Context: an optimization exercise on an open-source flow, tuned for small area and a short achievable clock period. The choices shown serve that exercise and are no tape-out recipe. RTL that was checked went through simulation tests only; none was proved equivalent to the original. Some runs may be left out. An edit can pass the tests and still lose a function that they never use. Only the layout flow was run in runs 2 to 4 and 11 to 14; the RTL was not checked for function there. Power figures rest on the tool's default switching activity, not on a simulated workload.

$ cat flow/constraint.sdc
create_clock -name core_clock -period 6.0 [get_ports {clk}]
set_input_delay 1.2000 -clock core_clock [delete_from_list [all_inputs] [get_ports {clk}]]
set_output_delay 1.2000 -clock core_clock [all_outputs]
set_load 0.01 [all_outputs]
$ cat flow/config.mk
export PLATFORM = sky130hd
export DESIGN_NAME = FourBitBP
export DESIGN_NICKNAME = FourBitBP
export VERILOG_FILES = /design/flow/design.v
export SDC_FILE = /design/flow/constraint.sdc
export NUM_CORES = 4
export LEC_CHECK = 0
export CAP_MARGIN = 20
export CORE_MARGIN = 2
export CORE_UTILIZATION = 40
export SLEW_MARGIN = 20
$ cat flow/design.v
`timescale 1ns / 1ps
module FourBitBP(
    input clk,
    input [2:0] branchID,
    input outcome,
    input reset,
    output reg miss
    );
    integer i;
    reg [3:0] BHT [7:0];        
    reg [1:0] Counters [127:0];             
    always @ (posedge clk)
    begin
    if(reset == 1)
    begin
    for(i=0;i<128;i=i+1)                    
    begin
        if(i < 8)
            BHT[i] <= 4'b0000;
        Counters[i] <= 2'b00;
    end
    miss <= 0;
    end
    else
    begin
    if(Counters[{branchID,BHT[branchID]}][1] == outcome)             
    begin
        miss <= 0;
        if(outcome == 0 && Counters[{branchID,BHT[branchID]}] == 2'b01)
            Counters[{branchID,BHT[branchID]}] <= 2'b00;
        if(outcome == 1 && Counters[{branchID,BHT[branchID]}] == 2'b10)
            Counters[{branchID,BHT[branchID]}] <= 2'b11;
        BHT[branchID] <= {BHT[branchID][2], BHT[branchID][1], BHT[branchID][0], outcome};    
    end
    if(Counters[{branchID,BHT[branchID]}][1] != outcome)             
    begin
        miss <= 1;
        if(outcome == 0)                                                
            Counters[{branchID,BHT[branchID]}] <= Counters[{branchID,BHT[branchID]}] - 2'b01;    
        if(outcome == 1)
            Counters[{branchID,BHT[branchID]}] <= Counters[{branchID,BHT[branchID]}] + 2'b01;
        BHT[branchID] <= {BHT[branchID][2], BHT[branchID][1], BHT[branchID][0], outcome};
    end        
    end
  end
endmodule
$ cat flow/run.sh
#!/bin/bash
# synth_recipe.tcl (not shown) runs the flow's synth.tcl, then flattens the netlist and writes it again
# the make line also repeats each setting of config.mk as NAME=value (left out here)
make -C /OpenROAD-flow-scripts/flow DESIGN_CONFIG=/design/flow/config.mk WORK_HOME=/design/flow/orfs CLKGATE_MAP_FILE= SYNTH_SCRIPT=/design/flow/synth_recipe.tcl finish
==> run_1/final_congestion.png <==
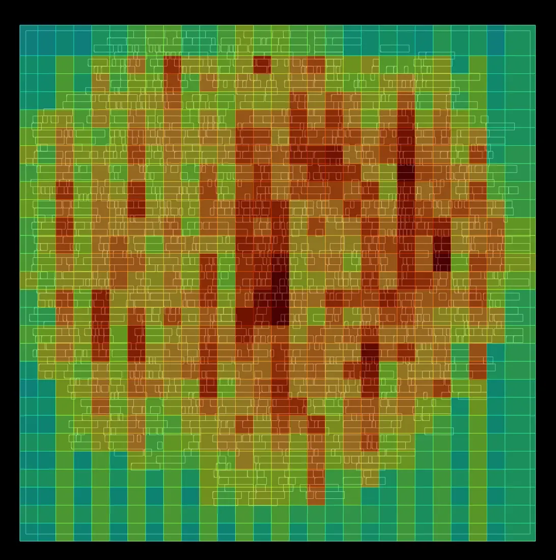
GRT busiest layer: met2
DR WL/cell: 24.3 um
grt met1 use: 34.2%

==> run_1/met2.png <==
Drawn at 2 px/um.
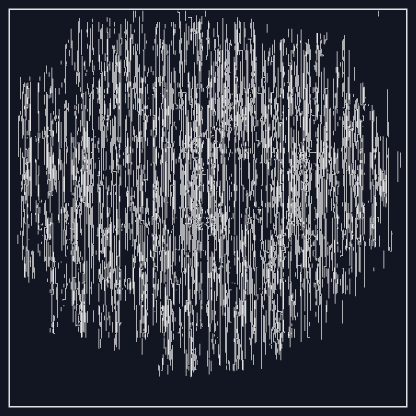
nets with wire on the layer: 1313
main direction: vertical
share of all routed wire: 47%
wire length on this layer: 23.2 mm
longest straight run: 70.8 um
Post-Route WL: 49.1 mm
DR vias: 11700
met2 Resource Use GR: 41.4%

==> run_1/density.png <==
Drawn at 2 px/um. 20 x 20 tiles, from black (low) to pale yellow (high), 0 to 100% covered.
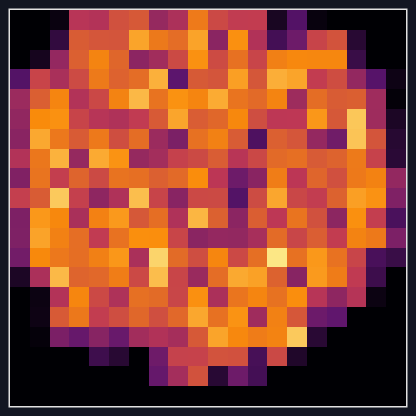
fullest tile: 95%
nearly empty tiles: 18%
emptiest ninth of the die: south-east
Core Util, Final: 49.0%
Initial Util: 40.3%

==> run 1: final timing paths <==
kind / from / endpoint / slack (ns) / cells past startpoint
hold reg to reg: BHT[7][2] / BHT[7][2] / 0.48 / 2
setup / recovery: branchID[1] / Counters[115][0] / 0.16 / 25
setup reg to reg: BHT[6][1] / Counters[115][0] / 1.24 / 21
hold / removal: BHT[7][2] / BHT[7][2] / 0.48 / 2
==> run 1: registers in the layout, indices dropped and copies added, names as in the netlist <==
| name | count |
|---|---|
| Counters | 256 |
| BHT | 32 |
| miss | 1 |
==> run 1: Yosys cell counts, drive strengths merged, types with 11 or more instances <==
cell type / instances
a211oi: 11
a21o: 33
a21oi: 31
a22oi: 18
a32oi: 16
buf: 58
clkbuf: 66
dfxtp: 33
edfxtp: 256
mux2i: 70
nand2: 153
nand2b: 20
nand3: 41
nor2: 204
nor3: 108
nor4: 24
o21ai: 22
o21bai: 85
==> run 1: layer usage <==
| layer | vias to the layer above | routed length [um] |
|---|---|---|
| met5 | - | 0 |
| met1 | 5809 | 20200 |
| li1 | 5284 | - |
| met4 | 0 | 1960 |
| met3 | 133 | 3750 |
| met2 | 522 | 23200 |
==> notes.md, run 1 <==
outcome: no timing/DRC/antenna violations
Max Buffers Root-to-Sink: 3
share of cells above drive strength 1: 26.7%
Post-synth EDFFs: 256
# setup viols final: 0
fin cells: 2024
RD Place Congestion: 0.986
DR pass1 iterations: 6
antenna violations before repair: 0
Vert. Die Dim: 198 um
ANT cells: 0
Synth top area share: 51.1%
clock group power: 2.07 mW
Yosys reg bits: 289
Simple-Gate Fraction of Synth Area: 20.3%
synthesized cell area: 15100 sq um
Worst-Margin Slew: 0.901 ns
switch share: 25.1%
Die Wd: 198 um
postcts setup bufs: 0
vias in the first global route: 11900
Non-clock inverters: 7
fin nets: 1500
largest class: registers
sequential share of power: 45.7%
Hold Crit Class: flip-flop to flip-flop
Gate power share: 12.7%
Total GRT Usage: 25.5%
count of pins over their slew limit: 0
post-placement cell count: 1963
sequential cell area share: 45.5%
Mapped Cells: 1354
CP arrival: 6.16 ns
top cells by area, synth: edfxtp_1, nor2_1, nor3_2
compound-cell area share of the yosys netlist: 13.0%
Crit. End Element: flip-flop
XOR/XNOR Fraction of Synth Area: 0%
syn nets: 1364
power density over the cells: 271 nW/um^2
Final Skew: 0.0151 ns
Final min period: 5.84 ns
core box area: 37400 sq um
largest family of logic cells by synthesized area: simple AND/OR/NAND/NOR gates
CTS buffer count: 34
Avg Inst Size Synth: 11.1 sq um
Slowest-stage cell, CP: clkdlybuf4s50_1
Setup CP Type: primary input to flip-flop
multi-input combinational area share: 33.6%
Crit path largest cell delay: 0.50 ns
most frequent cells in the layout: edfxtp_1, nor2_1, buf_4
most used flip-flop cell after synthesis: edfxtp_1
multi-input gates: 934
Tapcells: 511
pre-CTS WS: -0.697 ns
post-DP HPWL: 35.6 mm
# H-tree levels: 2
first-pass GRT wire length: 74.2 mm
Resized Gates After CTS: 1
FP Rows: 71
grt total ovfl: 0
Initial DRC Count: 1246
Worst path most repeated cell: buf_4
Hold WS: 0.480 ns
VDD IR-drop max: 0.196 mV
final hold vios: 0
Die ar.: 39200 sq um
layout buffer count excluding clock buffers: 224
P_leak: 6.33 nW
CTS Hold Bufs: 0
synth warn: 2
Max transition margin: 39.6%
crit-path leading delay family: buffers and inverters
number of remaining DRC errors: 0
worst path bufs/invs: 10
worst skew pair latency: 0.52 ns
Synth Area in Adders: 0.332%
FFs w/ async S/R, synth: 0%
clock network area share: 5.94%
Logic power comb: 629 uW
clk_buf instances: 41
placed inst area: 17200 sq um
vias per cell: 5.80
f_max: 171 MHz
mux contribution to synthesized area: 6.47%
setup TNS: 0 ns
Worst-path clk slew: 0.06 ns
commonest non-fill, non-tap cell in the layout: edfxtp_1
internal power: 3.72 mW
seq_cells: 289
IO buf count: 6
Worst Path Required: 6.32 ns
Final Total Pwr: 4.97 mW
area of all sequential standard cells: 8350 sq um
Antenna Violating Nets Remaining: 0
Cell variety after synth: 65
pin count of the biggest net entering global routing: 78
Top pwr grp: registers
Final Cell Area: 18300 sq um
post-layout worst setup margin: 0.159 ns
Seq/Total Area, Yosys: 55.4%
Crit Path Max Fanout: 16
clock network power share: 41.6%
==> run_1/cell_classes.png <==
Drawn at 2 px/um. Fill, decap, tap and diode cells in gray.
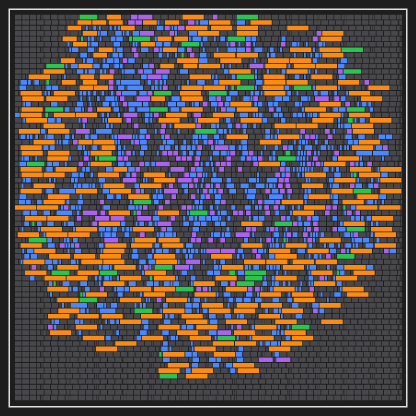

==> run 2, diff against run 1 <==
==> flow/design.v (replaced) <==
module FourBitBP(
    input clk,
    input [2:0] branchID,
    input outcome,
    input reset,
    output reg miss
    );
    reg [3:0] BHT [0:7];
    reg [1:0] Counters [0:127];
    wire [1:0] cb [0:7];
    genvar b, j;
    generate
        for (b = 0; b < 8; b = b + 1) begin : g_rd
            assign cb[b] = Counters[{b[2:0], BHT[b]}];
        end
    endgenerate
    wire [1:0] c = cb[branchID];
    wire [1:0] nc = reset ? 2'b00 :
                    {(c[1] & c[0]) | (outcome & (c[1] | c[0])),
                     (c[1] & ~c[0]) | (outcome & (c[1] | ~c[0]))};
    always @(posedge clk) begin
        miss <= ~reset & (c[1] ^ outcome);
    end
    generate
        for (b = 0; b < 8; b = b + 1) begin : g_bht
            always @(posedge clk) begin
                if (reset)
                    BHT[b] <= 4'b0000;
                else if (branchID == b)
                    BHT[b] <= {BHT[b][2:0], outcome};
            end
            for (j = 0; j < 16; j = j + 1) begin : g_cnt
                always @(posedge clk) begin
                    if (reset | ((branchID == b) & (BHT[b] == j)))
                        Counters[b*16+j] <= nc;
                end
            end
        end
    endgenerate
endmodule
==> run_2/cell_classes.png <==
Drawn at 2 px/um. Fill, decap, tap and diode cells in gray.
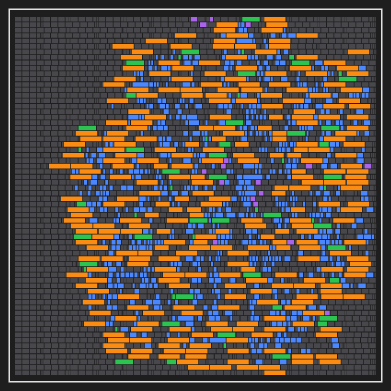
| class | color | cells |
|---|---|---|
| flip-flops | orange | 289 |
| other buffers and delay cells | purple | 17 |
| clock drivers and dummy loads | green | 56 |
| all other logic | blue | 738 |
core box area: 32500 sq um
FP Rows: 66
Final Cell Area: 14400 sq um
sequential cell area share: 57.9%

==> run_2/density.png <==
Drawn at 2 px/um. 19 x 19 tiles, from black (low) to pale yellow (high), 0 to 100% covered.
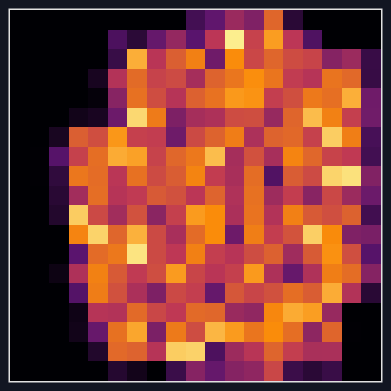
emptiest ninth of the die: north-west
fullest tile: 96%
nearly empty tiles: 23%
mean over tiles: 40%
tiles over 75% full: 10%
Initial Util: 40.6%
Core Util, Final: 44.4%

==> run_2/final_congestion.png <==
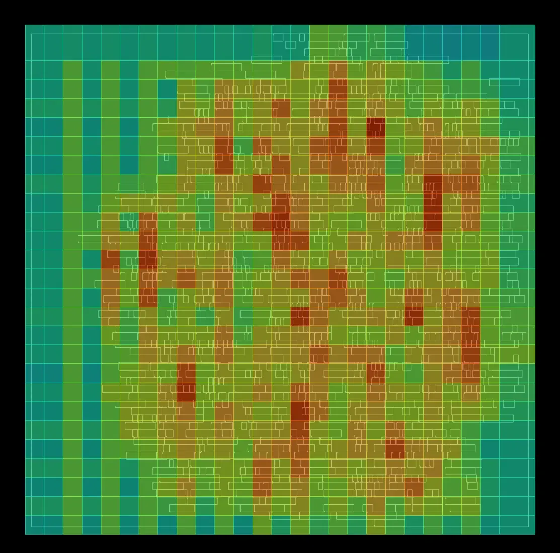
Total GRT Usage: 17.0%
met3 track demand over resource: 2.27%
met2 Resource Use GR: 28.5%
grt met1 use: 23.3%
DR WL/cell: 18.8 um

==> run_2/port_nets.png <==
Drawn at 3 px/um.
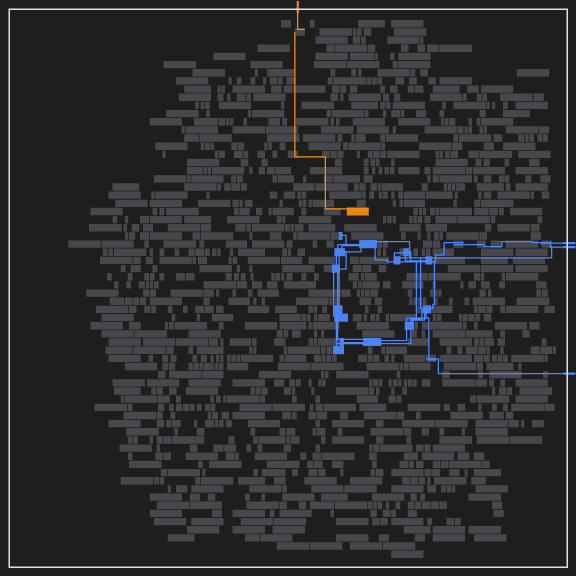
| port | color | direction | edge | end cells | buffers | wire |
|---|---|---|---|---|---|---|
| branchID | blue | input | east | 17 | 3 | 559 um |
| miss | orange | output | north | 1 | 1 | 91.8 um |
IO buf count: 6
boundary pin count: 7

==> notes.md, run 2 <==
outcome: no timing/DRC/antenna violations
worst path bufs/invs: 2
area of all sequential standard cells: 8350 sq um
Hold WS: 0.667 ns
most used flip-flop cell after synthesis: edfxtp_1
clk_buf instances: 45
CTS buffer count: 30
count of pins over their slew limit: 0
met2 routed WL: 14.1 mm
Worst Path Required: 6.25 ns
Seq/Total Area, Yosys: 63.4%
switch share: 22.1%
fin cells: 1542
Crit path largest cell delay: 0.72 ns
vias in the first global route: 8494
first-pass GRT wire length: 46.8 mm
Die ar.: 34400 sq um
Yosys reg bits: 289
DR vias: 8719
# setup viols final: 0
Post-synth EDFFs: 256
crit path capture: Counters[25][0]
Synth top area share: 58.4%
sequential share of power: 55.2%
Antenna Violating Nets Remaining: 0
Gate power share: 5.7%
Setup CP Type: primary input to flip-flop
Mapped Cells: 1119
Hold Crit Class: flip-flop to flip-flop
postcts setup bufs: 0
Worst-Margin Slew: 0.918 ns
layout buffer count excluding clock buffers: 17
WHS Path Cells: 3
Critical path origin: branchID[2]
instance count on the critical path: 9
Logic power comb: 255 uW
Die Wd: 185 um
FFs w/ async S/R, synth: 0%
grt total ovfl: 0
share of cells above drive strength 1: 8.73%
met3 wire length: 1.20 mm
Avg Inst Size Synth: 11.8 sq um
Worst-path clk slew: 0.06 ns
CTS Hold Bufs: 0
P_leak: 4.65 nW
Tapcells: 442
count leader, synth: edfxtp_1
hold path start: BHT[1][2]
Final Skew: 0.0204 ns
# H-tree levels: 1
worst skew pair latency: 0.56 ns
clock network power share: 39.1%
top cells by area, synth: edfxtp_1, dfxtp_1, nand2_1
synthesized cell area: 13200 sq um
crit-path leading delay family: buffers and inverters
pin count of the biggest net entering global routing: 81
Max Buffers Root-to-Sink: 3
synth warn: 3
most frequent cells in the layout: edfxtp_1, nand2_1, o21ai_0
Vert. Die Dim: 185 um
f_max: 242 MHz
RR Endpoint: Counters[40][1]
multi-input combinational area share: 30.3%
RD Place Congestion: 0.801
ANT cells: 0
Cell variety after synth: 79
DR top layer: met4
post-DP HPWL: 17.7 mm
seq_cells: 289
biggest regs: Counters x256, BHT x32, miss x1
power density over the cells: 312 nW/um^2
number of remaining DRC errors: 0
DR pass1 iterations: 7
list of most frequent post-synthesis cells: edfxtp_1, nand2_1, o21ai_0
largest class: registers
max reg flops: 256
largest register by flop count: Counters
commonest non-fill, non-tap cell in the layout: edfxtp_1
Crit Path Max Fanout: 76
Critical R2R Launch: BHT[4][3]
Initial DRC Count: 715
fin nets: 1082
GRT busiest layer: met2
M1 WL: 13.1 mm
vias per cell: 5.65
syn nets: 1125
Resized Gates After CTS: 0
Slowest-stage cell, CP: clkdlybuf4s50_1
Top pwr grp: registers
R2R depth: 9
-- run 2: cell types whose count changed in the layout (fill, tap and decap cells not counted), moves of 17 or more --
cell | previous run | this run
o31ai_1 | 1 | 29
o21ai_0 | 17 | 107
nor2_1 | 202 | 34
a21o_1 | 33 | 1
nor3_2 | 77 | 0
buf_12 | 30 | 0
nor3_1 | 30 | 8
mux2i_1 | 69 | 29
o21bai_1 | 82 | 1
nand2_1 | 149 | 166
buf_4 | 188 | 11
-- run 2: logic make-up (layout without fill, tap and decap cells) --
logic type	count (synthesis)	in the layout	synth area share (%)
simple gates	379	379	14.5
compound gates	289	289	14.1
flops	289	289	63.4
buf+inv	111	92	3.56
mux	50	50	4.37
fa+ha+maj	1	1	0.0855
-- run 2: per-stage QoR --
| stage | instance area [sq um] | worst slack (ns) | power (mW) | util, % |
|---|---|---|---|---|
| floorplan | 13200 | 0.851 | 2.69 | - |
| global placement | 13500 | 1.37 | 2.78 | 41.5 |
| detailed placement | 13500 | 1.28 | 2.79 | 41.5 |
| CTS | 14400 | 1.84 | 4.54 | 44.4 |
| global route | 14400 | 1.60 | 4.67 | 44.4 |
| finish | 14400 | 1.87 | 4.50 | 44.4 |
==> run_2/met2.png <==
Drawn at 2 px/um.
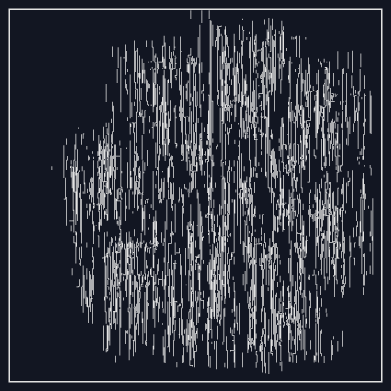

==> run 3, diff against run 2 <==
==> flow/design.v (replaced) <==
module FourBitBP(
    input clk,
    input [2:0] branchID,
    input outcome,
    input reset,
    output reg miss
    );
    reg [3:0] BHT [0:7];
    reg [1:0] Counters [0:127];
    reg       rst_r;             
    reg [2:0] bid_r;             
    reg [3:0] h_r;               
    reg [1:0] c_r;               
    reg       o_r;               
    wire [1:0] nc_r = {(c_r[1] & c_r[0]) | (o_r & (c_r[1] | c_r[0])),
                       (c_r[1] & ~c_r[0]) | (o_r & (c_r[1] | ~c_r[0]))};
    wire       self_r = (h_r == {4{o_r}});
    wire [1:0] cb [0:7];
    genvar b, j;
    generate
        for (b = 0; b < 8; b = b + 1) begin : g_rd
            assign cb[b] = rst_r ? 2'b00 :
                           (self_r && bid_r == b) ? nc_r :
                           Counters[{b[2:0], BHT[b]}];
        end
    endgenerate
    wire [1:0] c = cb[branchID];
    always @(posedge clk) begin
        miss  <= ~reset & (c[1] ^ outcome);
        rst_r <= reset;
        bid_r <= branchID;
        h_r   <= BHT[branchID];
        c_r   <= c;
        o_r   <= outcome;
    end
    generate
        for (b = 0; b < 8; b = b + 1) begin : g_bht
            always @(posedge clk) begin
                if (reset)
                    BHT[b] <= 4'b0000;
                else if (branchID == b)
                    BHT[b] <= {BHT[b][2:0], outcome};
            end
            for (j = 0; j < 16; j = j + 1) begin : g_cnt
                always @(posedge clk) begin
                    if (rst_r)
                        Counters[b*16+j] <= 2'b00;
                    else if (bid_r == b && h_r == j)
                        Counters[b*16+j] <= nc_r;
                end
            end
        end
    endgenerate
endmodule
--- a/flow/config.mk
+++ b/flow/config.mk
@@ -5,7 +5,9 @@
 export SDC_FILE = /design/flow/constraint.sdc
 export NUM_CORES = 4
 export LEC_CHECK = 0
+export ABC_CLOCK_PERIOD_IN_PS = 2300
 export CAP_MARGIN = 20
 export CORE_MARGIN = 2
 export CORE_UTILIZATION = 40
+export SETUP_SLACK_MARGIN = 3.7
 export SLEW_MARGIN = 20
==> run_3/met2.png <==
Drawn at 2 px/um.
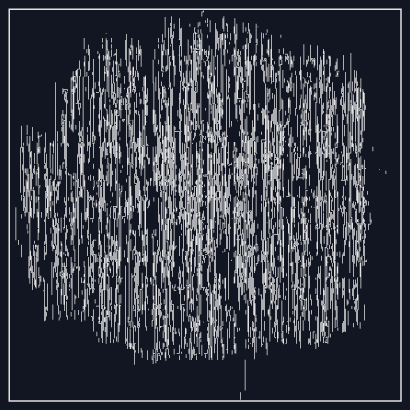
nets with wire on the layer: 1434
wire length on this layer: 20.0 mm
met2 Resource Use GR: 36.7%
DR vias: 13400
Post-Route WL: 44.6 mm

==> run_3/cell_classes.png <==
Drawn at 2 px/um. Fill, decap, tap and diode cells in gray.
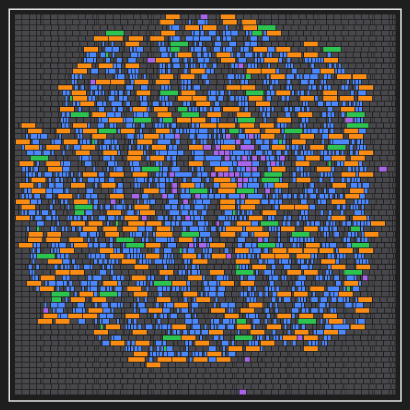
| class | color | cells |
|---|---|---|
| flip-flops | orange | 300 |
| all other logic | blue | 1403 |
| clock drivers and dummy loads | green | 61 |
| other buffers and delay cells | purple | 55 |
Final Cell Area: 16500 sq um
FP Rows: 70
sequential cell area share: 36.8%

==> run_3/port_nets.png <==
Drawn at 3 px/um.
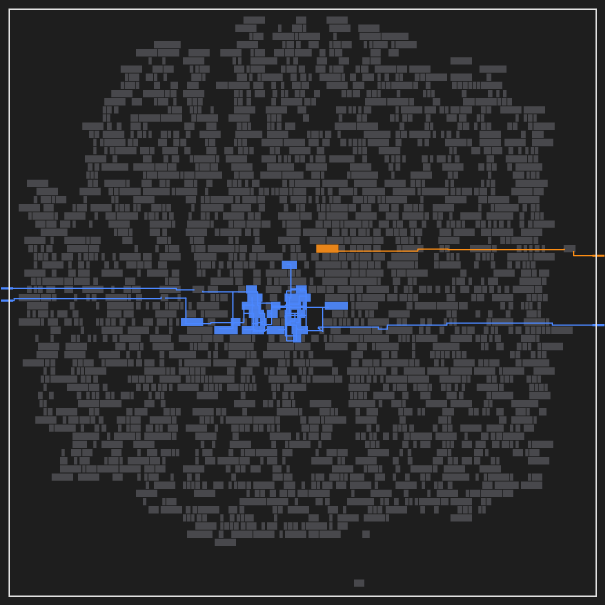
| port | color | direction | edge | end cells | buffers | wire |
|---|---|---|---|---|---|---|
| branchID | blue | input | 2 west, 1 east | 31 | 3 | 517 um |
| miss | orange | output | east | 1 | 1 | 84.7 um |

==> run_3/density.png <==
Drawn at 2 px/um. 20 x 20 tiles, from black (low) to pale yellow (high), 0 to 100% covered.
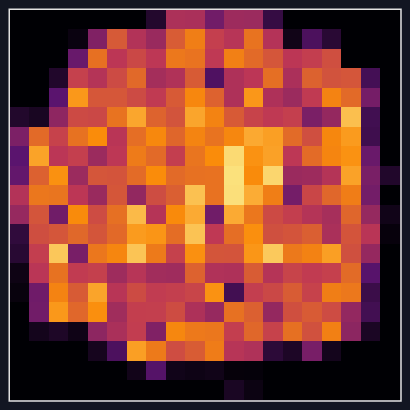
densest ninth of the die: center
mean over tiles: 42%
tiles over 75% full: 9.5%
core box area: 36300 sq um
Core Util, Final: 45.5%
Initial Util: 40.3%

==> notes.md, run 3 <==
DR top layer: met4
Synth top area share: 41.1%
internal power: 3.35 mW
CTS Hold Bufs: 0
Vert. Die Dim: 195 um
outcome: no timing/DRC/antenna violations
largest register by flop count: Counters
Hold WS: 0.452 ns
post-layout worst setup margin: 3.53 ns
Slowest-stage cell, CP: or4_4
DR pass1 iterations: 5
Setup CP Type: flip-flop to flip-flop
clock group power: 2.11 mW
met3 wire length: 3.11 mm
# H-tree levels: 2
CP arrival: 2.86 ns
biggest regs: Counters x256, BHT x32, h_r x4
final hold vios: 0
Total GRT Usage: 22.9%
clock network power share: 48.0%
share of cells above drive strength 1: 12.1%
power density over the cells: 267 nW/um^2
instance count on the critical path: 8
Yosys reg bits: 300
top cells by area, synth: dfxtp_1, mux2i_1, nand2_1
Initial DRC Count: 1206
worst path bufs/invs: 0
most frequent cells in the layout: nand2_1, dfxtp_1, a21oi_1
switch share: 23.8%
M1 WL: 19.9 mm
synthesized cell area: 14600 sq um
fin nets: 1801
Top pwr grp: clock
Gate power share: 5.8%
synth warn: 3
Mapped Cells: 1893
most used flip-flop cell after synthesis: dfxtp_1
first-pass GRT wire length: 69.8 mm
Die ar.: 38100 sq um
max reg flops: 256
## run 3: repair_timing
| action | in CTS | in global routing |
|---|---|---|
| setup buffers | 22 | 10 |
| endpoints found under the hold margin | 0 | 0 |
| pin swaps | 14 | 13 |
| gates cloned | 4 | 0 |
| resized for setup | 91 | 32 |
| endpoints found under the setup margin | 193 | 78 |
## run 3: cell type report
cell class,instances,share of cell area (%)
flip-flops and latches,300,36.8
well taps,468,3.55
diodes,1,0.0152
inverters,18,0.417
clock inverters,4,0.288
clock buffers,57,6.62
multi-input cells,1385,49.5
repair buffers,55,2.81
## run 3: worst max path at each step
stage                startpoint     end  slack, ns
CTS                      h_r[2]  c_r[0]       3.53
finish                   h_r[0]    miss       3.53
floorplan           branchID[1]    miss       3.42
detailed placement  branchID[2]    miss       1.85
global route             h_r[0]    miss       3.44
global placement    branchID[2]    miss       1.89
## run 3: logic make-up after synthesis
| group | share of synthesized area, % |
|---|---|
| xor+xnor | 0.120 |
| buf+inv | 5.59 |
| compound gates | 17.3 |
| mux | 12.2 |
| simple gates | 23.5 |
| fa+ha+maj | 0.137 |
| flops | 41.1 |
==> run_3/final_congestion.png <==
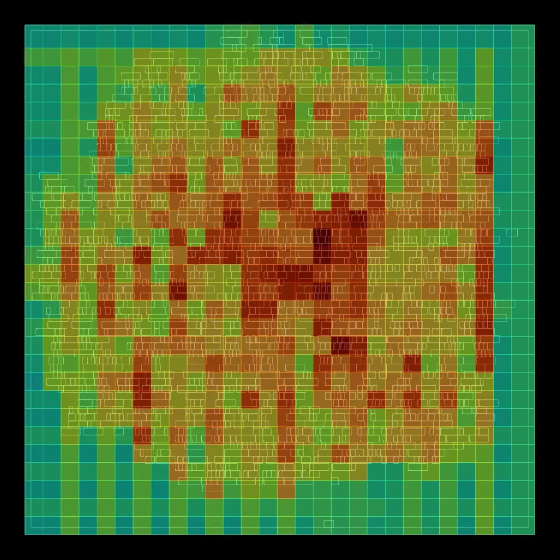

==> run 4, diff against run 3 <==
--- a/flow/config.mk
+++ b/flow/config.mk
@@ -5,9 +5,7 @@
 export SDC_FILE = /design/flow/constraint.sdc
 export NUM_CORES = 4
 export LEC_CHECK = 0
-export ABC_CLOCK_PERIOD_IN_PS = 2300
 export CAP_MARGIN = 20
 export CORE_MARGIN = 2
 export CORE_UTILIZATION = 40
-export SETUP_SLACK_MARGIN = 3.7
 export SLEW_MARGIN = 20
==> run_4/final_congestion.png <==
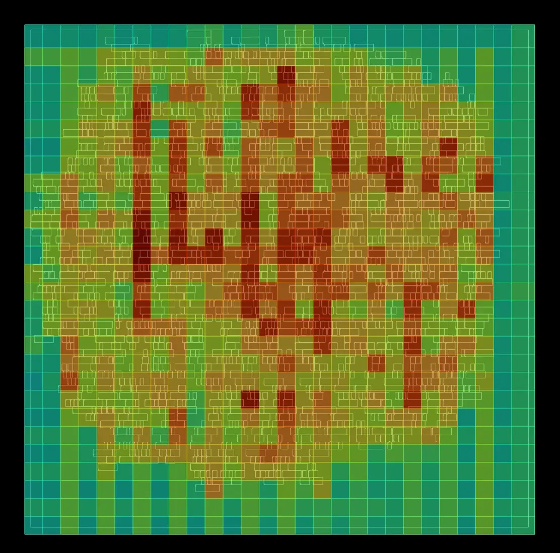
DR WL/cell: 18.7 um
met2 Resource Use GR: 34.3%
met3 track demand over resource: 3.94%

==> run_4/cell_classes.png <==
Drawn at 2 px/um. Fill, decap, tap and diode cells in gray.
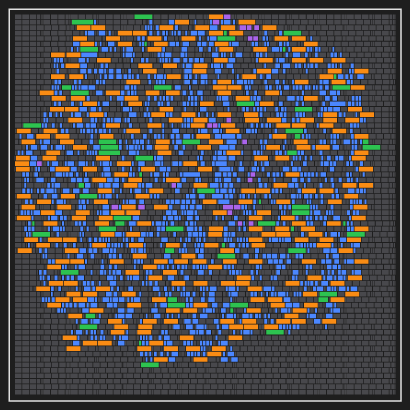
| class | color | cells |
|---|---|---|
| all other logic | blue | 1399 |
| flip-flops | orange | 300 |
| other buffers and delay cells | purple | 22 |
| clock drivers and dummy loads | green | 59 |
Final Cell Area: 15800 sq um
Core Util, Final: 43.7%

==> run_4/met2.png <==
Drawn at 2 px/um.
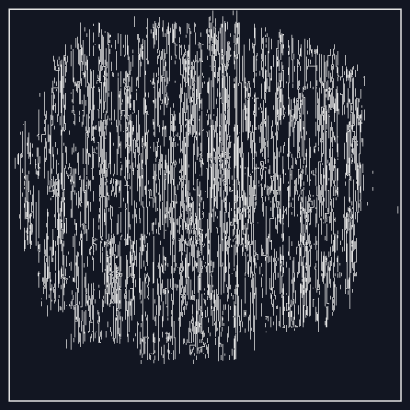
main direction: vertical
wire length on this layer: 18600 um
nets with wire on the layer: 1346
share of all routed wire: 44%
longest straight run: 66.8 um
Post-Route WL: 42.1 mm
DR vias: 12900

==> run_4/port_nets.png <==
Drawn at 3 px/um.
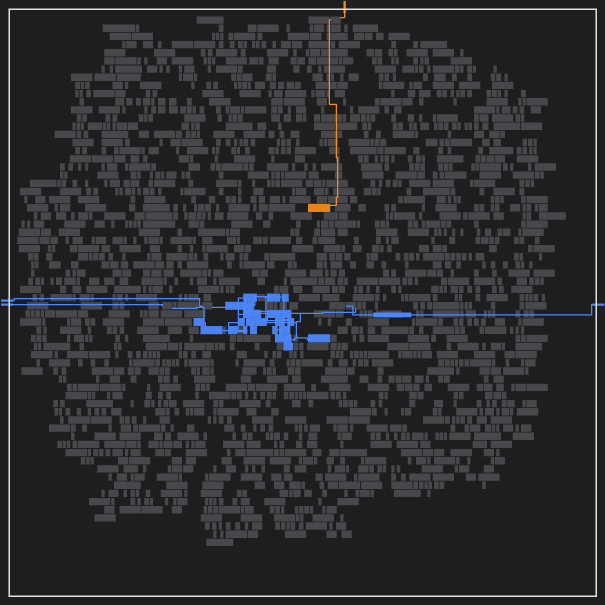
| port | color | direction | edge | end cells | buffers | wire |
|---|---|---|---|---|---|---|
| miss | orange | output | north | 1 | 1 | 71.5 um |
| branchID | blue | input | 2 west, 1 east | 31 | 3 | 461 um |

==> notes.md, run 4 <==
largest family of logic cells by synthesized area: simple AND/OR/NAND/NOR gates
Total GRT Usage: 21.8%
Simple-Gate Fraction of Synth Area: 23.5%
Setup CP Type: primary input to flip-flop
layout buffer count excluding clock buffers: 22
DR pass1 iterations: 7
grt met1 use: 29.7%
post-DP HPWL: 25.4 mm
IO buf count: 6
hold path start: Counters[44][1]
Worst-Margin Slew: 1.16 ns
commonest non-fill, non-tap cell in the layout: nand2_1
Mapped Cells: 1893
ANT cells: 1
final hold vios: 0
vias in the first global route: 12000
Antenna Violating Nets Remaining: 0
met2 routed WL: 18.6 mm
power density over the cells: 273 nW/um^2
Initial Util: 40.3%
multi-input combinational area share: 49.7%
CTS Hold Bufs: 0
Worst Path Required: 6.45 ns
R2R depth: 7
area of all sequential standard cells: 6010 sq um
synth warn: 3
P_leak: 5.62 nW
Critical R2R Launch: h_r[1]
Hold Crit Endpoint: Counters[44][1]
crit-path leading delay family: simple AND/OR/NAND/NOR gates
FP Rows: 70
Worst path most repeated cell: nor2b_1
Crit. End Element: flip-flop
Initial DRC Count: 1418
Worst-path clk slew: 0.06 ns
DR top layer: met5
Slowest-stage cell, CP: clkdlybuf4s50_1
f_max: 271 MHz
share of cells above drive strength 1: 6.40%
largest class: multi-input gates
most frequent cells in the layout: nand2_1, dfxtp_1, a21oi_1
CP arrival: 4.14 ns
clk_buf instances: 48
Cell variety after synth: 72
syn nets: 1899
CTS buffer count: 34
Crit path largest cell delay: 0.73 ns
# setup viols final: 0
Hold Crit Class: flip-flop to flip-flop
Max Buffers Root-to-Sink: 3
Die Wd: 195 um
Critical path origin: branchID[1]
Resized Gates After CTS: 0
Crit Path Max Fanout: 14
Die ar.: 38100 sq um
RD Place Congestion: 0.889
biggest regs: Counters x256, BHT x32, h_r x4
Seq/Total Area, Yosys: 41.1%
Final min period: 3.69 ns
Tapcells: 468
worst skew pair latency: 0.52 ns
core box area: 36300 sq um
Yosys reg bits: 300
met3 wire length: 2.87 mm
WHS Path Cells: 2
largest register by flop count: Counters
Final Skew: 0.0138 ns
count of pins over their slew limit: 0
instance count on the critical path: 8
crit path capture: miss
synthesized cell area: 14600 sq um
VDD IR-drop max: 0.215 mV
Non-clock buffering overhead: 1.18%
outcome: no timing/DRC/antenna violations
top cells by area, synth: dfxtp_1, mux2i_1, nand2_1
clock network area share: 7.01%
number of remaining DRC errors: 0
list of most frequent post-synthesis cells: nand2_1, dfxtp_1, a21oi_1, nor2_1, clkbuf_1
compound-cell area share of the yosys netlist: 17.3%
count leader, synth: nand2_1
# H-tree levels: 2
M1 WL: 19.1 mm
sequential cell area share: 37.9%
XOR/XNOR Fraction of Synth Area: 0.120%
FFs w/ async S/R, synth: 0%
fin nets: 1763
vias per cell: 5.75
Non-clock inverters: 18
setup TNS: 0 ns
most used flip-flop cell after synthesis: dfxtp_1
Max transition margin: 22.3%
antenna violations before repair: 3
post-placement cell count: 2188
first-pass GRT wire length: 66.5 mm
fin cells: 2249
-- run 4: cell types whose count changed in the layout (fill, tap and decap cells not counted), moves of 5 or more --
cell,previous run,this run
clkbuf_1,11,6
dfxtp_4,11,1
buf_4,44,15
nor2b_4,6,0
buf_6,5,0
dfxtp_1,268,299
nor2b_1,6,12
dfxtp_2,21,0
nor2_1,197,203
-- run 4: stage by stage --
step,cell area (sq um),power (mW),setup slack [ns],hold slack (ns)
2_1_floorplan,14600,2.21,3.05,0.431
3_3_place_gp,14700,2.28,1.89,0.439
3_5_place_dp,14700,2.28,1.82,0.444
4_1_cts,15800,4.35,2.35,0.452
5_1_grt,15800,4.45,2.13,0.469
6_report,15800,4.33,2.31,0.450
-- run 4: kinds of logic after synthesis --
group           Yosys count
simple gates            760
compound gates          443
flops                   300
buf+inv                 212
mux                     174
xor+xnor                  2
fa+ha+maj                 2
-- run 4: power breakdown --
part	leakage [nW]	switching, mW	internal, mW	total (mW)
registers	2.42	0.0245	2.00	2.03
logic	2.64	0.166	0.0494	0.215
clock network	0.554	0.844	1.24	2.09
total	5.62	1.03	3.30	4.33
==> run_4/density.png <==
Drawn at 2 px/um. 20 x 20 tiles, from black (low) to pale yellow (high), 0 to 100% covered.
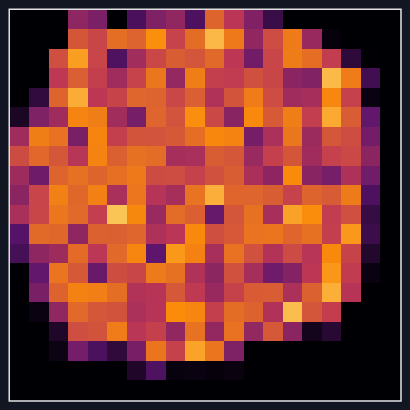

==> run 5, diff against run 4 <==
==> flow/design.v (replaced) <==
module FourBitBP(
    input clk,
    input [2:0] branchID,
    input outcome,
    input reset,
    output reg miss
    );
    reg [3:0] BHT [0:7];
    reg [1:0] Counters [0:127];
    reg       rst_r;             
    reg [2:0] bid_r;             
    reg [3:0] h_r;               
    reg [1:0] c_r;               
    reg       o_r;               
    reg       self_r;            
    wire [1:0] wd_r = rst_r ? 2'b00 :
                      {(c_r[1] & c_r[0]) | (o_r & (c_r[1] | c_r[0])),
                       (c_r[1] & ~c_r[0]) | (o_r & (c_r[1] | ~c_r[0]))};
    wire [7:0]  we_b;
    wire [15:0] we_h;
    wire [1:0]  cb [0:7];
    genvar b, j;
    generate
        for (b = 0; b < 8; b = b + 1) begin : g_rd
            assign we_b[b] = rst_r | (bid_r == b);
            assign cb[b] = (rst_r | (self_r & (bid_r == b))) ? wd_r :
                           Counters[{b[2:0], BHT[b]}];
        end
        for (j = 0; j < 16; j = j + 1) begin : g_weh
            assign we_h[j] = rst_r | (h_r == j);
        end
    endgenerate
    wire [1:0] c = cb[branchID];
    wire [3:0] h = BHT[branchID];
    always @(posedge clk) begin
        miss   <= ~reset & (c[1] ^ outcome);
        rst_r  <= reset;
        bid_r  <= branchID;
        h_r    <= h;
        c_r    <= c;
        o_r    <= outcome;
        self_r <= (h == {4{outcome}});
    end
    generate
        for (b = 0; b < 8; b = b + 1) begin : g_bht
            always @(posedge clk) begin
                if (reset)
                    BHT[b] <= 4'b0000;
                else if (branchID == b)
                    BHT[b] <= {BHT[b][2:0], outcome};
            end
            for (j = 0; j < 16; j = j + 1) begin : g_cnt
                always @(posedge clk) begin
                    if (we_b[b] & we_h[j])
                        Counters[b*16+j] <= wd_r;
                end
            end
        end
    endgenerate
endmodule
--- a/flow/config.mk
+++ b/flow/config.mk
@@ -5,7 +5,9 @@
 export SDC_FILE = /design/flow/constraint.sdc
 export NUM_CORES = 4
 export LEC_CHECK = 0
+export ABC_CLOCK_PERIOD_IN_PS = 2300
 export CAP_MARGIN = 20
 export CORE_MARGIN = 2
 export CORE_UTILIZATION = 40
+export SETUP_SLACK_MARGIN = 3.7
 export SLEW_MARGIN = 20
==> run_5/density.png <==
Drawn at 2 px/um. 19 x 19 tiles, from black (low) to pale yellow (high), 0 to 100% covered.
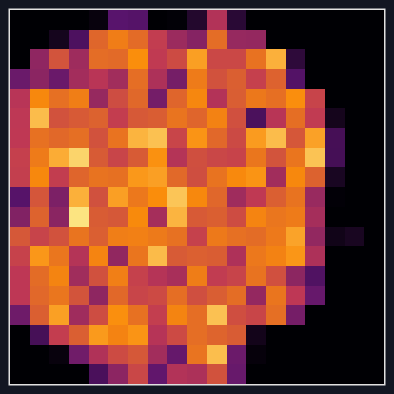
nearly empty tiles: 24%
fullest tile: 94%
tiles over 75% full: 9.4%
Core Util, Final: 47.0%
Initial Util: 40.8%
core box area: 32800 sq um

==> run_5/port_nets.png <==
Drawn at 3 px/um.
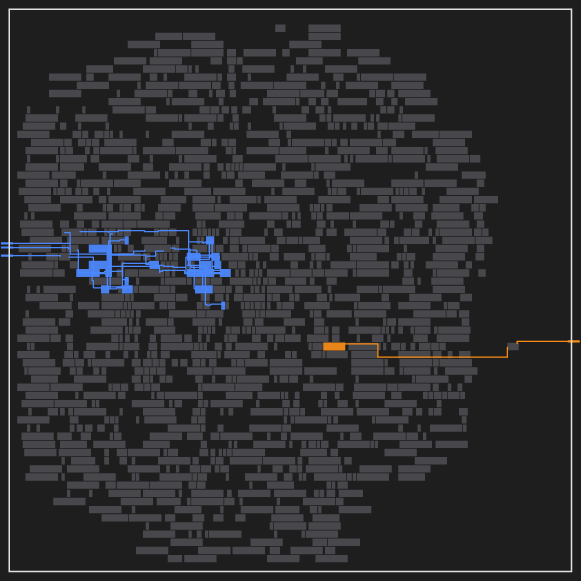
| port | color | direction | edge | end cells | buffers | wire |
|---|---|---|---|---|---|---|
| branchID | blue | input | west | 24 | 6 | 502 um |
| miss | orange | output | east | 1 | 1 | 80.2 um |

==> notes.md, run 5 <==
outcome: no timing/DRC/antenna violations
# setup viols final: 0
Logic power comb: 363 uW
Final Skew: 0.0119 ns
boundary pin count: 7
f_max: 411 MHz
Initial DRC Count: 1131
Crit path largest cell delay: 0.52 ns
Simple-Gate Fraction of Synth Area: 14.7%
Gate power share: 7.3%
Slowest-stage cell, CP: mux4_2
power density over the cells: 324 nW/um^2
WHS Path Cells: 2
Worst-Margin Slew: 1.13 ns
compound-cell area share of the yosys netlist: 11.0%
pre-CTS WS: 2.14 ns
synth warn: 3
clock group power: 2.08 mW
Antenna Violating Nets Remaining: 0
syn nets: 1092
Die ar.: 35000 sq um
hold path start: BHT[0][3]
post-placement cell count: 1472
Die Wd: 187 um
commonest non-fill, non-tap cell in the layout: edfxtp_1
top cells by area, synth: edfxtp_1, dfxtp_1, nor2_1
vias per cell: 5.77
Post-synth EDFFs: 256
Synth top area share: 57.4%
DR top layer: met4
Final min period: 2.43 ns
Crit Path Max Fanout: 18
worst skew pair latency: 0.56 ns
largest register by flop count: Counters
clock network power share: 41.7%
synthesized cell area: 13400 sq um
P_leak: 5.10 nW
fin cells: 1558
instance count on the critical path: 6
Avg Inst Size Synth: 12.3 sq um
met2 routed WL: 16.1 mm
Hold Crit Class: flip-flop to flip-flop
DR pass1 iterations: 5
DR vias: 8982
Post-Route WL: 33.8 mm
R2R depth: 6
Synth Area in Adders: 0%
ANT cells: 0
VDD IR-drop max: 0.283 mV
vias in the first global route: 8609
RD Place Congestion: 0.889
post-layout worst setup margin: 3.57 ns
CP arrival: 2.88 ns
switch share: 22.1%
crit-path leading delay family: multiplexers
sequential share of power: 51.0%
Worst-path clk slew: 0.07 ns
Hold Crit Endpoint: BHT[0][3]
pin count of the biggest net entering global routing: 102
mux contribution to synthesized area: 6.14%
biggest regs: Counters x256, BHT x32, h_r x4
list of most frequent post-synthesis cells: edfxtp_1, nor2_1, nand2_1
worst path bufs/invs: 0
FFs w/ async S/R, synth: 0%
count of pins over their slew limit: 0
GRT busiest layer: met2
RR Endpoint: miss
Seq/Total Area, Yosys: 64.1%
postcts setup bufs: 17
Mapped Cells: 1086
Resized Gates After CTS: 72
CTS buffer count: 31
met3 wire length: 2.11 mm
most used flip-flop cell after synthesis: edfxtp_1
IO buf count: 6
==> run_5/final_congestion.png <==
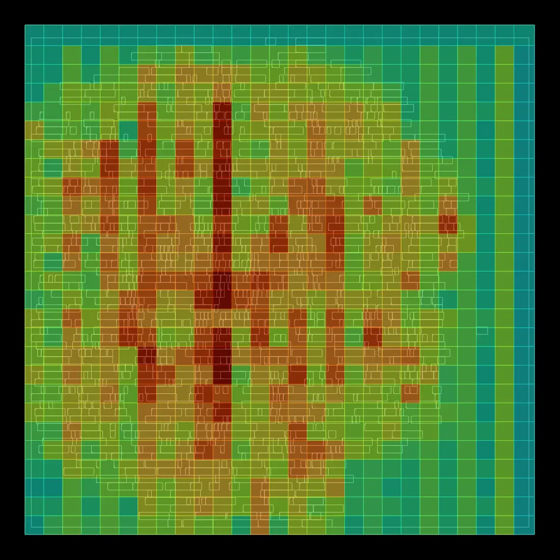
met2 Resource Use GR: 30.8%
grt met1 use: 25.5%
met3 track demand over resource: 2.59%
DR WL/cell: 21.7 um
Total GRT Usage: 18.7%

==> run_5/cell_classes.png <==
Drawn at 2 px/um. Fill, decap, tap and diode cells in gray.
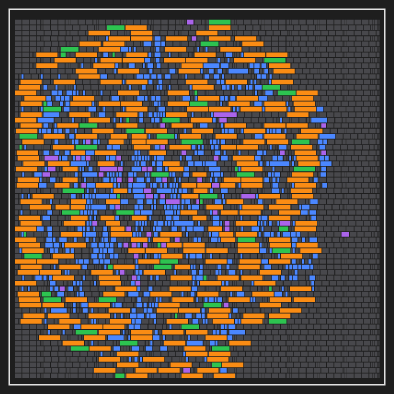
| class | color | cells |
|---|---|---|
| other buffers and delay cells | purple | 56 |
| all other logic | blue | 702 |
| flip-flops | orange | 301 |
| clock drivers and dummy loads | green | 57 |
FP Rows: 66
sequential cell area share: 56.2%

run 5: cell count changes in the layout (fill, tap and decap cells not counted), moves of 10 or more:
cell      before  now
dfxtp_1      299   16
edfxtp_1       0  256
nand2_1      313   90
a21oi_1      206   49
mux2i_1      158   33
nand3_1      110   20
o21ai_0      120   34
nor2_1       203  169
buf_4         15   40
dfxtp_4        1   16
dfxtp_2        0   13
o221ai_1       7   17
run 5: layout make-up:
type                       count  area, sq um
fill                        2924        17400
inverter                      17         63.8
multi-input combinational    685         4480
clock buffer                  38          842
tap                          442          553
timing repair buffer          56          537
sequential                   301         8660
clock inverter                19          274
run 5: per-stage QoR:
step / cell area (sq um) / util, % / total power, mW / hold WS, ns
3_3_place_gp: 13800 / 42.0 / 2.93 / 0.640
6_report: 15400 / 47.0 / 5.00 / 0.566
5_1_grt: 15400 / 47.0 / 5.14 / 0.589
3_5_place_dp: 13800 / 42.0 / 2.94 / 0.658
4_1_cts: 15200 / 46.3 / 5.01 / 0.565
2_1_floorplan: 13500 / - / 2.80 / 0.592
==> run_5/met2.png <==
Drawn at 2 px/um.
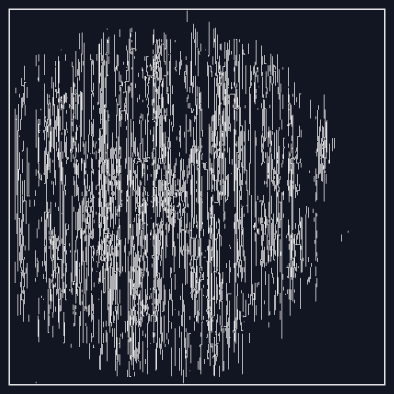

==> run 6, diff against run 5 <==
--- a/flow/config.mk
+++ b/flow/config.mk
@@ -9,5 +9,6 @@
 export CAP_MARGIN = 20
 export CORE_MARGIN = 2
 export CORE_UTILIZATION = 40
+export CTS_BUF_LIST = sky130_fd_sc_hd__clkbuf_4
 export SETUP_SLACK_MARGIN = 3.7
 export SLEW_MARGIN = 20
==> run_6/met2.png <==
Drawn at 2 px/um.
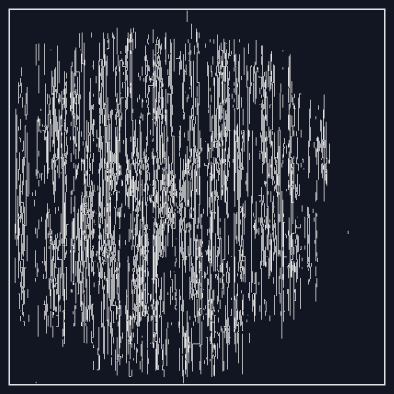
main direction: vertical
share of all routed wire: 47%
nets with wire on the layer: 975
DR vias: 9264
met2 Resource Use GR: 30.8%
Post-Route WL: 34.6 mm

==> run_6/density.png <==
Drawn at 2 px/um. 19 x 19 tiles, from black (low) to pale yellow (high), 0 to 100% covered.
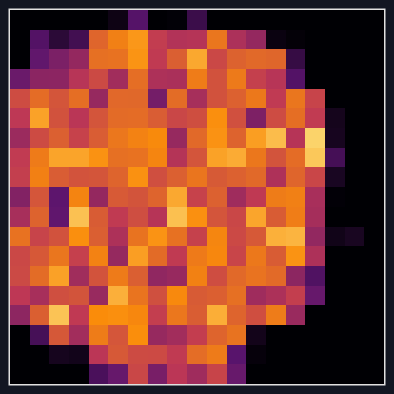
mean over tiles: 42%
fullest tile: 91%
tiles over 75% full: 9.1%
Core Util, Final: 46.3%

==> run_6/final_congestion.png <==
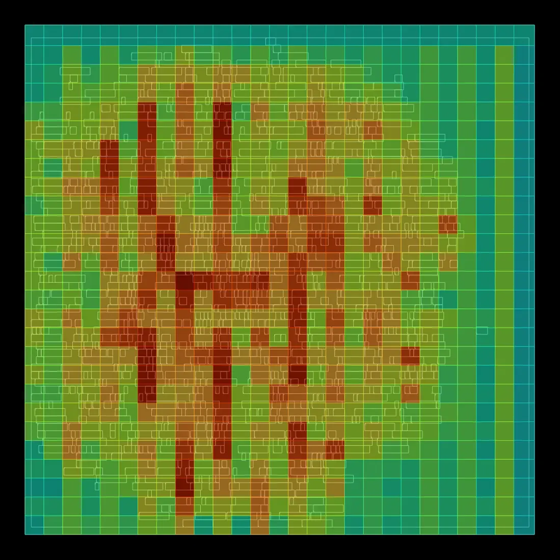
DR WL/cell: 21.2 um
Total GRT Usage: 19.3%
met3 track demand over resource: 3.96%
grt met1 use: 24.7%

==> run_6/cell_classes.png <==
Drawn at 2 px/um. Fill, decap, tap and diode cells in gray.
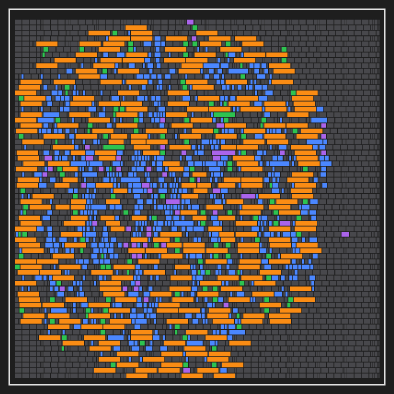
Final Cell Area: 15200 sq um
sequential cell area share: 57.1%

==> notes.md, run 6 <==
Simple-Gate Fraction of Synth Area: 14.7%
outcome: no timing/DRC/antenna violations
mux contribution to synthesized area: 6.14%
share of cells above drive strength 1: 23.3%
RR Endpoint: miss
GRT busiest layer: met2
post-layout worst setup margin: 3.57 ns
placed inst area: 13800 sq um
worst skew pair latency: 0.69 ns
Setup CP Type: flip-flop to flip-flop
# setup viols final: 0
Antenna Violating Nets Remaining: 0
XOR/XNOR Fraction of Synth Area: 0%
# H-tree levels: 3
Worst-Margin Slew: 1.10 ns
f_max: 412 MHz
biggest regs: Counters x256, BHT x32, h_r x4
Initial Util: 40.8%
Synth top area share: 57.4%
commonest non-fill, non-tap cell in the layout: edfxtp_1
most frequent cells in the layout: edfxtp_1, nor2_1, clkbuf_4
Final Total Pwr: 4.63 mW
Max transition margin: 26.8%
count leader, synth: edfxtp_1
CP arrival: 2.98 ns
Critical R2R Launch: BHT[4][0]
setup TNS: 0 ns
area of all sequential standard cells: 8670 sq um
power density over the cells: 305 nW/um^2
R2R depth: 6
CTS Hold Bufs: 0
fillcell total: 3003
P_leak: 5.09 nW
Hold Crit Class: flip-flop to flip-flop
Post-synth EDFFs: 256
Hold WS: 0.571 ns
Die ar.: 35000 sq um
top cells by area, synth: edfxtp_1, dfxtp_1, nor2_1
most used flip-flop cell after synthesis: edfxtp_1
Hold Crit Endpoint: BHT[0][3]
met2 routed WL: 16.2 mm
antenna violations before repair: 1
met3 wire length: 2.33 mm
Crit Path Max Fanout: 19
first-pass GRT wire length: 51.8 mm
post-DP HPWL: 20.5 mm
Crit. End Element: flip-flop
list of most frequent post-synthesis cells: edfxtp_1, nor2_1, nand2_1
R2R Setup Slk: 3.57 ns
vias per cell: 5.68
VDD IR-drop max: 0.165 mV
vias in the first global route: 9115
synth warn: 3
largest register by flop count: Counters
syn nets: 1092
Initial DRC Count: 1025
synthesized cell area: 13400 sq um
grt total ovfl: 0
Final min period: 2.43 ns
Cell variety after synth: 75
DR pass1 iterations: 5
number of remaining DRC errors: 0
Max Buffers Root-to-Sink: 3
Worst-path clk slew: 0.07 ns
Seq/Total Area, Yosys: 64.1%
M1 WL: 14.5 mm
DR top layer: met4
pin count of the biggest net entering global routing: 102
WHS Path Cells: 2
boundary pin count: 7
core box area: 32800 sq um
post-placement cell count: 1472
pre-CTS WS: 2.14 ns
max reg flops: 256
IO buf count: 6
Vert. Die Dim: 187 um
CTS buffer count: 76
-- run 6: cell counts after synthesis --
No cell type changed its count.
-- run 6: timing repair --
item	4_1_cts	5_1_grt
gates cloned	1	1
resized for setup	71	38
setup buffers	17	5
setup endpoints to repair	172	54
pin swaps	11	9
-- run 6: cell type report --
class,count,share of cell area (%)
antenna,1,0.0165
clock buffer,108,5.34
clock inverter,25,1.00
inverter,17,0.445
multi-input combinational,686,29.4
sequential,301,57.1
tap,442,3.64
timing repair buffer,50,3.04
-- run 6: worst max-delay path by stage --
stage                     start    to  cells after the start
global route          BHT[4][0]  miss                      6
global placement    branchID[2]  miss                      8
floorplan                 rst_r  miss                      8
CTS                   BHT[4][0]  miss                      6
finish                BHT[4][0]  miss                      6
detailed placement  branchID[2]  miss                      8
-- run 6: worst max-delay path: stages, from the launching register on --
cell,delay [ns]
dfxtp_4,0.49
mux4_2,0.53
and3_4,0.20
a2111oi_4,0.33
o221a_2,0.31
nand4bb_4,0.12
mux2_4,0.31
-- run 6: power by group --
| part | switching, mW | internal (mW) | total, mW |
|---|---|---|---|
| clock | 0.810 | 0.916 | 1.73 |
| sequential | 0.0577 | 2.49 | 2.55 |
| combinational | 0.257 | 0.104 | 0.361 |
==> run_6/port_nets.png <==
Drawn at 3 px/um.
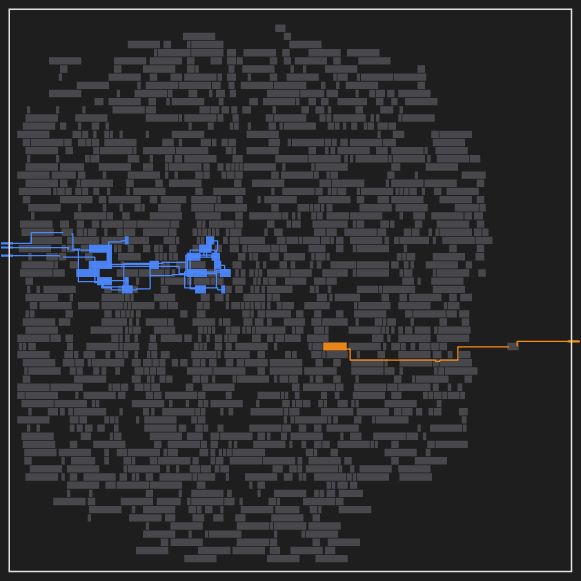

==> run 7, diff against run 6 <==
--- a/flow/config.mk
+++ b/flow/config.mk
@@ -5,7 +5,7 @@
 export SDC_FILE = /design/flow/constraint.sdc
 export NUM_CORES = 4
 export LEC_CHECK = 0
-export ABC_CLOCK_PERIOD_IN_PS = 2300
+export ABC_AREA = 1
 export CAP_MARGIN = 20
 export CORE_MARGIN = 2
 export CORE_UTILIZATION = 40
==> run_7/port_nets.png <==
Drawn at 3 px/um.
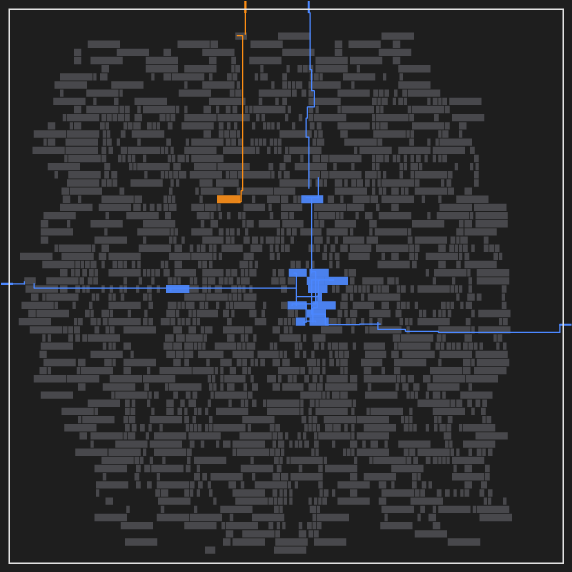
| port | color | direction | edge | end cells | buffers | wire |
|---|---|---|---|---|---|---|
| branchID | blue | input | 1 east, 1 north, 1 west | 14 | 3 | 377 um |
| miss | orange | output | north | 1 | 1 | 66.6 um |

==> run_7/cell_classes.png <==
Drawn at 2 px/um. Fill, decap, tap and diode cells in gray.
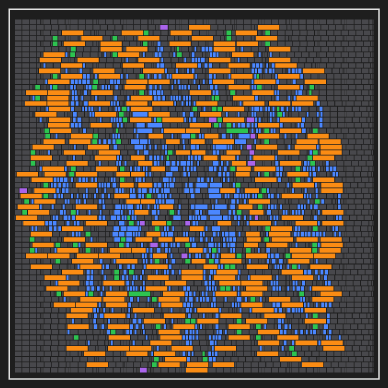
| class | color | cells |
|---|---|---|
| other buffers and delay cells | purple | 14 |
| all other logic | blue | 972 |
| flip-flops | orange | 301 |
| clock drivers and dummy loads | green | 137 |
sequential cell area share: 57.9%
core box area: 31700 sq um
Final Cell Area: 14800 sq um

==> run_7/density.png <==
Drawn at 2 px/um. 18 x 18 tiles, from black (low) to pale yellow (high), 0 to 100% covered.
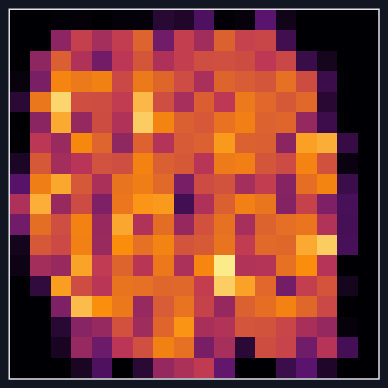
Initial Util: 40.9%
Core Util, Final: 46.8%

==> run_7/final_congestion.png <==
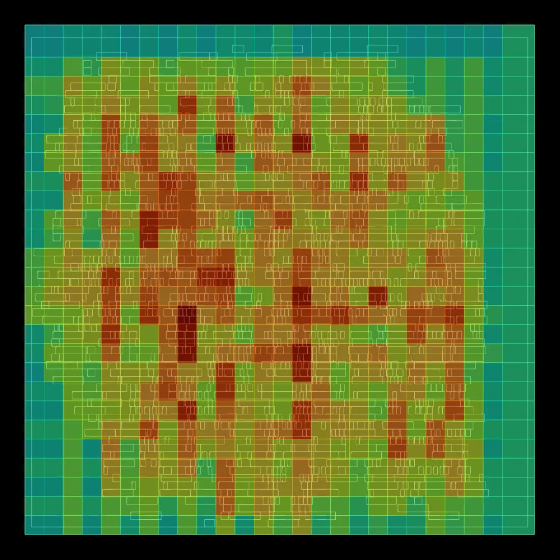
Total GRT Usage: 21.0%
met3 track demand over resource: 4.05%

==> notes.md, run 7 <==
outcome: no timing/DRC/antenna violations
Critical R2R Launch: bid_r[1]
f_max: 426 MHz
largest class: registers
pre-CTS WS: 2.47 ns
fin nets: 1372
biggest regs: Counters x256, BHT x32, h_r x4
Resized Gates After CTS: 20
WHS Path Cells: 2
DR WL/cell: 19.1 um
Slowest-stage cell, CP: dfxtp_2
antenna violations before repair: 1
count of pins over their slew limit: 0
Worst-Margin Slew: 1.20 ns
clk_buf instances: 126
most frequent cells in the layout: nor2_1, edfxtp_1, nand3_1
switch share: 24.6%
Non-clock inverters: 112
Crit path largest cell delay: 0.35 ns
seq_cells: 301
Simple-Gate Fraction of Synth Area: 25.6%
Final min period: 2.35 ns
CTS Hold Bufs: 0
pin count of the biggest net entering global routing: 74
grt total ovfl: 0
Non-clock buffering overhead: 0.868%
Hold WS: 0.512 ns
VDD IR-drop max: 0.127 mV
RR Endpoint: c_r[0]
largest family of logic cells by synthesized area: simple AND/OR/NAND/NOR gates
DR pass1 iterations: 6
Final Skew: 0.0461 ns
layout buffer count excluding clock buffers: 14
post-DP HPWL: 22.0 mm
max reg flops: 256
Die ar.: 33900 sq um
worst skew pair latency: 0.70 ns
CP arrival: 1.15 ns
Synth Area in Adders: 0%
fillcell total: 3041
first-pass GRT wire length: 53.3 mm
Mapped Cells: 1288
most used flip-flop cell after synthesis: edfxtp_1
vias per cell: 5.35
hold path start: BHT[0][2]
postcts setup bufs: 1
IO buf count: 6
share of cells above drive strength 1: 15.2%
number of remaining DRC errors: 0
Final Total Pwr: 4.77 mW
Seq/Total Area, Yosys: 66.2%
vias in the first global route: 9716
Synth top area share: 59.2%
commonest non-fill, non-tap cell in the layout: nor2_1
Worst-path clk slew: 0.06 ns
FFs w/ async S/R, synth: 0%
syn nets: 1294
==> run 7: changes by cell type after synthesis, sizes merged, moves of 19 or more <==
| cell | before | now |
|---|---|---|
| nand3 | 20 | 228 |
| nand2 | 90 | 208 |
| nor2 | 170 | 279 |
| inv | 17 | 111 |
| buf | 42 | 4 |
| mux2i | 33 | 0 |
| clkbuf | 41 | 11 |
| mux2 | 25 | 0 |
| o21ai | 36 | 12 |
| a31oi | 27 | 4 |
| nand4 | 10 | 33 |
| nand3b | 21 | 0 |
| nor2b | 19 | 0 |
==> run 7: worst max path at each step <==
stage | start | to
after CTS | miss | miss
final | miss | miss
after global routing | miss | miss
after floorplan | rst_r | miss
after detailed placement | branchID[0] | self_r
after global placement | branchID[0] | self_r
==> run 7: worst reg2reg max path, delay by kind of cell (launching register included) <==
kind                   cells  cell delay (ns)
buffers and inverters      3             0.48
flip-flops                 1             0.54
AND/OR/NAND/NOR            5             0.62
AO/OA/AOI/OAI              3             0.50
==> run 7: power by group through the flow <==
stage	sequential (mW)	clock, mW	combinational (mW)
floorplan	2.58	0	0.215
global placement	2.60	0	0.344
detailed placement	2.61	0	0.350
CTS	2.56	1.89	0.352
global route	2.57	2.01	0.384
finish	2.56	1.86	0.352
==> run_7/met2.png <==
Drawn at 2 px/um.
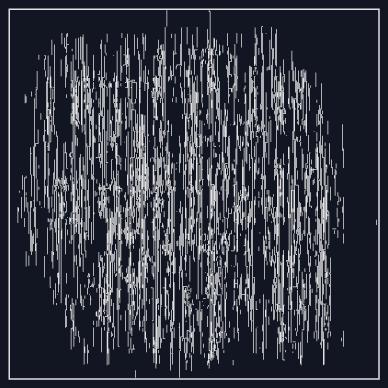

==> run 8, diff against run 7 <==
--- a/flow/config.mk
+++ b/flow/config.mk
@@ -5,10 +5,10 @@
 export SDC_FILE = /design/flow/constraint.sdc
 export NUM_CORES = 4
 export LEC_CHECK = 0
-export ABC_AREA = 1
+export ABC_CLOCK_PERIOD_IN_PS = 2300
 export CAP_MARGIN = 20
 export CORE_MARGIN = 2
-export CORE_UTILIZATION = 40
+export CORE_UTILIZATION = 65
 export CTS_BUF_LIST = sky130_fd_sc_hd__clkbuf_4
 export SETUP_SLACK_MARGIN = 3.7
 export SLEW_MARGIN = 20
==> run_8/met2.png <==
Drawn at 3 px/um.
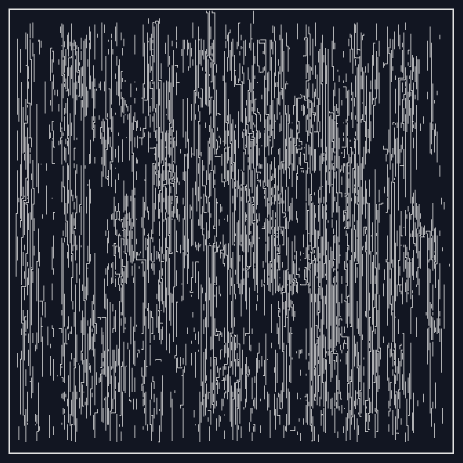
met2 Resource Use GR: 46.6%
DR vias: 9457

==> run_8/cell_classes.png <==
Drawn at 3 px/um. Fill, decap, tap and diode cells in gray.
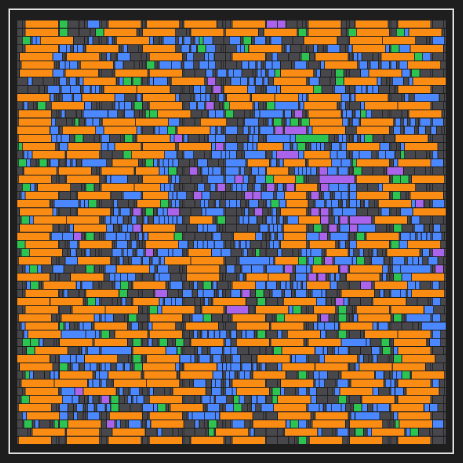
core box area: 20200 sq um
Core Util, Final: 74.2%
FP Rows: 52
Final Cell Area: 15000 sq um
sequential cell area share: 57.7%

==> notes.md, run 8 <==
Non-clock inverters: 17
Crit Path Max Fanout: 15
Net Switching: 1.13 mW
Gate power share: 8.2%
Yosys reg bits: 301
most frequent cells in the layout: edfxtp_1, nor2_1, clkbuf_4
boundary pin count: 7
list of most frequent post-synthesis cells: edfxtp_1, nor2_1, nand2_1
seq_cells: 301
Final Skew: 0.0351 ns
Synth top area share: 57.4%
DR WL/cell: 23.0 um
max reg flops: 256
largest register by flop count: Counters
Setup CP Type: primary input to flip-flop
Post-Route WL: 33.7 mm
Resized Gates After CTS: 88
Slowest-stage cell, CP: a311oi_1
count of pins over their slew limit: 0
setup TNS: 0 ns
outcome: no timing/DRC/antenna violations
mux contribution to synthesized area: 6.14%
met2 routed WL: 15.5 mm
post-placement cell count: 1297
placed inst area: 13500 sq um
FFs w/ async S/R, synth: 0%
Worst-path clk slew: 0.08 ns
Simple-Gate Fraction of Synth Area: 14.7%
area of the multi-input gates: 4480 sq um
R2R depth: 7
commonest non-fill, non-tap cell in the layout: edfxtp_1
number of remaining DRC errors: 0
postcts setup bufs: 26
CTS Hold Bufs: 0
top cells by area, synth: edfxtp_1, dfxtp_1, nor2_1
GRT busiest layer: met2
most used flip-flop cell after synthesis: edfxtp_1
instance count on the critical path: 8
area of all sequential standard cells: 8660 sq um
Hold Crit Class: flip-flop to flip-flop
sequential share of power: 55.0%
M1 WL: 13.8 mm
Final min period: 2.42 ns
Crit path largest cell delay: 0.45 ns
layout buffer count excluding clock buffers: 55
Avg Inst Size Synth: 12.3 sq um
met3 wire length: 3.39 mm
pin count of the biggest net entering global routing: 103
final hold vios: 0
Mapped Cells: 1086
clock network area share: 6.37%
Antenna Violating Nets Remaining: 0
f_max: 414 MHz
CTS buffer count: 76
Final Total Pwr: 4.64 mW
VDD IR-drop max: 0.217 mV
vias per cell: 6.46
syn nets: 1092
# setup viols final: 0
IO buf count: 6
Max transition margin: 22.2%
# H-tree levels: 3
Initial Util: 66.2%
RD Place Congestion: 0.964
==> run_8/final_congestion.png <==
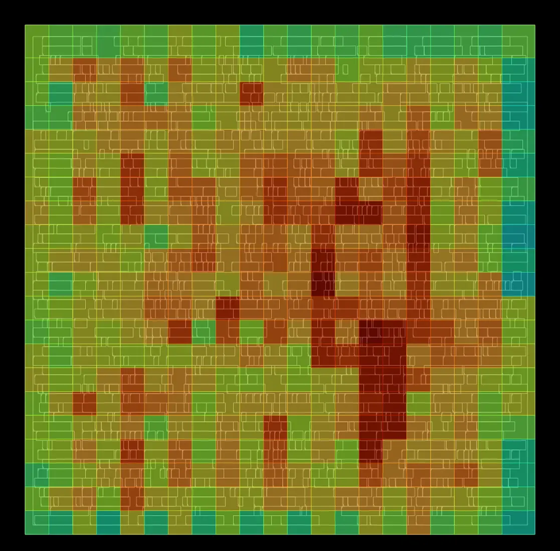
grt met1 use: 44.9%
Total GRT Usage: 31.2%
met3 track demand over resource: 7.75%

==> run_8/port_nets.png <==
Drawn at 4 px/um.
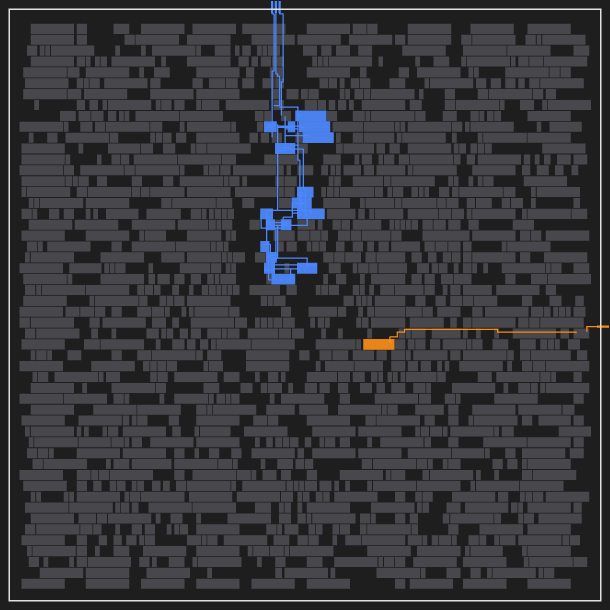

run 8: cell count changes after synthesis, moves of 20 or more:
| cell | delta |
|---|---|
| a31oi_1 | +23 |
| buf_2 | +29 |
| clkbuf_1 | +20 |
| inv_1 | -80 |
| mux2_2 | +22 |
| mux2i_1 | +33 |
| nand2_1 | -116 |
| nand3_1 | -205 |
| nand3b_1 | +21 |
| nand4_1 | -23 |
| nor2_1 | -105 |
| o21ai_0 | +26 |
run 8: logic make-up after synthesis:
family / Yosys count
compound gates: 215
buf+inv: 100
flops: 301
mux: 67
simple gates: 403
run 8: worst paths after layout:
check         endpoint        start  slack [ns]
max               miss  branchID[2]        3.58
min          BHT[0][1]    BHT[0][1]        0.57
max reg2reg       miss    BHT[1][0]        3.59
min reg2reg  BHT[0][1]    BHT[0][1]        0.57
run 8: power by group through the flow:
stage | registers [mW] | logic (mW) | clock network (mW)
after detailed placement | 2.60 | 0.333 | 0
after global placement | 2.60 | 0.329 | 0
after floorplan | 2.57 | 0.228 | 0
final | 2.55 | 0.378 | 1.71
after CTS | 2.55 | 0.367 | 1.73
after global routing | 2.56 | 0.405 | 1.84
==> run_8/density.png <==
Drawn at 2 px/um. 15 x 15 tiles, from black (low) to pale yellow (high), 0 to 100% covered.
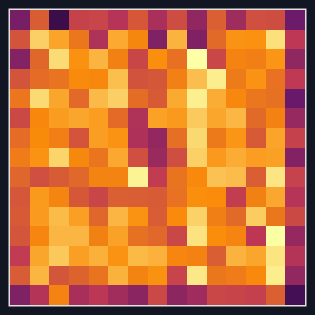

==> run 9, diff against run 8 <==
--- a/flow/config.mk
+++ b/flow/config.mk
@@ -8,7 +8,8 @@
 export ABC_CLOCK_PERIOD_IN_PS = 2300
 export CAP_MARGIN = 20
 export CORE_MARGIN = 2
-export CORE_UTILIZATION = 65
-export CTS_BUF_LIST = sky130_fd_sc_hd__clkbuf_4
+export CORE_UTILIZATION = 40
+export CTS_BUF_LIST = sky130_fd_sc_hd__clkbuf_4 sky130_fd_sc_hd__clkbuf_8
+export CTS_CLUSTER_SIZE = 30
 export SETUP_SLACK_MARGIN = 3.7
 export SLEW_MARGIN = 20
==> run_9/density.png <==
Drawn at 2 px/um. 19 x 19 tiles, from black (low) to pale yellow (high), 0 to 100% covered.
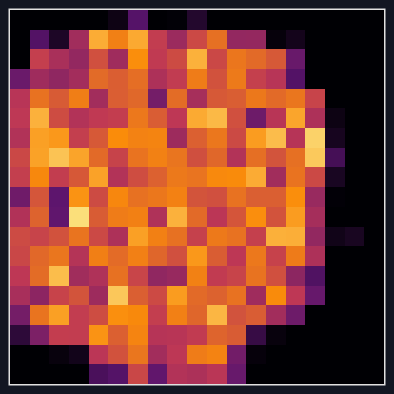
tiles over 75% full: 10%
emptiest ninth of the die: south-east
fullest tile: 93%
mean over tiles: 42%
nearly empty tiles: 24%
core box area: 32800 sq um
Initial Util: 40.8%
Core Util, Final: 46.8%

==> run_9/port_nets.png <==
Drawn at 3 px/um.
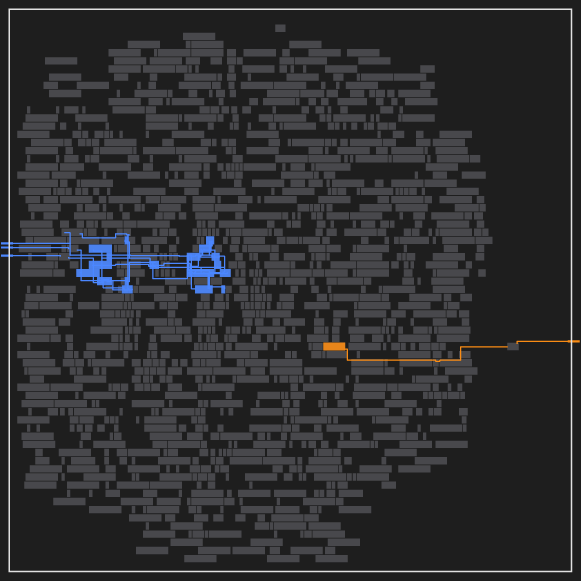

==> notes.md, run 9 <==
outcome: no timing/DRC/antenna violations
Worst-Margin Slew: 1.11 ns
# H-tree levels: 2
most frequent cells in the layout: edfxtp_1, nor2_1, nand2_1
# setup viols final: 0
Hold Crit Class: flip-flop to flip-flop
max reg flops: 256
Crit path largest cell delay: 0.54 ns
Net Switching: 1.10 mW
Hold WS: 0.560 ns
sequential cell power: 2.55 mW
clock group power: 1.83 mW
boundary pin count: 7
synth warn: 3
share of cells above drive strength 1: 21.3%
area of the multi-input gates: 4470 sq um
Yosys reg bits: 301
RD Place Congestion: 0.889
clock network power share: 38.5%
pin count of the biggest net entering global routing: 102
top cells by area, synth: edfxtp_1, dfxtp_1, nor2_1
P_leak: 5.12 nW
Top pwr grp: registers
switch share: 23.2%
Crit Path Max Fanout: 18
Crit. End Element: flip-flop
Slowest-stage cell, CP: dfxtp_2
IO buf count: 6
most used flip-flop cell after synthesis: edfxtp_1
DR pass1 iterations: 5
Mapped Cells: 1086
crit path cell chain: mux2_2 -> a21oi_1 -> a22oi_1 -> o31ai_1 -> o221a_2 -> nand4bb_4 -> mux2_4
sequential share of power: 53.8%
syn nets: 1092
Post-synth EDFFs: 256
Max transition margin: 26.0%
ANT cells: 0
FP Rows: 66
post-placement cell count: 1472
Gate power share: 7.7%
Avg Inst Size Synth: 12.3 sq um
Final Total Pwr: 4.74 mW
first-pass GRT wire length: 50.9 mm
VDD IR-drop max: 0.308 mV
Final Skew: 0.0233 ns
largest register by flop count: Counters
FFs w/ async S/R, synth: 0%
Logic power comb: 364 uW
post-DP HPWL: 20.5 mm
R2R Setup Slk: 3.58 ns
Worst-path clk slew: 0.07 ns
internal power: 3.64 mW
Final min period: 2.42 ns
Final Cell Area: 15300 sq um
number of remaining DRC errors: 0
area of all sequential standard cells: 8660 sq um
vias in the first global route: 8703
worst path bufs/invs: 0
list of most frequent post-synthesis cells: edfxtp_1, nor2_1, nand2_1
count leader, synth: edfxtp_1
fin nets: 1122
f_max: 413 MHz
fin cells: 1597
Antenna Violating Nets Remaining: 0
antenna violations before repair: 0
final hold vios: 0
Seq/Total Area, Yosys: 64.1%
count of pins over their slew limit: 0
==> run_9/final_congestion.png <==
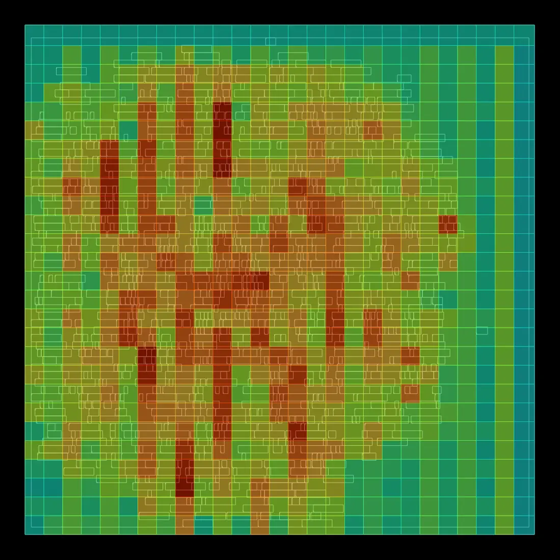
DR WL/cell: 21.4 um
met2 Resource Use GR: 30.5%
Total GRT Usage: 18.9%

==> run_9/met2.png <==
Drawn at 2 px/um.
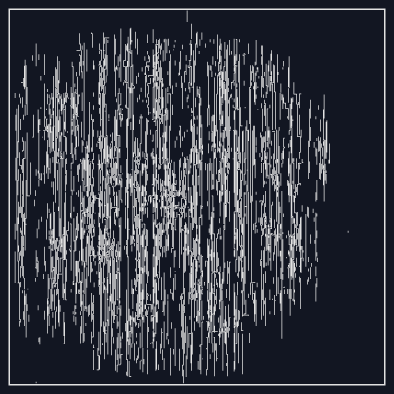
wire length on this layer: 16200 um
longest straight run: 77.7 um
main direction: vertical
share of all routed wire: 47%
nets with wire on the layer: 958
Post-Route WL: 34.2 mm
DR vias: 9085

run 9: cell families after synthesis:
group                  Yosys count  synth area share [%]
AND/OR/NAND/NOR                403                  14.7
flip-flops                     301                  64.1
AO/OA/AOI/OAI                  215                  11.0
buffers and inverters          100                  3.95
multiplexers                    67                  6.14
run 9: final cells by class:
type	instances	area share, %
Clock buffer	74	5.86
Clock inverter	16	0.783
Inverter	17	0.416
Multi-Input combinational cell	686	29.1
Sequential cell	301	56.5
Tap cell	442	3.61
Timing Repair Buffer	61	3.72
run 9: path summary, 6_finish.rpt:
check / start / to / cells after the start
max: BHT[7][0] / miss / 7
min: BHT[0][3] / BHT[0][3] / 2
max reg2reg: BHT[7][0] / miss / 7
min reg2reg: BHT[0][3] / BHT[0][3] / 2
run 9: what timing repair did:
action                     4_1_cts  5_1_grt
setup endpoints to repair      171      106
hold buffers                     0        0
pin swaps                       12       12
resized for setup               68       35
gates cloned                     1        2
buffers inserted                15       17
run 9: layer usage:
layer / GRT usage (%) / wire length [um] / vias up
li1: - / - / 4182
met1: 25.2 / 14500 / 4492
met2: 30.5 / 16200 / 338
met3: 3.26 / 2300 / 73
met4: 7.94 / 1200 / 0
met5: 0 / 0 / -
==> run_9/cell_classes.png <==
Drawn at 2 px/um. Fill, decap, tap and diode cells in gray.
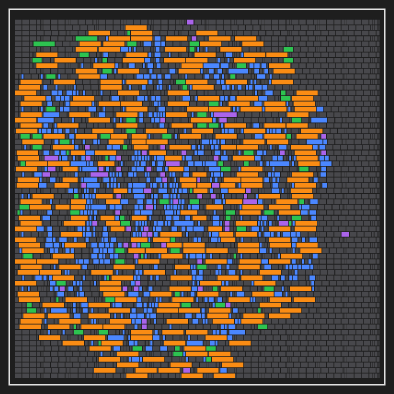

==> run 10, diff against run 9 <==
==> flow/config.mk (replaced) <==
export PLATFORM = sky130hd
export DESIGN_NAME = FourBitBP
export DESIGN_NICKNAME = FourBitBP
export VERILOG_FILES = /design/flow/design.v
export SDC_FILE = /design/flow/constraint.sdc
export NUM_CORES = 4
export LEC_CHECK = 0
export ABC_AREA = 1
export CAP_MARGIN = 20
export CORE_MARGIN = 2
export CORE_UTILIZATION = 40
export CTS_BUF_LIST = sky130_fd_sc_hd__clkbuf_16
export CTS_CLUSTER_DIAMETER = 100
export CTS_CLUSTER_SIZE = 16
export SETUP_SLACK_MARGIN = 3.7
export SLEW_MARGIN = 20
==> run_10/cell_classes.png <==
Drawn at 2 px/um. Fill, decap, tap and diode cells in gray.
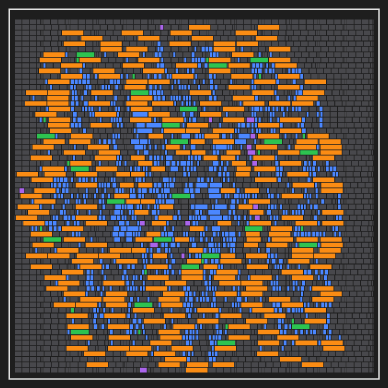
| class | color | cells |
|---|---|---|
| clock drivers and dummy loads | green | 39 |
| other buffers and delay cells | purple | 15 |
| flip-flops | orange | 301 |
| all other logic | blue | 972 |
sequential cell area share: 59.6%
Core Util, Final: 45.5%
Final Cell Area: 14400 sq um
core box area: 31700 sq um
FP Rows: 65

==> run_10/density.png <==
Drawn at 2 px/um. 18 x 18 tiles, from black (low) to pale yellow (high), 0 to 100% covered.
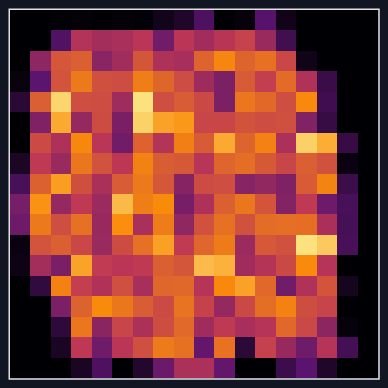
densest ninth of the die: center
nearly empty tiles: 19%
tiles over 75% full: 6.2%
Initial Util: 40.9%

==> run_10/port_nets.png <==
Drawn at 3 px/um.
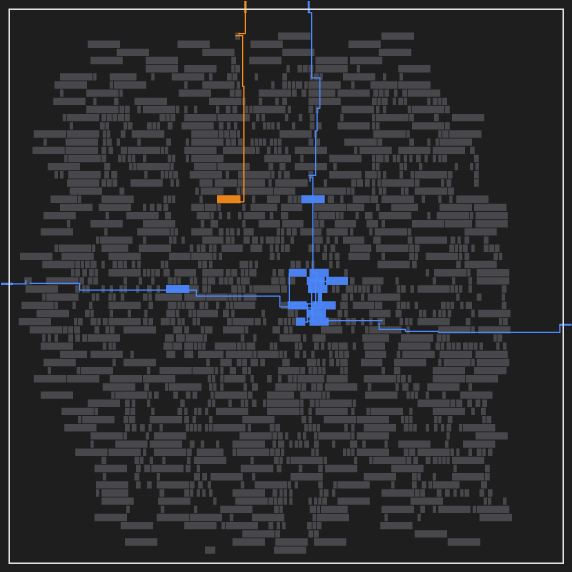
| port | color | direction | edge | end cells | buffers | wire |
|---|---|---|---|---|---|---|
| branchID | blue | input | 1 east, 1 north, 1 west | 14 | 3 | 383 um |
| miss | orange | output | north | 1 | 1 | 70.0 um |

==> run_10/met2.png <==
Drawn at 2 px/um.
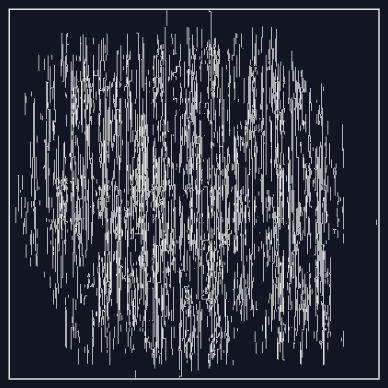
share of all routed wire: 48%
main direction: vertical
Post-Route WL: 34.1 mm
met2 Resource Use GR: 34.2%
DR vias: 9364

==> notes.md, run 10 <==
DR top layer: met4
switch share: 24.2%
Synth top area share: 59.2%
setup TNS: 0 ns
# setup viols final: 0
R2R depth: 12
M1 WL: 15.6 mm
Vert. Die Dim: 184 um
list of most frequent post-synthesis cells: nor2_1, edfxtp_1, nand3_1
Non-clock inverters: 112
first-pass GRT wire length: 52.1 mm
post-layout worst setup margin: 3.68 ns
fin nets: 1318
fillcell total: 3026
Cell variety after synth: 34
GRT busiest layer: met2
sequential cell power: 2.56 mW
share of cells above drive strength 1: 8.44%
FFs w/ async S/R, synth: 0%
Die Wd: 184 um
Slowest-stage cell, CP: dfxtp_1
Non-clock buffering overhead: 0.824%
Net Switching: 1.04 mW
Antenna Violating Nets Remaining: 0
Seq/Total Area, Yosys: 66.2%
RR Endpoint: miss
grt met1 use: 28.4%
commonest non-fill, non-tap cell in the layout: nor2_1
Total GRT Usage: 20.3%
worst skew pair latency: 0.53 ns
grt total ovfl: 0
WHS Path Cells: 2
XOR/XNOR Fraction of Synth Area: 0%
seq_cells: 301
placed inst area: 13700 sq um
pre-CTS WS: 2.47 ns
IO buf count: 6
Post-synth EDFFs: 256
clock group power: 1.39 mW
largest class: registers
CP arrival: 2.77 ns
most used flip-flop cell after synthesis: edfxtp_1
area of the multi-input gates: 4130 sq um
Crit Path Max Fanout: 17
f_max: 432 MHz
boundary pin count: 7
Logic power comb: 352 uW
Initial DRC Count: 924
met2 routed WL: 16.2 mm
syn nets: 1294
clk_buf instances: 23
biggest regs: Counters x256, BHT x32, h_r x4
synth warn: 3
Worst Path Required: 6.45 ns
Final min period: 2.32 ns
count leader, synth: nor2_1
Die ar.: 33900 sq um
worst path bufs/invs: 3
outcome: no timing/DRC/antenna violations
largest register by flop count: Counters
max reg flops: 256
hold path start: BHT[0][2]
multi-input gates: 860
Yosys reg bits: 301
mux contribution to synthesized area: 0%
CTS Hold Bufs: 0
pin count of the biggest net entering global routing: 74
RD Place Congestion: 0.957
internal power: 3.26 mW
number of remaining DRC errors: 0
Worst-path clk slew: 0.07 ns
Critical R2R Launch: bid_r[0]
multi-input combinational area share: 28.6%
compound-cell area share of the yosys netlist: 4.53%
DR pass1 iterations: 6
Hold Crit Endpoint: BHT[0][2]
# H-tree levels: 1
clock network area share: 4.42%
met3 wire length: 1.75 mm
antenna violations before repair: 1
Crit path largest cell delay: 0.57 ns
power density over the cells: 298 nW/um^2
Hold Crit Class: flip-flop to flip-flop
Worst-Margin Slew: 1.20 ns
count of pins over their slew limit: 0
post-DP HPWL: 22.0 mm
final hold vios: 0
most frequent cells in the layout: nor2_1, edfxtp_1, nand3_1
Top pwr grp: registers
CTS buffer count: 22
area of all sequential standard cells: 8600 sq um
## run 10: cell types whose count changed after synthesis, sizes merged, moves of 17 or more
cell and delta:
inv +94, o221ai -17, mux2 -25, a31oi -23, nor2b -19, clkbuf -30, nand2 +118, o21ai -24
nor2 +109, mux2i -33, nand3b -21, nand3 +208, nand4 +23, buf -38
## run 10: worst max-delay path by stage
stage / slack (ns) / start / cells after the start / to
5_1_grt: 3.61 / rst_r / 11 / miss
6_report: 3.68 / bid_r[0] / 12 / miss
4_1_cts: 3.53 / branchID[0] / 10 / self_r
3_3_place_gp: 2.51 / branchID[0] / 10 / self_r
2_1_floorplan: 3.27 / rst_r / 13 / miss
3_5_place_dp: 2.47 / branchID[0] / 10 / self_r
## run 10: metrics by stage
stage / cells / util [%]
2_1_floorplan: 1288 / -
3_3_place_gp: 1687 / 43.3
3_5_place_dp: 1688 / 43.3
4_1_cts: 1727 / 45.4
5_1_grt: 1730 / 45.5
6_report: 1731 / 45.5
## run 10: what timing repair did
action | CTS | global route
pin swaps | 0 | 1
setup buffers | 0 | 2
cloned | 0 | 0
setup endpoints to repair | 40 | 16
resized for setup | 18 | 17
==> run_10/final_congestion.png <==
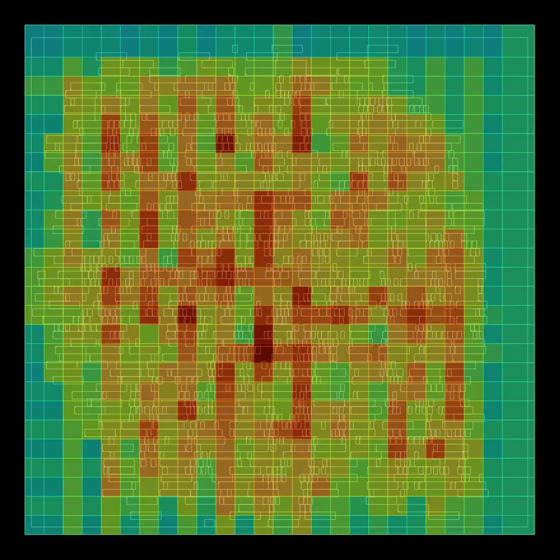

==> run 11, diff against run 10 <==
--- a/flow/design.v
+++ b/flow/design.v
@@ -12,7 +12,7 @@
     reg [3:0] h_r;               
     reg [1:0] c_r;               
     reg       o_r;               
-    reg       self_r;            
+    reg [7:0] byp_r;             
     wire [1:0] wd_r = rst_r ? 2'b00 :
                       {(c_r[1] & c_r[0]) | (o_r & (c_r[1] | c_r[0])),
                        (c_r[1] & ~c_r[0]) | (o_r & (c_r[1] | ~c_r[0]))};
@@ -23,23 +23,20 @@
     generate
         for (b = 0; b < 8; b = b + 1) begin : g_rd
             assign we_b[b] = rst_r | (bid_r == b);
-            assign cb[b] = (rst_r | (self_r & (bid_r == b))) ? wd_r :
-                           Counters[{b[2:0], BHT[b]}];
+            assign cb[b] = byp_r[b] ? wd_r : Counters[{b[2:0], BHT[b]}];
         end
         for (j = 0; j < 16; j = j + 1) begin : g_weh
             assign we_h[j] = rst_r | (h_r == j);
         end
     endgenerate
     wire [1:0] c = cb[branchID];
-    wire [3:0] h = BHT[branchID];
     always @(posedge clk) begin
         miss   <= ~reset & (c[1] ^ outcome);
         rst_r  <= reset;
         bid_r  <= branchID;
-        h_r    <= h;
+        h_r    <= BHT[branchID];
         c_r    <= c;
         o_r    <= outcome;
-        self_r <= (h == {4{outcome}});
     end
     generate
         for (b = 0; b < 8; b = b + 1) begin : g_bht
@@ -48,6 +45,9 @@
                     BHT[b] <= 4'b0000;
                 else if (branchID == b)
                     BHT[b] <= {BHT[b][2:0], outcome};
+            end
+            always @(posedge clk) begin
+                byp_r[b] <= reset | ((branchID == b) & (BHT[b] == {4{outcome}}));
             end
             for (j = 0; j < 16; j = j + 1) begin : g_cnt
                 always @(posedge clk) begin
==> run_11/final_congestion.png <==
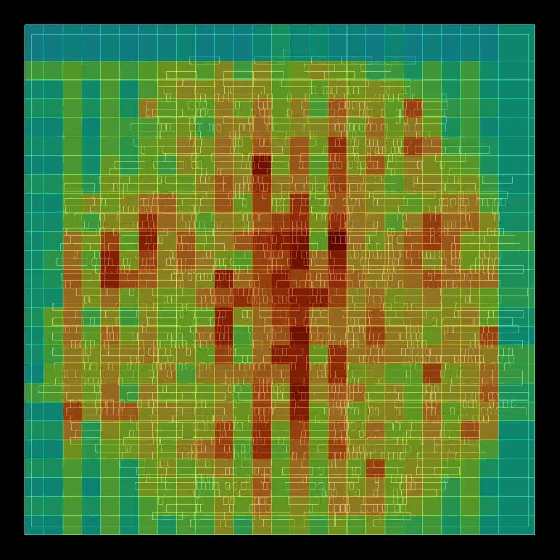
met3 track demand over resource: 2.76%
met2 Resource Use GR: 33.4%
DR WL/cell: 19.3 um

==> run_11/port_nets.png <==
Drawn at 3 px/um.
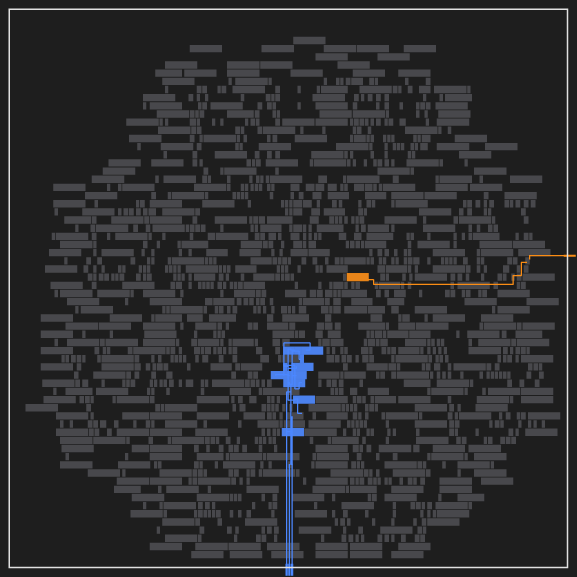
| port | color | direction | edge | end cells | buffers | wire |
|---|---|---|---|---|---|---|
| branchID | blue | input | south | 13 | 3 | 270 um |
| miss | orange | output | east | 1 | 1 | 75.1 um |

==> notes.md, run 11 <==
RD Place Congestion: 0.911
Die Wd: 186 um
fin cells: 1806
compound-cell area share of the yosys netlist: 4.95%
postcts setup bufs: 4
f_max: 441 MHz
most frequent cells in the layout: nor2_1, edfxtp_1, nand3_1
DR top layer: met4
Initial DRC Count: 1078
CTS Hold Bufs: 0
DR pass1 iterations: 7
final hold vios: 0
Final Total Pwr: 4.34 mW
antenna violations before repair: 0
largest family of logic cells by synthesized area: simple AND/OR/NAND/NOR gates
R2R Setup Slk: 3.89 ns
Final Skew: 0.0214 ns
ANT cells: 0
RR Endpoint: miss
Seq/Total Area, Yosys: 66.2%
Crit Path Max Fanout: 7
FP Rows: 66
Die ar.: 34500 sq um
crit path capture: miss
# setup viols final: 0
Worst Path Required: 6.42 ns
IO buf count: 6
boundary pin count: 7
setup TNS: 0 ns
met3 wire length: 1.96 mm
R2R depth: 13
number of remaining DRC errors: 0
Setup CP Type: primary input to flip-flop
first-pass GRT wire length: 53.1 mm
syn nets: 1327
count leader, synth: nor2_1
synth warn: 3
post-layout worst setup margin: 3.73 ns
largest register by flop count: Counters
Simple-Gate Fraction of Synth Area: 25.0%
most used flip-flop cell after synthesis: edfxtp_1
Worst-path clk slew: 0.08 ns
P_leak: 5.74 nW
grt total ovfl: 0
biggest regs: Counters x256, BHT x32, byp_r x8
Crit. End Element: flip-flop
Mapped Cells: 1321
count of pins over their slew limit: 0
Synth top area share: 58.3%
outcome: no timing/DRC/antenna violations
Post-synth EDFFs: 256
post-placement cell count: 1761
==> run_11/met2.png <==
Drawn at 2 px/um.
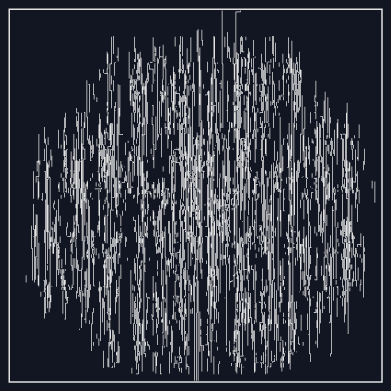
wire length on this layer: 16400 um
main direction: vertical
nets with wire on the layer: 1064
share of all routed wire: 47%
longest straight run: 65.3 um
Post-Route WL: 34.9 mm
DR vias: 9591

==> run_11/cell_classes.png <==
Drawn at 2 px/um. Fill, decap, tap and diode cells in gray.
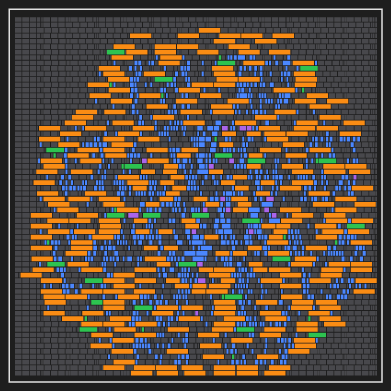
sequential cell area share: 59.7%
core box area: 32500 sq um

-- run 11: layout make-up --
type / count / area [sq um] / share of cell area [%]
clock buffers: 23 / 576 / 3.93
multi-input cells: 875 / 4070 / 27.8
inverters: 121 / 460 / 3.15
well taps: 442 / 553 / 3.78
clock inverters: 18 / 80.1 / 0.547
repair buffers: 19 / 158 / 1.08
flip-flops and latches: 308 / 8740 / 59.7
-- run 11: layer usage --
layer	track usage, %	vias to the layer above
li1	-	4620
met1	28.5	4624
met2	33.4	287
met3	2.76	60
met4	6.68	0
met5	0	-
-- run 11: logic make-up after synthesis --
kind of cell | after synthesis
flops | 308
compound gates | 116
simple gates | 759
buf+inv | 138
-- run 11: critical path: stages --
cell and delay [ns]:
dlygate4sd2_1 0.36, inv_2 0.15, nor3_4 0.24, inv_2 0.11
a21oi_1 0.12, nand2_1 0.09, nand2_1 0.07, nor2_1 0.06
nand3_2 0.09, nand2_1 0.05, nand2_1 0.08, nor2_1 0.05
-- run 11: power breakdown --
group	switching, mW	leakage (nW)	internal (mW)
Clock	0.736	0.381	0.698
Combinational	0.258	2.43	0.0624
Sequential	0.0549	2.93	2.53
==> run_11/density.png <==
Drawn at 2 px/um. 19 x 19 tiles, from black (low) to pale yellow (high), 0 to 100% covered.
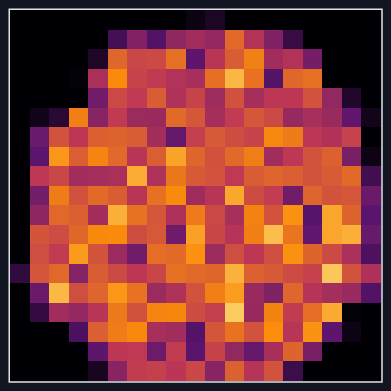

==> run 12, diff against run 11 <==
--- a/flow/config.mk
+++ b/flow/config.mk
@@ -9,8 +9,8 @@
 export CAP_MARGIN = 20
 export CORE_MARGIN = 2
 export CORE_UTILIZATION = 40
-export CTS_BUF_LIST = sky130_fd_sc_hd__clkbuf_16
-export CTS_CLUSTER_DIAMETER = 100
-export CTS_CLUSTER_SIZE = 16
+export CTS_BUF_LIST = sky130_fd_sc_hd__clkbuf_8
+export CTS_CLUSTER_DIAMETER = 60
+export CTS_CLUSTER_SIZE = 12
 export SETUP_SLACK_MARGIN = 3.7
 export SLEW_MARGIN = 20
==> run_12/density.png <==
Drawn at 2 px/um. 19 x 19 tiles, from black (low) to pale yellow (high), 0 to 100% covered.
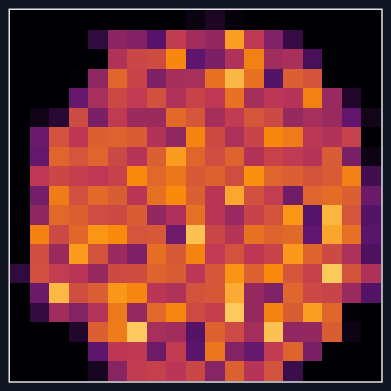
mean over tiles: 41%
fullest tile: 88%
emptiest ninth of the die: north-west
densest ninth of the die: center
Initial Util: 40.6%
Core Util, Final: 44.8%

==> run_12/cell_classes.png <==
Drawn at 2 px/um. Fill, decap, tap and diode cells in gray.
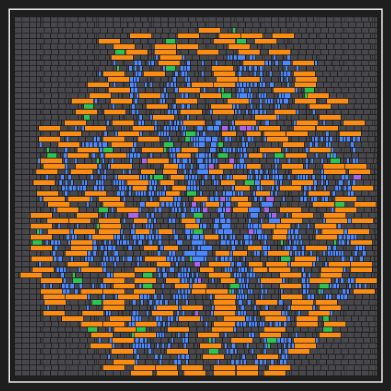
| class | color | cells |
|---|---|---|
| other buffers and delay cells | purple | 19 |
| clock drivers and dummy loads | green | 58 |
| flip-flops | orange | 308 |
| all other logic | blue | 996 |
Final Cell Area: 14600 sq um
sequential cell area share: 60.0%
FP Rows: 66

==> notes.md, run 12 <==
hold path start: BHT[0][3]
crit-path leading delay family: flip-flops
RD Place Congestion: 0.911
worst path bufs/invs: 1
outcome: no timing/DRC/antenna violations
Worst-Margin Slew: 1.17 ns
CTS buffer count: 31
clock network power share: 30.5%
Slowest-stage cell, CP: dfxtp_2
Gate power share: 7.7%
clock group power: 1.27 mW
internal power: 3.12 mW
vias per cell: 5.31
synthesized cell area: 13200 sq um
final hold vios: 0
Post-Route WL: 35.2 mm
RSZ-0062 raised after global routing: true
Vert. Die Dim: 186 um
Crit. End Element: primary output
power density over the cells: 287 nW/um^2
pin count of the biggest net entering global routing: 80
Logic power comb: 321 uW
Synth top area share: 58.3%
# H-tree levels: 1
Top pwr grp: registers
setup TNS: 0 ns
Cell variety after synth: 31
P_leak: 5.72 nW
sequential cell power: 2.58 mW
VDD IR-drop max: 0.143 mV
Num Clock Sinks: 308
Die ar.: 34500 sq um
clk root buf: clkbuf_8
FFs w/ async S/R, synth: 0%
Crit path largest cell delay: 0.37 ns
fillcell total: 3132
post-placement cell count: 1761
IO buf count: 6
CP arrival: 1.10 ns
sequential share of power: 61.9%
Seq/Total Area, Yosys: 66.2%
first-pass GRT wire length: 53.6 mm
worst skew pair latency: 0.62 ns
DR pass1 iterations: 5
DR vias: 9673
Initial DRC Count: 1058
most used flip-flop cell after synthesis: edfxtp_1
CTS Hold Bufs: 0
fin cells: 1823
Crit Path Max Fanout: 1
most frequent cells in the layout: nor2_1, edfxtp_1, nand3_1
list of most frequent post-synthesis cells: nor2_1, edfxtp_1, nand3_1
Worst-path clk slew: 0.09 ns
post-DP HPWL: 22.4 mm
Max Buffers Root-to-Sink: 3
Yosys reg bits: 308
Post-synth EDFFs: 256
Net Switching: 1.06 mW
Max-Cap Viols: 0
area leader, netlist: edfxtp_1
placed inst area: 13900 sq um
Final Total Pwr: 4.18 mW
max reg flops: 256
largest register by flop count: Counters
Die Wd: 186 um
number of remaining DRC errors: 0
Setup crit start kind: flip-flop
Mapped Cells: 1321
R2R Setup Slk: 3.87 ns
Hold WS: 0.488 ns
boundary pin count: 7
antenna violations before repair: 0
grt total ovfl: 0
Worst Path Required: 4.80 ns
Max transition margin: 21.8%
vias in the first global route: 9108
postcts setup bufs: 4
Setup CP Type: flip-flop to primary output
synth warn: 3
fin nets: 1362
Resized Gates After CTS: 10
Final min period: 2.30 ns
syn nets: 1327
Critical R2R Launch: BHT[4][3]
post-layout worst setup margin: 3.70 ns
share of cells above drive strength 1: 7.46%
# setup viols final: 0
switch share: 25.4%
Final Skew: 0.0400 ns
Critical path origin: miss
Tcrit/Tclk final: 38.3%
CTS tree: built
Antenna Violating Nets Remaining: 0
biggest regs: Counters x256, BHT x32, byp_r x8
Avg Inst Size Synth: 9.99 sq um
count of pins over their slew limit: 0
crit path cell chain: buf_6
f_max: 435 MHz
Area Growth Syn to Fin: 10.4%
count leader, synth: nor2_1
ANT cells: 0
Hold Crit Class: flip-flop to flip-flop
pre-CTS WS: 2.84 ns
core box area: 32500 sq um
top cells by area, synth: edfxtp_1, nand3_1, dfxtp_1
commonest non-fill, non-tap cell in the layout: nor2_1
==> run_12/port_nets.png <==
Drawn at 3 px/um.
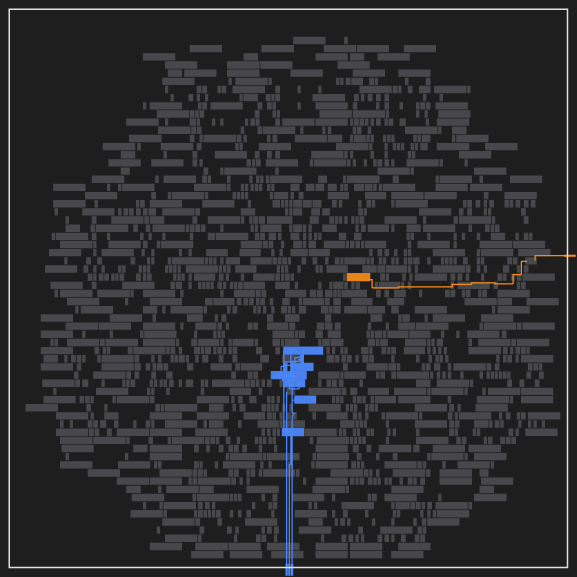

==> run_12/final_congestion.png <==
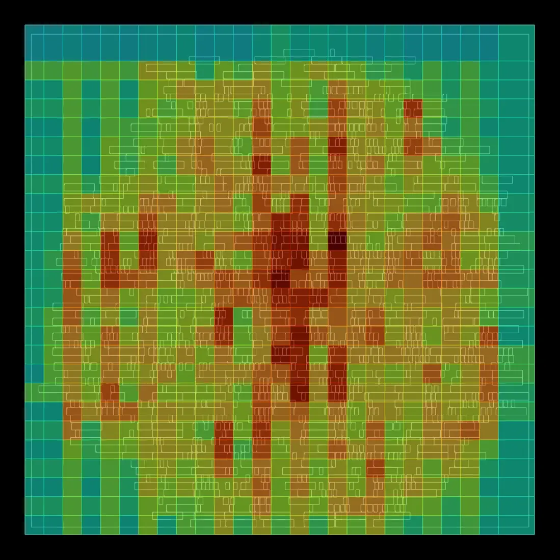
DR WL/cell: 19.3 um
Total GRT Usage: 20.7%

## run 12: cell count changes in the layout (fill, tap and decap cells not counted), moves of 2 or more
cell / delta
clkinv_4: +2
clkbuf_16: -23
nor2_2: +3
clkbuf_8: +34
nor2_1: -3
clkinvlp_4: +2
inv_1: +2
## run 12: area by class of cell
type | instances | area (sq um) | share of cell area (%)
well taps | 442 | 553 | 3.80
flip-flops and latches | 308 | 8740 | 60.0
clock inverters | 24 | 108 | 0.739
inverters | 121 | 460 | 3.16
clock buffers | 34 | 468 | 3.21
multi-input cells | 875 | 4080 | 28.0
repair buffers | 19 | 158 | 1.08
## run 12: layer usage
metal / track usage [%] / wire (um)
met1: 28.6 / 15100
met4: 6.74 / 1110
met2: 33.8 / 16500
met5: 0 / 0
met3: 2.86 / 2480
## run 12: worst paths after layout
check,to,cells after the start
max,miss,1
max reg2reg,miss,14
min,BHT[0][3],2
min reg2reg,BHT[0][3],2
## run 12: kinds of logic (layout without fill, tap and decap cells)
logic type,Yosys count,in the layout,synth area share (%)
simple gates,759,759,25.0
flops,308,308,66.2
compound gates,116,116,4.95
buf+inv,138,198,3.95
==> run_12/met2.png <==
Drawn at 2 px/um.
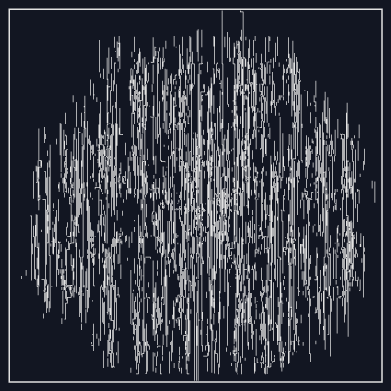

==> run 13, diff against run 12 <==
--- a/flow/config.mk
+++ b/flow/config.mk
@@ -10,7 +10,7 @@
 export CORE_MARGIN = 2
 export CORE_UTILIZATION = 40
 export CTS_BUF_LIST = sky130_fd_sc_hd__clkbuf_8
-export CTS_CLUSTER_DIAMETER = 60
-export CTS_CLUSTER_SIZE = 12
+export CTS_CLUSTER_DIAMETER = 70
+export CTS_CLUSTER_SIZE = 15
 export SETUP_SLACK_MARGIN = 3.7
 export SLEW_MARGIN = 20
==> run_13/met2.png <==
Drawn at 2 px/um.
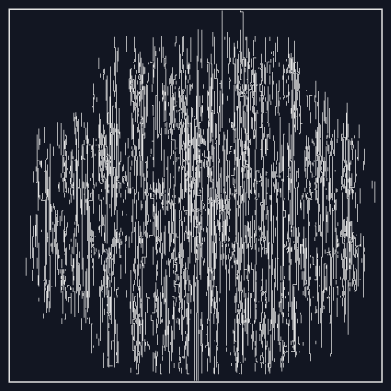
longest straight run: 84.0 um
wire length on this layer: 16300 um
nets with wire on the layer: 1068
main direction: vertical
Post-Route WL: 35.0 mm
met2 Resource Use GR: 33.4%

==> run_13/density.png <==
Drawn at 2 px/um. 19 x 19 tiles, from black (low) to pale yellow (high), 0 to 100% covered.
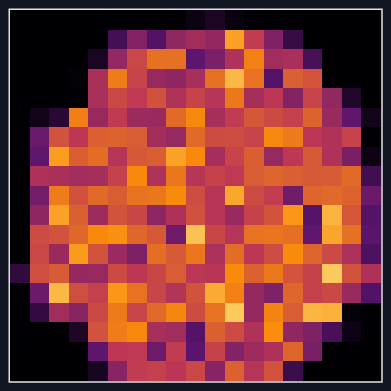
Core Util, Final: 44.3%

==> run_13/cell_classes.png <==
Drawn at 2 px/um. Fill, decap, tap and diode cells in gray.
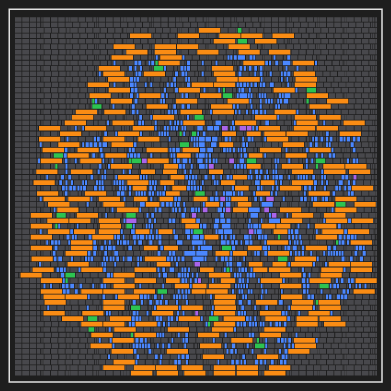
| class | color | cells |
|---|---|---|
| flip-flops | orange | 308 |
| other buffers and delay cells | purple | 19 |
| all other logic | blue | 996 |
| clock drivers and dummy loads | green | 46 |
Final Cell Area: 14400 sq um
sequential cell area share: 60.6%

==> run_13/port_nets.png <==
Drawn at 3 px/um.
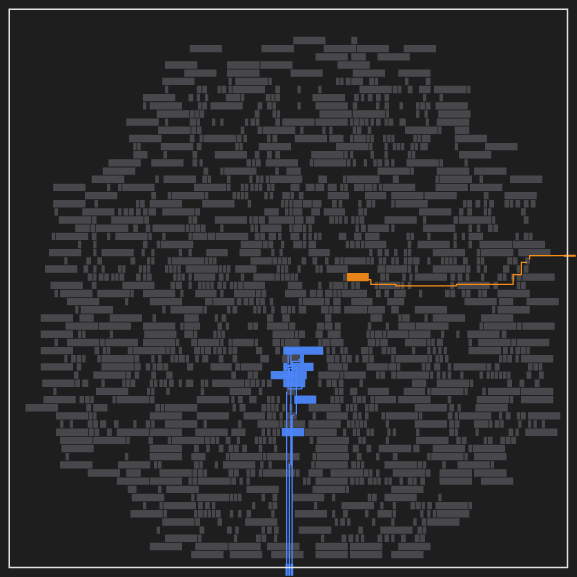

==> notes.md, run 13 <==
outcome: no timing/DRC/antenna violations
synth warn: 3
Non-clock inverters: 121
grt total ovfl: 0
# setup viols final: 0
Crit Path Max Fanout: 1
fin cells: 1811
VDD IR-drop max: 0.135 mV
P_leak: 5.64 nW
multi-input gates: 875
DR pass1 iterations: 5
Avg Inst Size Synth: 9.99 sq um
Max transition margin: 24.3%
most used flip-flop cell after synthesis: edfxtp_1
multi-input combinational area share: 28.2%
vias in the first global route: 8998
largest family of logic cells by synthesized area: simple AND/OR/NAND/NOR gates
top cells by area, synth: edfxtp_1, nand3_1, dfxtp_1
area of the multi-input gates: 4070 sq um
crit path capture: miss
Final Total Pwr: 4.01 mW
Max-Cap Viols: 0
core box area: 32500 sq um
Hold WS: 0.490 ns
FP Rows: 66
number of remaining DRC errors: 0
CP arrival: 1.13 ns
area leader, netlist: edfxtp_1
count of pins over their slew limit: 0
vias per cell: 5.32
Worst Path Required: 4.80 ns
crit path cell chain: clkbuf_2
antenna violations before repair: 0
post-DP HPWL: 22.4 mm
IO buf count: 6
crit-path leading delay family: flip-flops
XOR/XNOR Fraction of Synth Area: 0%
Post-synth EDFFs: 256
compound-cell area share of the yosys netlist: 4.95%
fillcell total: 3142
CTS tree: built
pre-CTS WS: 2.84 ns
Worst-path clk slew: 0.11 ns
met3 wire length: 2.37 mm
largest class: registers
Final Skew: 0.0256 ns
most frequent cells in the layout: nor2_1, edfxtp_1, nand3_1
Cell variety after synth: 31
syn nets: 1327
post-placement cell count: 1761
M1 WL: 15.3 mm
Tcrit/Tclk final: 38.9%
Antenna Violating Nets Remaining: 0
share of cells above drive strength 1: 6.87%
commonest non-fill, non-tap cell in the layout: nor2_1
worst skew pair latency: 0.59 ns
Tapcells: 442
FFs w/ async S/R, synth: 0%
Synth top area share: 58.3%
instance count on the critical path: 1
RR Endpoint: Counters[54][1]
Area Growth Syn to Fin: 9.22%
Critical path origin: miss
met3 track demand over resource: 2.64%
Setup CP Type: flip-flop to primary output
Yosys reg bits: 308
list of most frequent post-synthesis cells: nor2_1, edfxtp_1, nand3_1
Total GRT Usage: 20.5%
Initial Util: 40.6%
boundary pin count: 7
CTS buffer count: 25
clk_buf instances: 25
Seq/Total Area, Yosys: 66.2%
R2R depth: 5
Initial DRC Count: 1016
Simple-Gate Fraction of Synth Area: 25.0%
Final min period: 2.33 ns
RSZ-0062 raised after global routing: true
mux contribution to synthesized area: 0%
Vert. Die Dim: 186 um
Die ar.: 34500 sq um
Crit path largest cell delay: 0.39 ns
met2 routed WL: 16.3 mm
clk root buf: clkbuf_8
area of all sequential standard cells: 8740 sq um
DR WL/cell: 19.3 um
pin count of the biggest net entering global routing: 80
final hold vios: 0
R2R Setup Slk: 3.88 ns
Slowest-stage cell, CP: dfxtp_1
post-layout worst setup margin: 3.67 ns
setup TNS: 0 ns
layout buffer count excluding clock buffers: 19
Hold Crit Class: flip-flop to flip-flop
fin nets: 1356
seq_cells: 308
[run 13: how the worst min path moves through the flow]
| stage | startpoint | end | cells past startpoint | slack, ns |
|---|---|---|---|---|
| floorplan | BHT[0][3] | BHT[0][3] | 2 | 0.46 |
| global placement | BHT[0][3] | BHT[0][3] | 2 | 0.48 |
| detailed placement | BHT[0][3] | BHT[0][3] | 2 | 0.47 |
| CTS | BHT[0][3] | BHT[0][3] | 2 | 0.49 |
| global route | BHT[0][3] | BHT[0][3] | 2 | 0.51 |
| finish | BHT[0][3] | BHT[0][3] | 2 | 0.49 |
[run 13: repair_timing]
action | in CTS | in global routing
setup buffers | 4 | 0
gates resized for setup | 9 | 13
pin swaps | 2 | 1
setup endpoints to repair | 98 | 84
hold buffers | 0 | 0
hold endpoints to repair | 0 | 0
gates cloned | 0 | 0
[run 13: where the power goes]
part | leakage (nW) | switching, mW | internal [mW]
Sequential | 2.93 | 0.0548 | 2.53
Clock | 0.282 | 0.709 | 0.399
Combinational | 2.43 | 0.259 | 0.0622
==> run_13/final_congestion.png <==
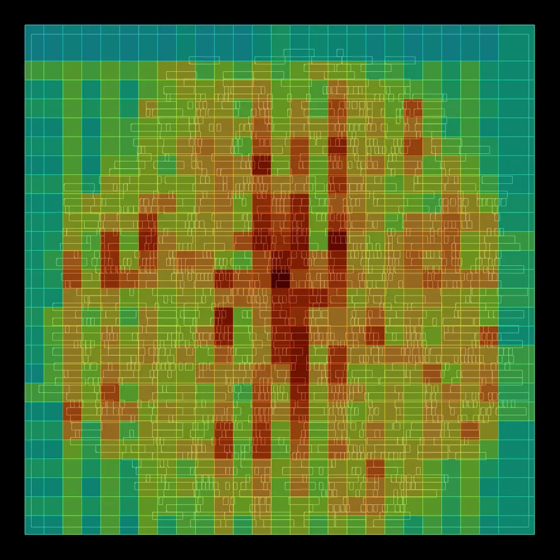

==> run 14, diff against run 13 <==
--- a/flow/config.mk
+++ b/flow/config.mk
@@ -12,5 +12,5 @@
 export CTS_BUF_LIST = sky130_fd_sc_hd__clkbuf_8
 export CTS_CLUSTER_DIAMETER = 70
 export CTS_CLUSTER_SIZE = 15
-export SETUP_SLACK_MARGIN = 3.7
+export SETUP_SLACK_MARGIN = 3.8
 export SLEW_MARGIN = 20
==> run_14/final_congestion.png <==
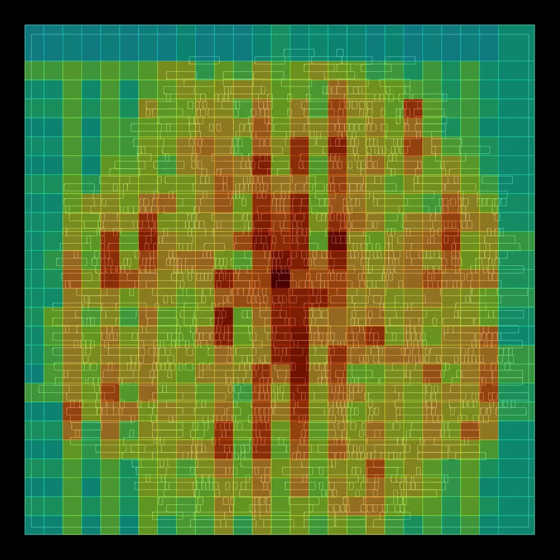
met3 track demand over resource: 2.64%
Core Util, Final: 44.4%

==> run_14/met2.png <==
Drawn at 2 px/um.
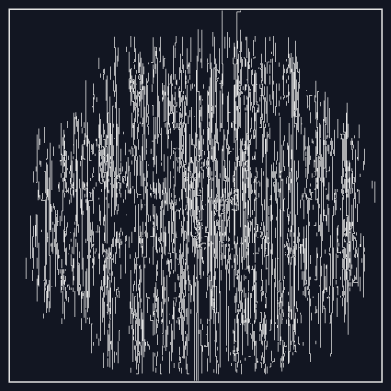
share of all routed wire: 46%
nets with wire on the layer: 1069
wire length on this layer: 16300 um
Post-Route WL: 35.0 mm
DR vias: 9608
met2 Resource Use GR: 33.4%

==> run_14/cell_classes.png <==
Drawn at 2 px/um. Fill, decap, tap and diode cells in gray.
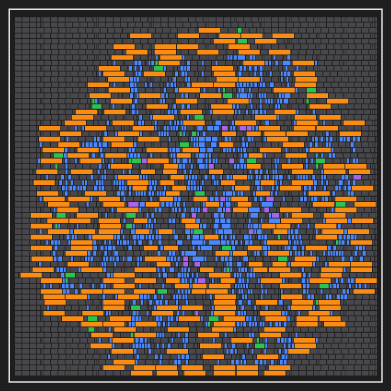
| class | color | cells |
|---|---|---|
| clock drivers and dummy loads | green | 46 |
| other buffers and delay cells | purple | 21 |
| flip-flops | orange | 308 |
| all other logic | blue | 997 |
sequential cell area share: 60.5%
Final Cell Area: 14500 sq um

==> run_14/port_nets.png <==
Drawn at 3 px/um.
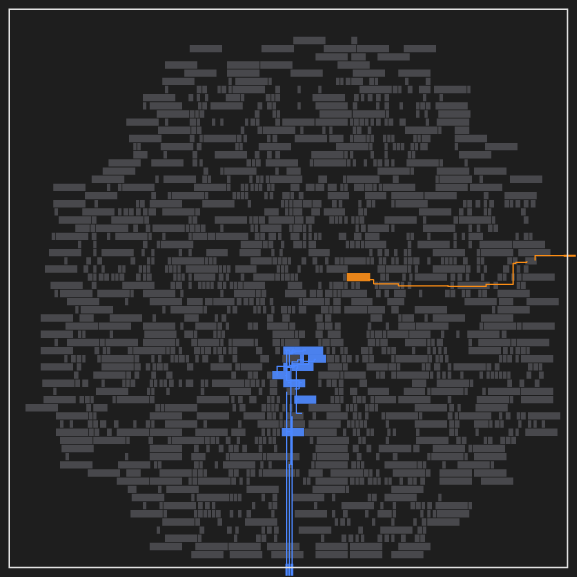
| port | color | direction | edge | end cells | buffers | wire |
|---|---|---|---|---|---|---|
| branchID | blue | input | south | 13 | 3 | 264 um |
| miss | orange | output | east | 1 | 1 | 75.3 um |

==> notes.md, run 14 <==
outcome: no timing/DRC/antenna violations
sequential cell power: 2.58 mW
biggest regs: Counters x256, BHT x32, byp_r x8
Logic power comb: 323 uW
Worst Path Required: 4.80 ns
Gate power share: 8.0%
Resized Gates After CTS: 16
Tcrit/Tclk final: 37.8%
Num Clock Sinks: 308
core box area: 32500 sq um
syn nets: 1327
Initial DRC Count: 937
FFs w/ async S/R, synth: 0%
Die ar.: 34500 sq um
Total GRT Usage: 20.5%
vias in the first global route: 8988
Avg Inst Size Synth: 9.99 sq um
synthesized cell area: 13200 sq um
Cell variety after synth: 31
Setup crit start kind: flip-flop
RD Place Congestion: 0.911
crit-path leading delay family: flip-flops
fin nets: 1359
IO buf count: 6
WHS Path Cells: 2
GRT busiest layer: met2
R2R Setup Slk: 3.90 ns
Crit. End Element: primary output
Mapped Cells: 1321
share of cells above drive strength 1: 7.22%
count of pins over their slew limit: 0
Hold WS: 0.490 ns
R2R depth: 14
RR Endpoint: miss
Max Buffers Root-to-Sink: 3
Slowest-stage cell, CP: dfxtp_2
switch share: 25.5%
# H-tree levels: 1
power density over the cells: 278 nW/um^2
Final min period: 2.27 ns
internal power: 2.99 mW
## run 14: logic make-up after synthesis
logic type	count (synthesis)	share of synthesized area, %
simple gates	759	25.0
buf+inv	138	3.95
flops	308	66.2
compound gates	116	4.95
## run 14: metrics by stage
step                      area (sq um)  worst slack (ns)  instances
after floorplan                  13200              3.33       1321
after global placement           13900              2.89       1761
after detailed placement         13900              2.84       1761
after CTS                        14400              3.71       1811
after global routing             14500              3.70       1814
final                            14500              3.73       1814
## run 14: worst max-delay path by stage
stage	depth (start not counted)	slack (ns)	end
finish	1	3.73	miss
global placement	12	2.89	miss
detailed placement	12	2.84	miss
global route	12	3.70	miss
CTS	1	3.71	miss
floorplan	11	3.33	miss
## run 14: layout make-up
cell class / instances / area, sq um / area share [%]
clock inverter: 21 / 96.3 / 0.667
timing repair buffer: 21 / 183 / 1.26
timing repair inverter: 1 / 7.51 / 0.0519
clock buffer: 25 / 344 / 2.38
inverter: 121 / 464 / 3.21
sequential: 308 / 8740 / 60.5
tap: 442 / 553 / 3.83
multi-input combinational: 875 / 4070 / 28.1

[port drivers added, routing unchanged]
In the flow no input, the clock included, has a driving cell. The finished layouts below were timed again as built, in two steps.
Step 1 sets driving cells, clkbuf_16 on the clock port and buf_2 on the other inputs (assumed; they add their load-dependent delay and slew).
Step 2 times the ports against the registers' clock, not the clock port: input delays grow and output delays shrink by t, the midpoint of the rising clock arrivals with the driver on.
Three values: ideal, step 1, step 2; two values: the first two.
| run | t (ns) | slack for setup (ns) | clock arrival spread, ns | slew at the worst register clock pin (ns) | cell pins on the clock port's net |
|---|---|---|---|---|---|
| run 1 | 0.575 | 0.159 / 0.189 / -0.385 | 0.015 / 0.015 | 0.06 / 0.06 | 1 |
| run 2 | 0.597 | 1.871 / 1.874 / 1.277 | 0.021 / 0.020 | 0.07 / 0.07 | 1 |
| run 3 | 0.560 | 3.527 / 3.487 / 2.926 | 0.013 / 0.013 | 0.06 / 0.06 | 1 |
| run 4 | 0.570 | 2.312 / 2.289 / 1.719 | 0.014 / 0.014 | 0.06 / 0.06 | 1 |
| run 5 | 0.602 | 3.565 / 3.542 / 2.940 | 0.012 / 0.012 | 0.07 / 0.07 | 1 |
| run 6 | 0.714 | 3.570 / 3.570 / 2.961 | 0.043 / 0.043 | 0.07 / 0.07 | 1 |
| run 7 | 0.728 | 3.651 / 3.604 / 3.026 | 0.055 / 0.055 | 0.08 / 0.08 | 1 |
| run 8 | 0.704 | 3.582 / 3.587 / 2.883 | 0.047 / 0.047 | 0.08 / 0.08 | 1 |
| run 9 | 0.607 | 3.576 / 3.576 / 2.984 | 0.026 / 0.026 | 0.07 / 0.07 | 1 |
| run 10 | 0.572 | 3.684 / 3.684 / 3.205 | 0.023 / 0.023 | 0.08 / 0.08 | 1 |
| run 11 | 0.566 | 3.734 / 3.690 / 3.161 | 0.023 / 0.022 | 0.08 / 0.08 | 1 |
| run 12 | 0.651 | 3.703 / 3.655 / 3.166 | 0.041 / 0.041 | 0.09 / 0.09 | 1 |
| run 13 | 0.630 | 3.667 / 3.618 / 3.193 | 0.025 / 0.026 | 0.11 / 0.11 | 1 |
| run 14 | 0.627 | 3.732 / 3.683 / 3.180 | 0.023 / 0.024 | 0.11 / 0.11 | 1 |
With both steps, setup timing fails in run 1, where it was met with ideal ports. For run 8, which loses most, drivers alone change the setup slack by +0.005 ns; drivers and shift together by -0.699 ns.
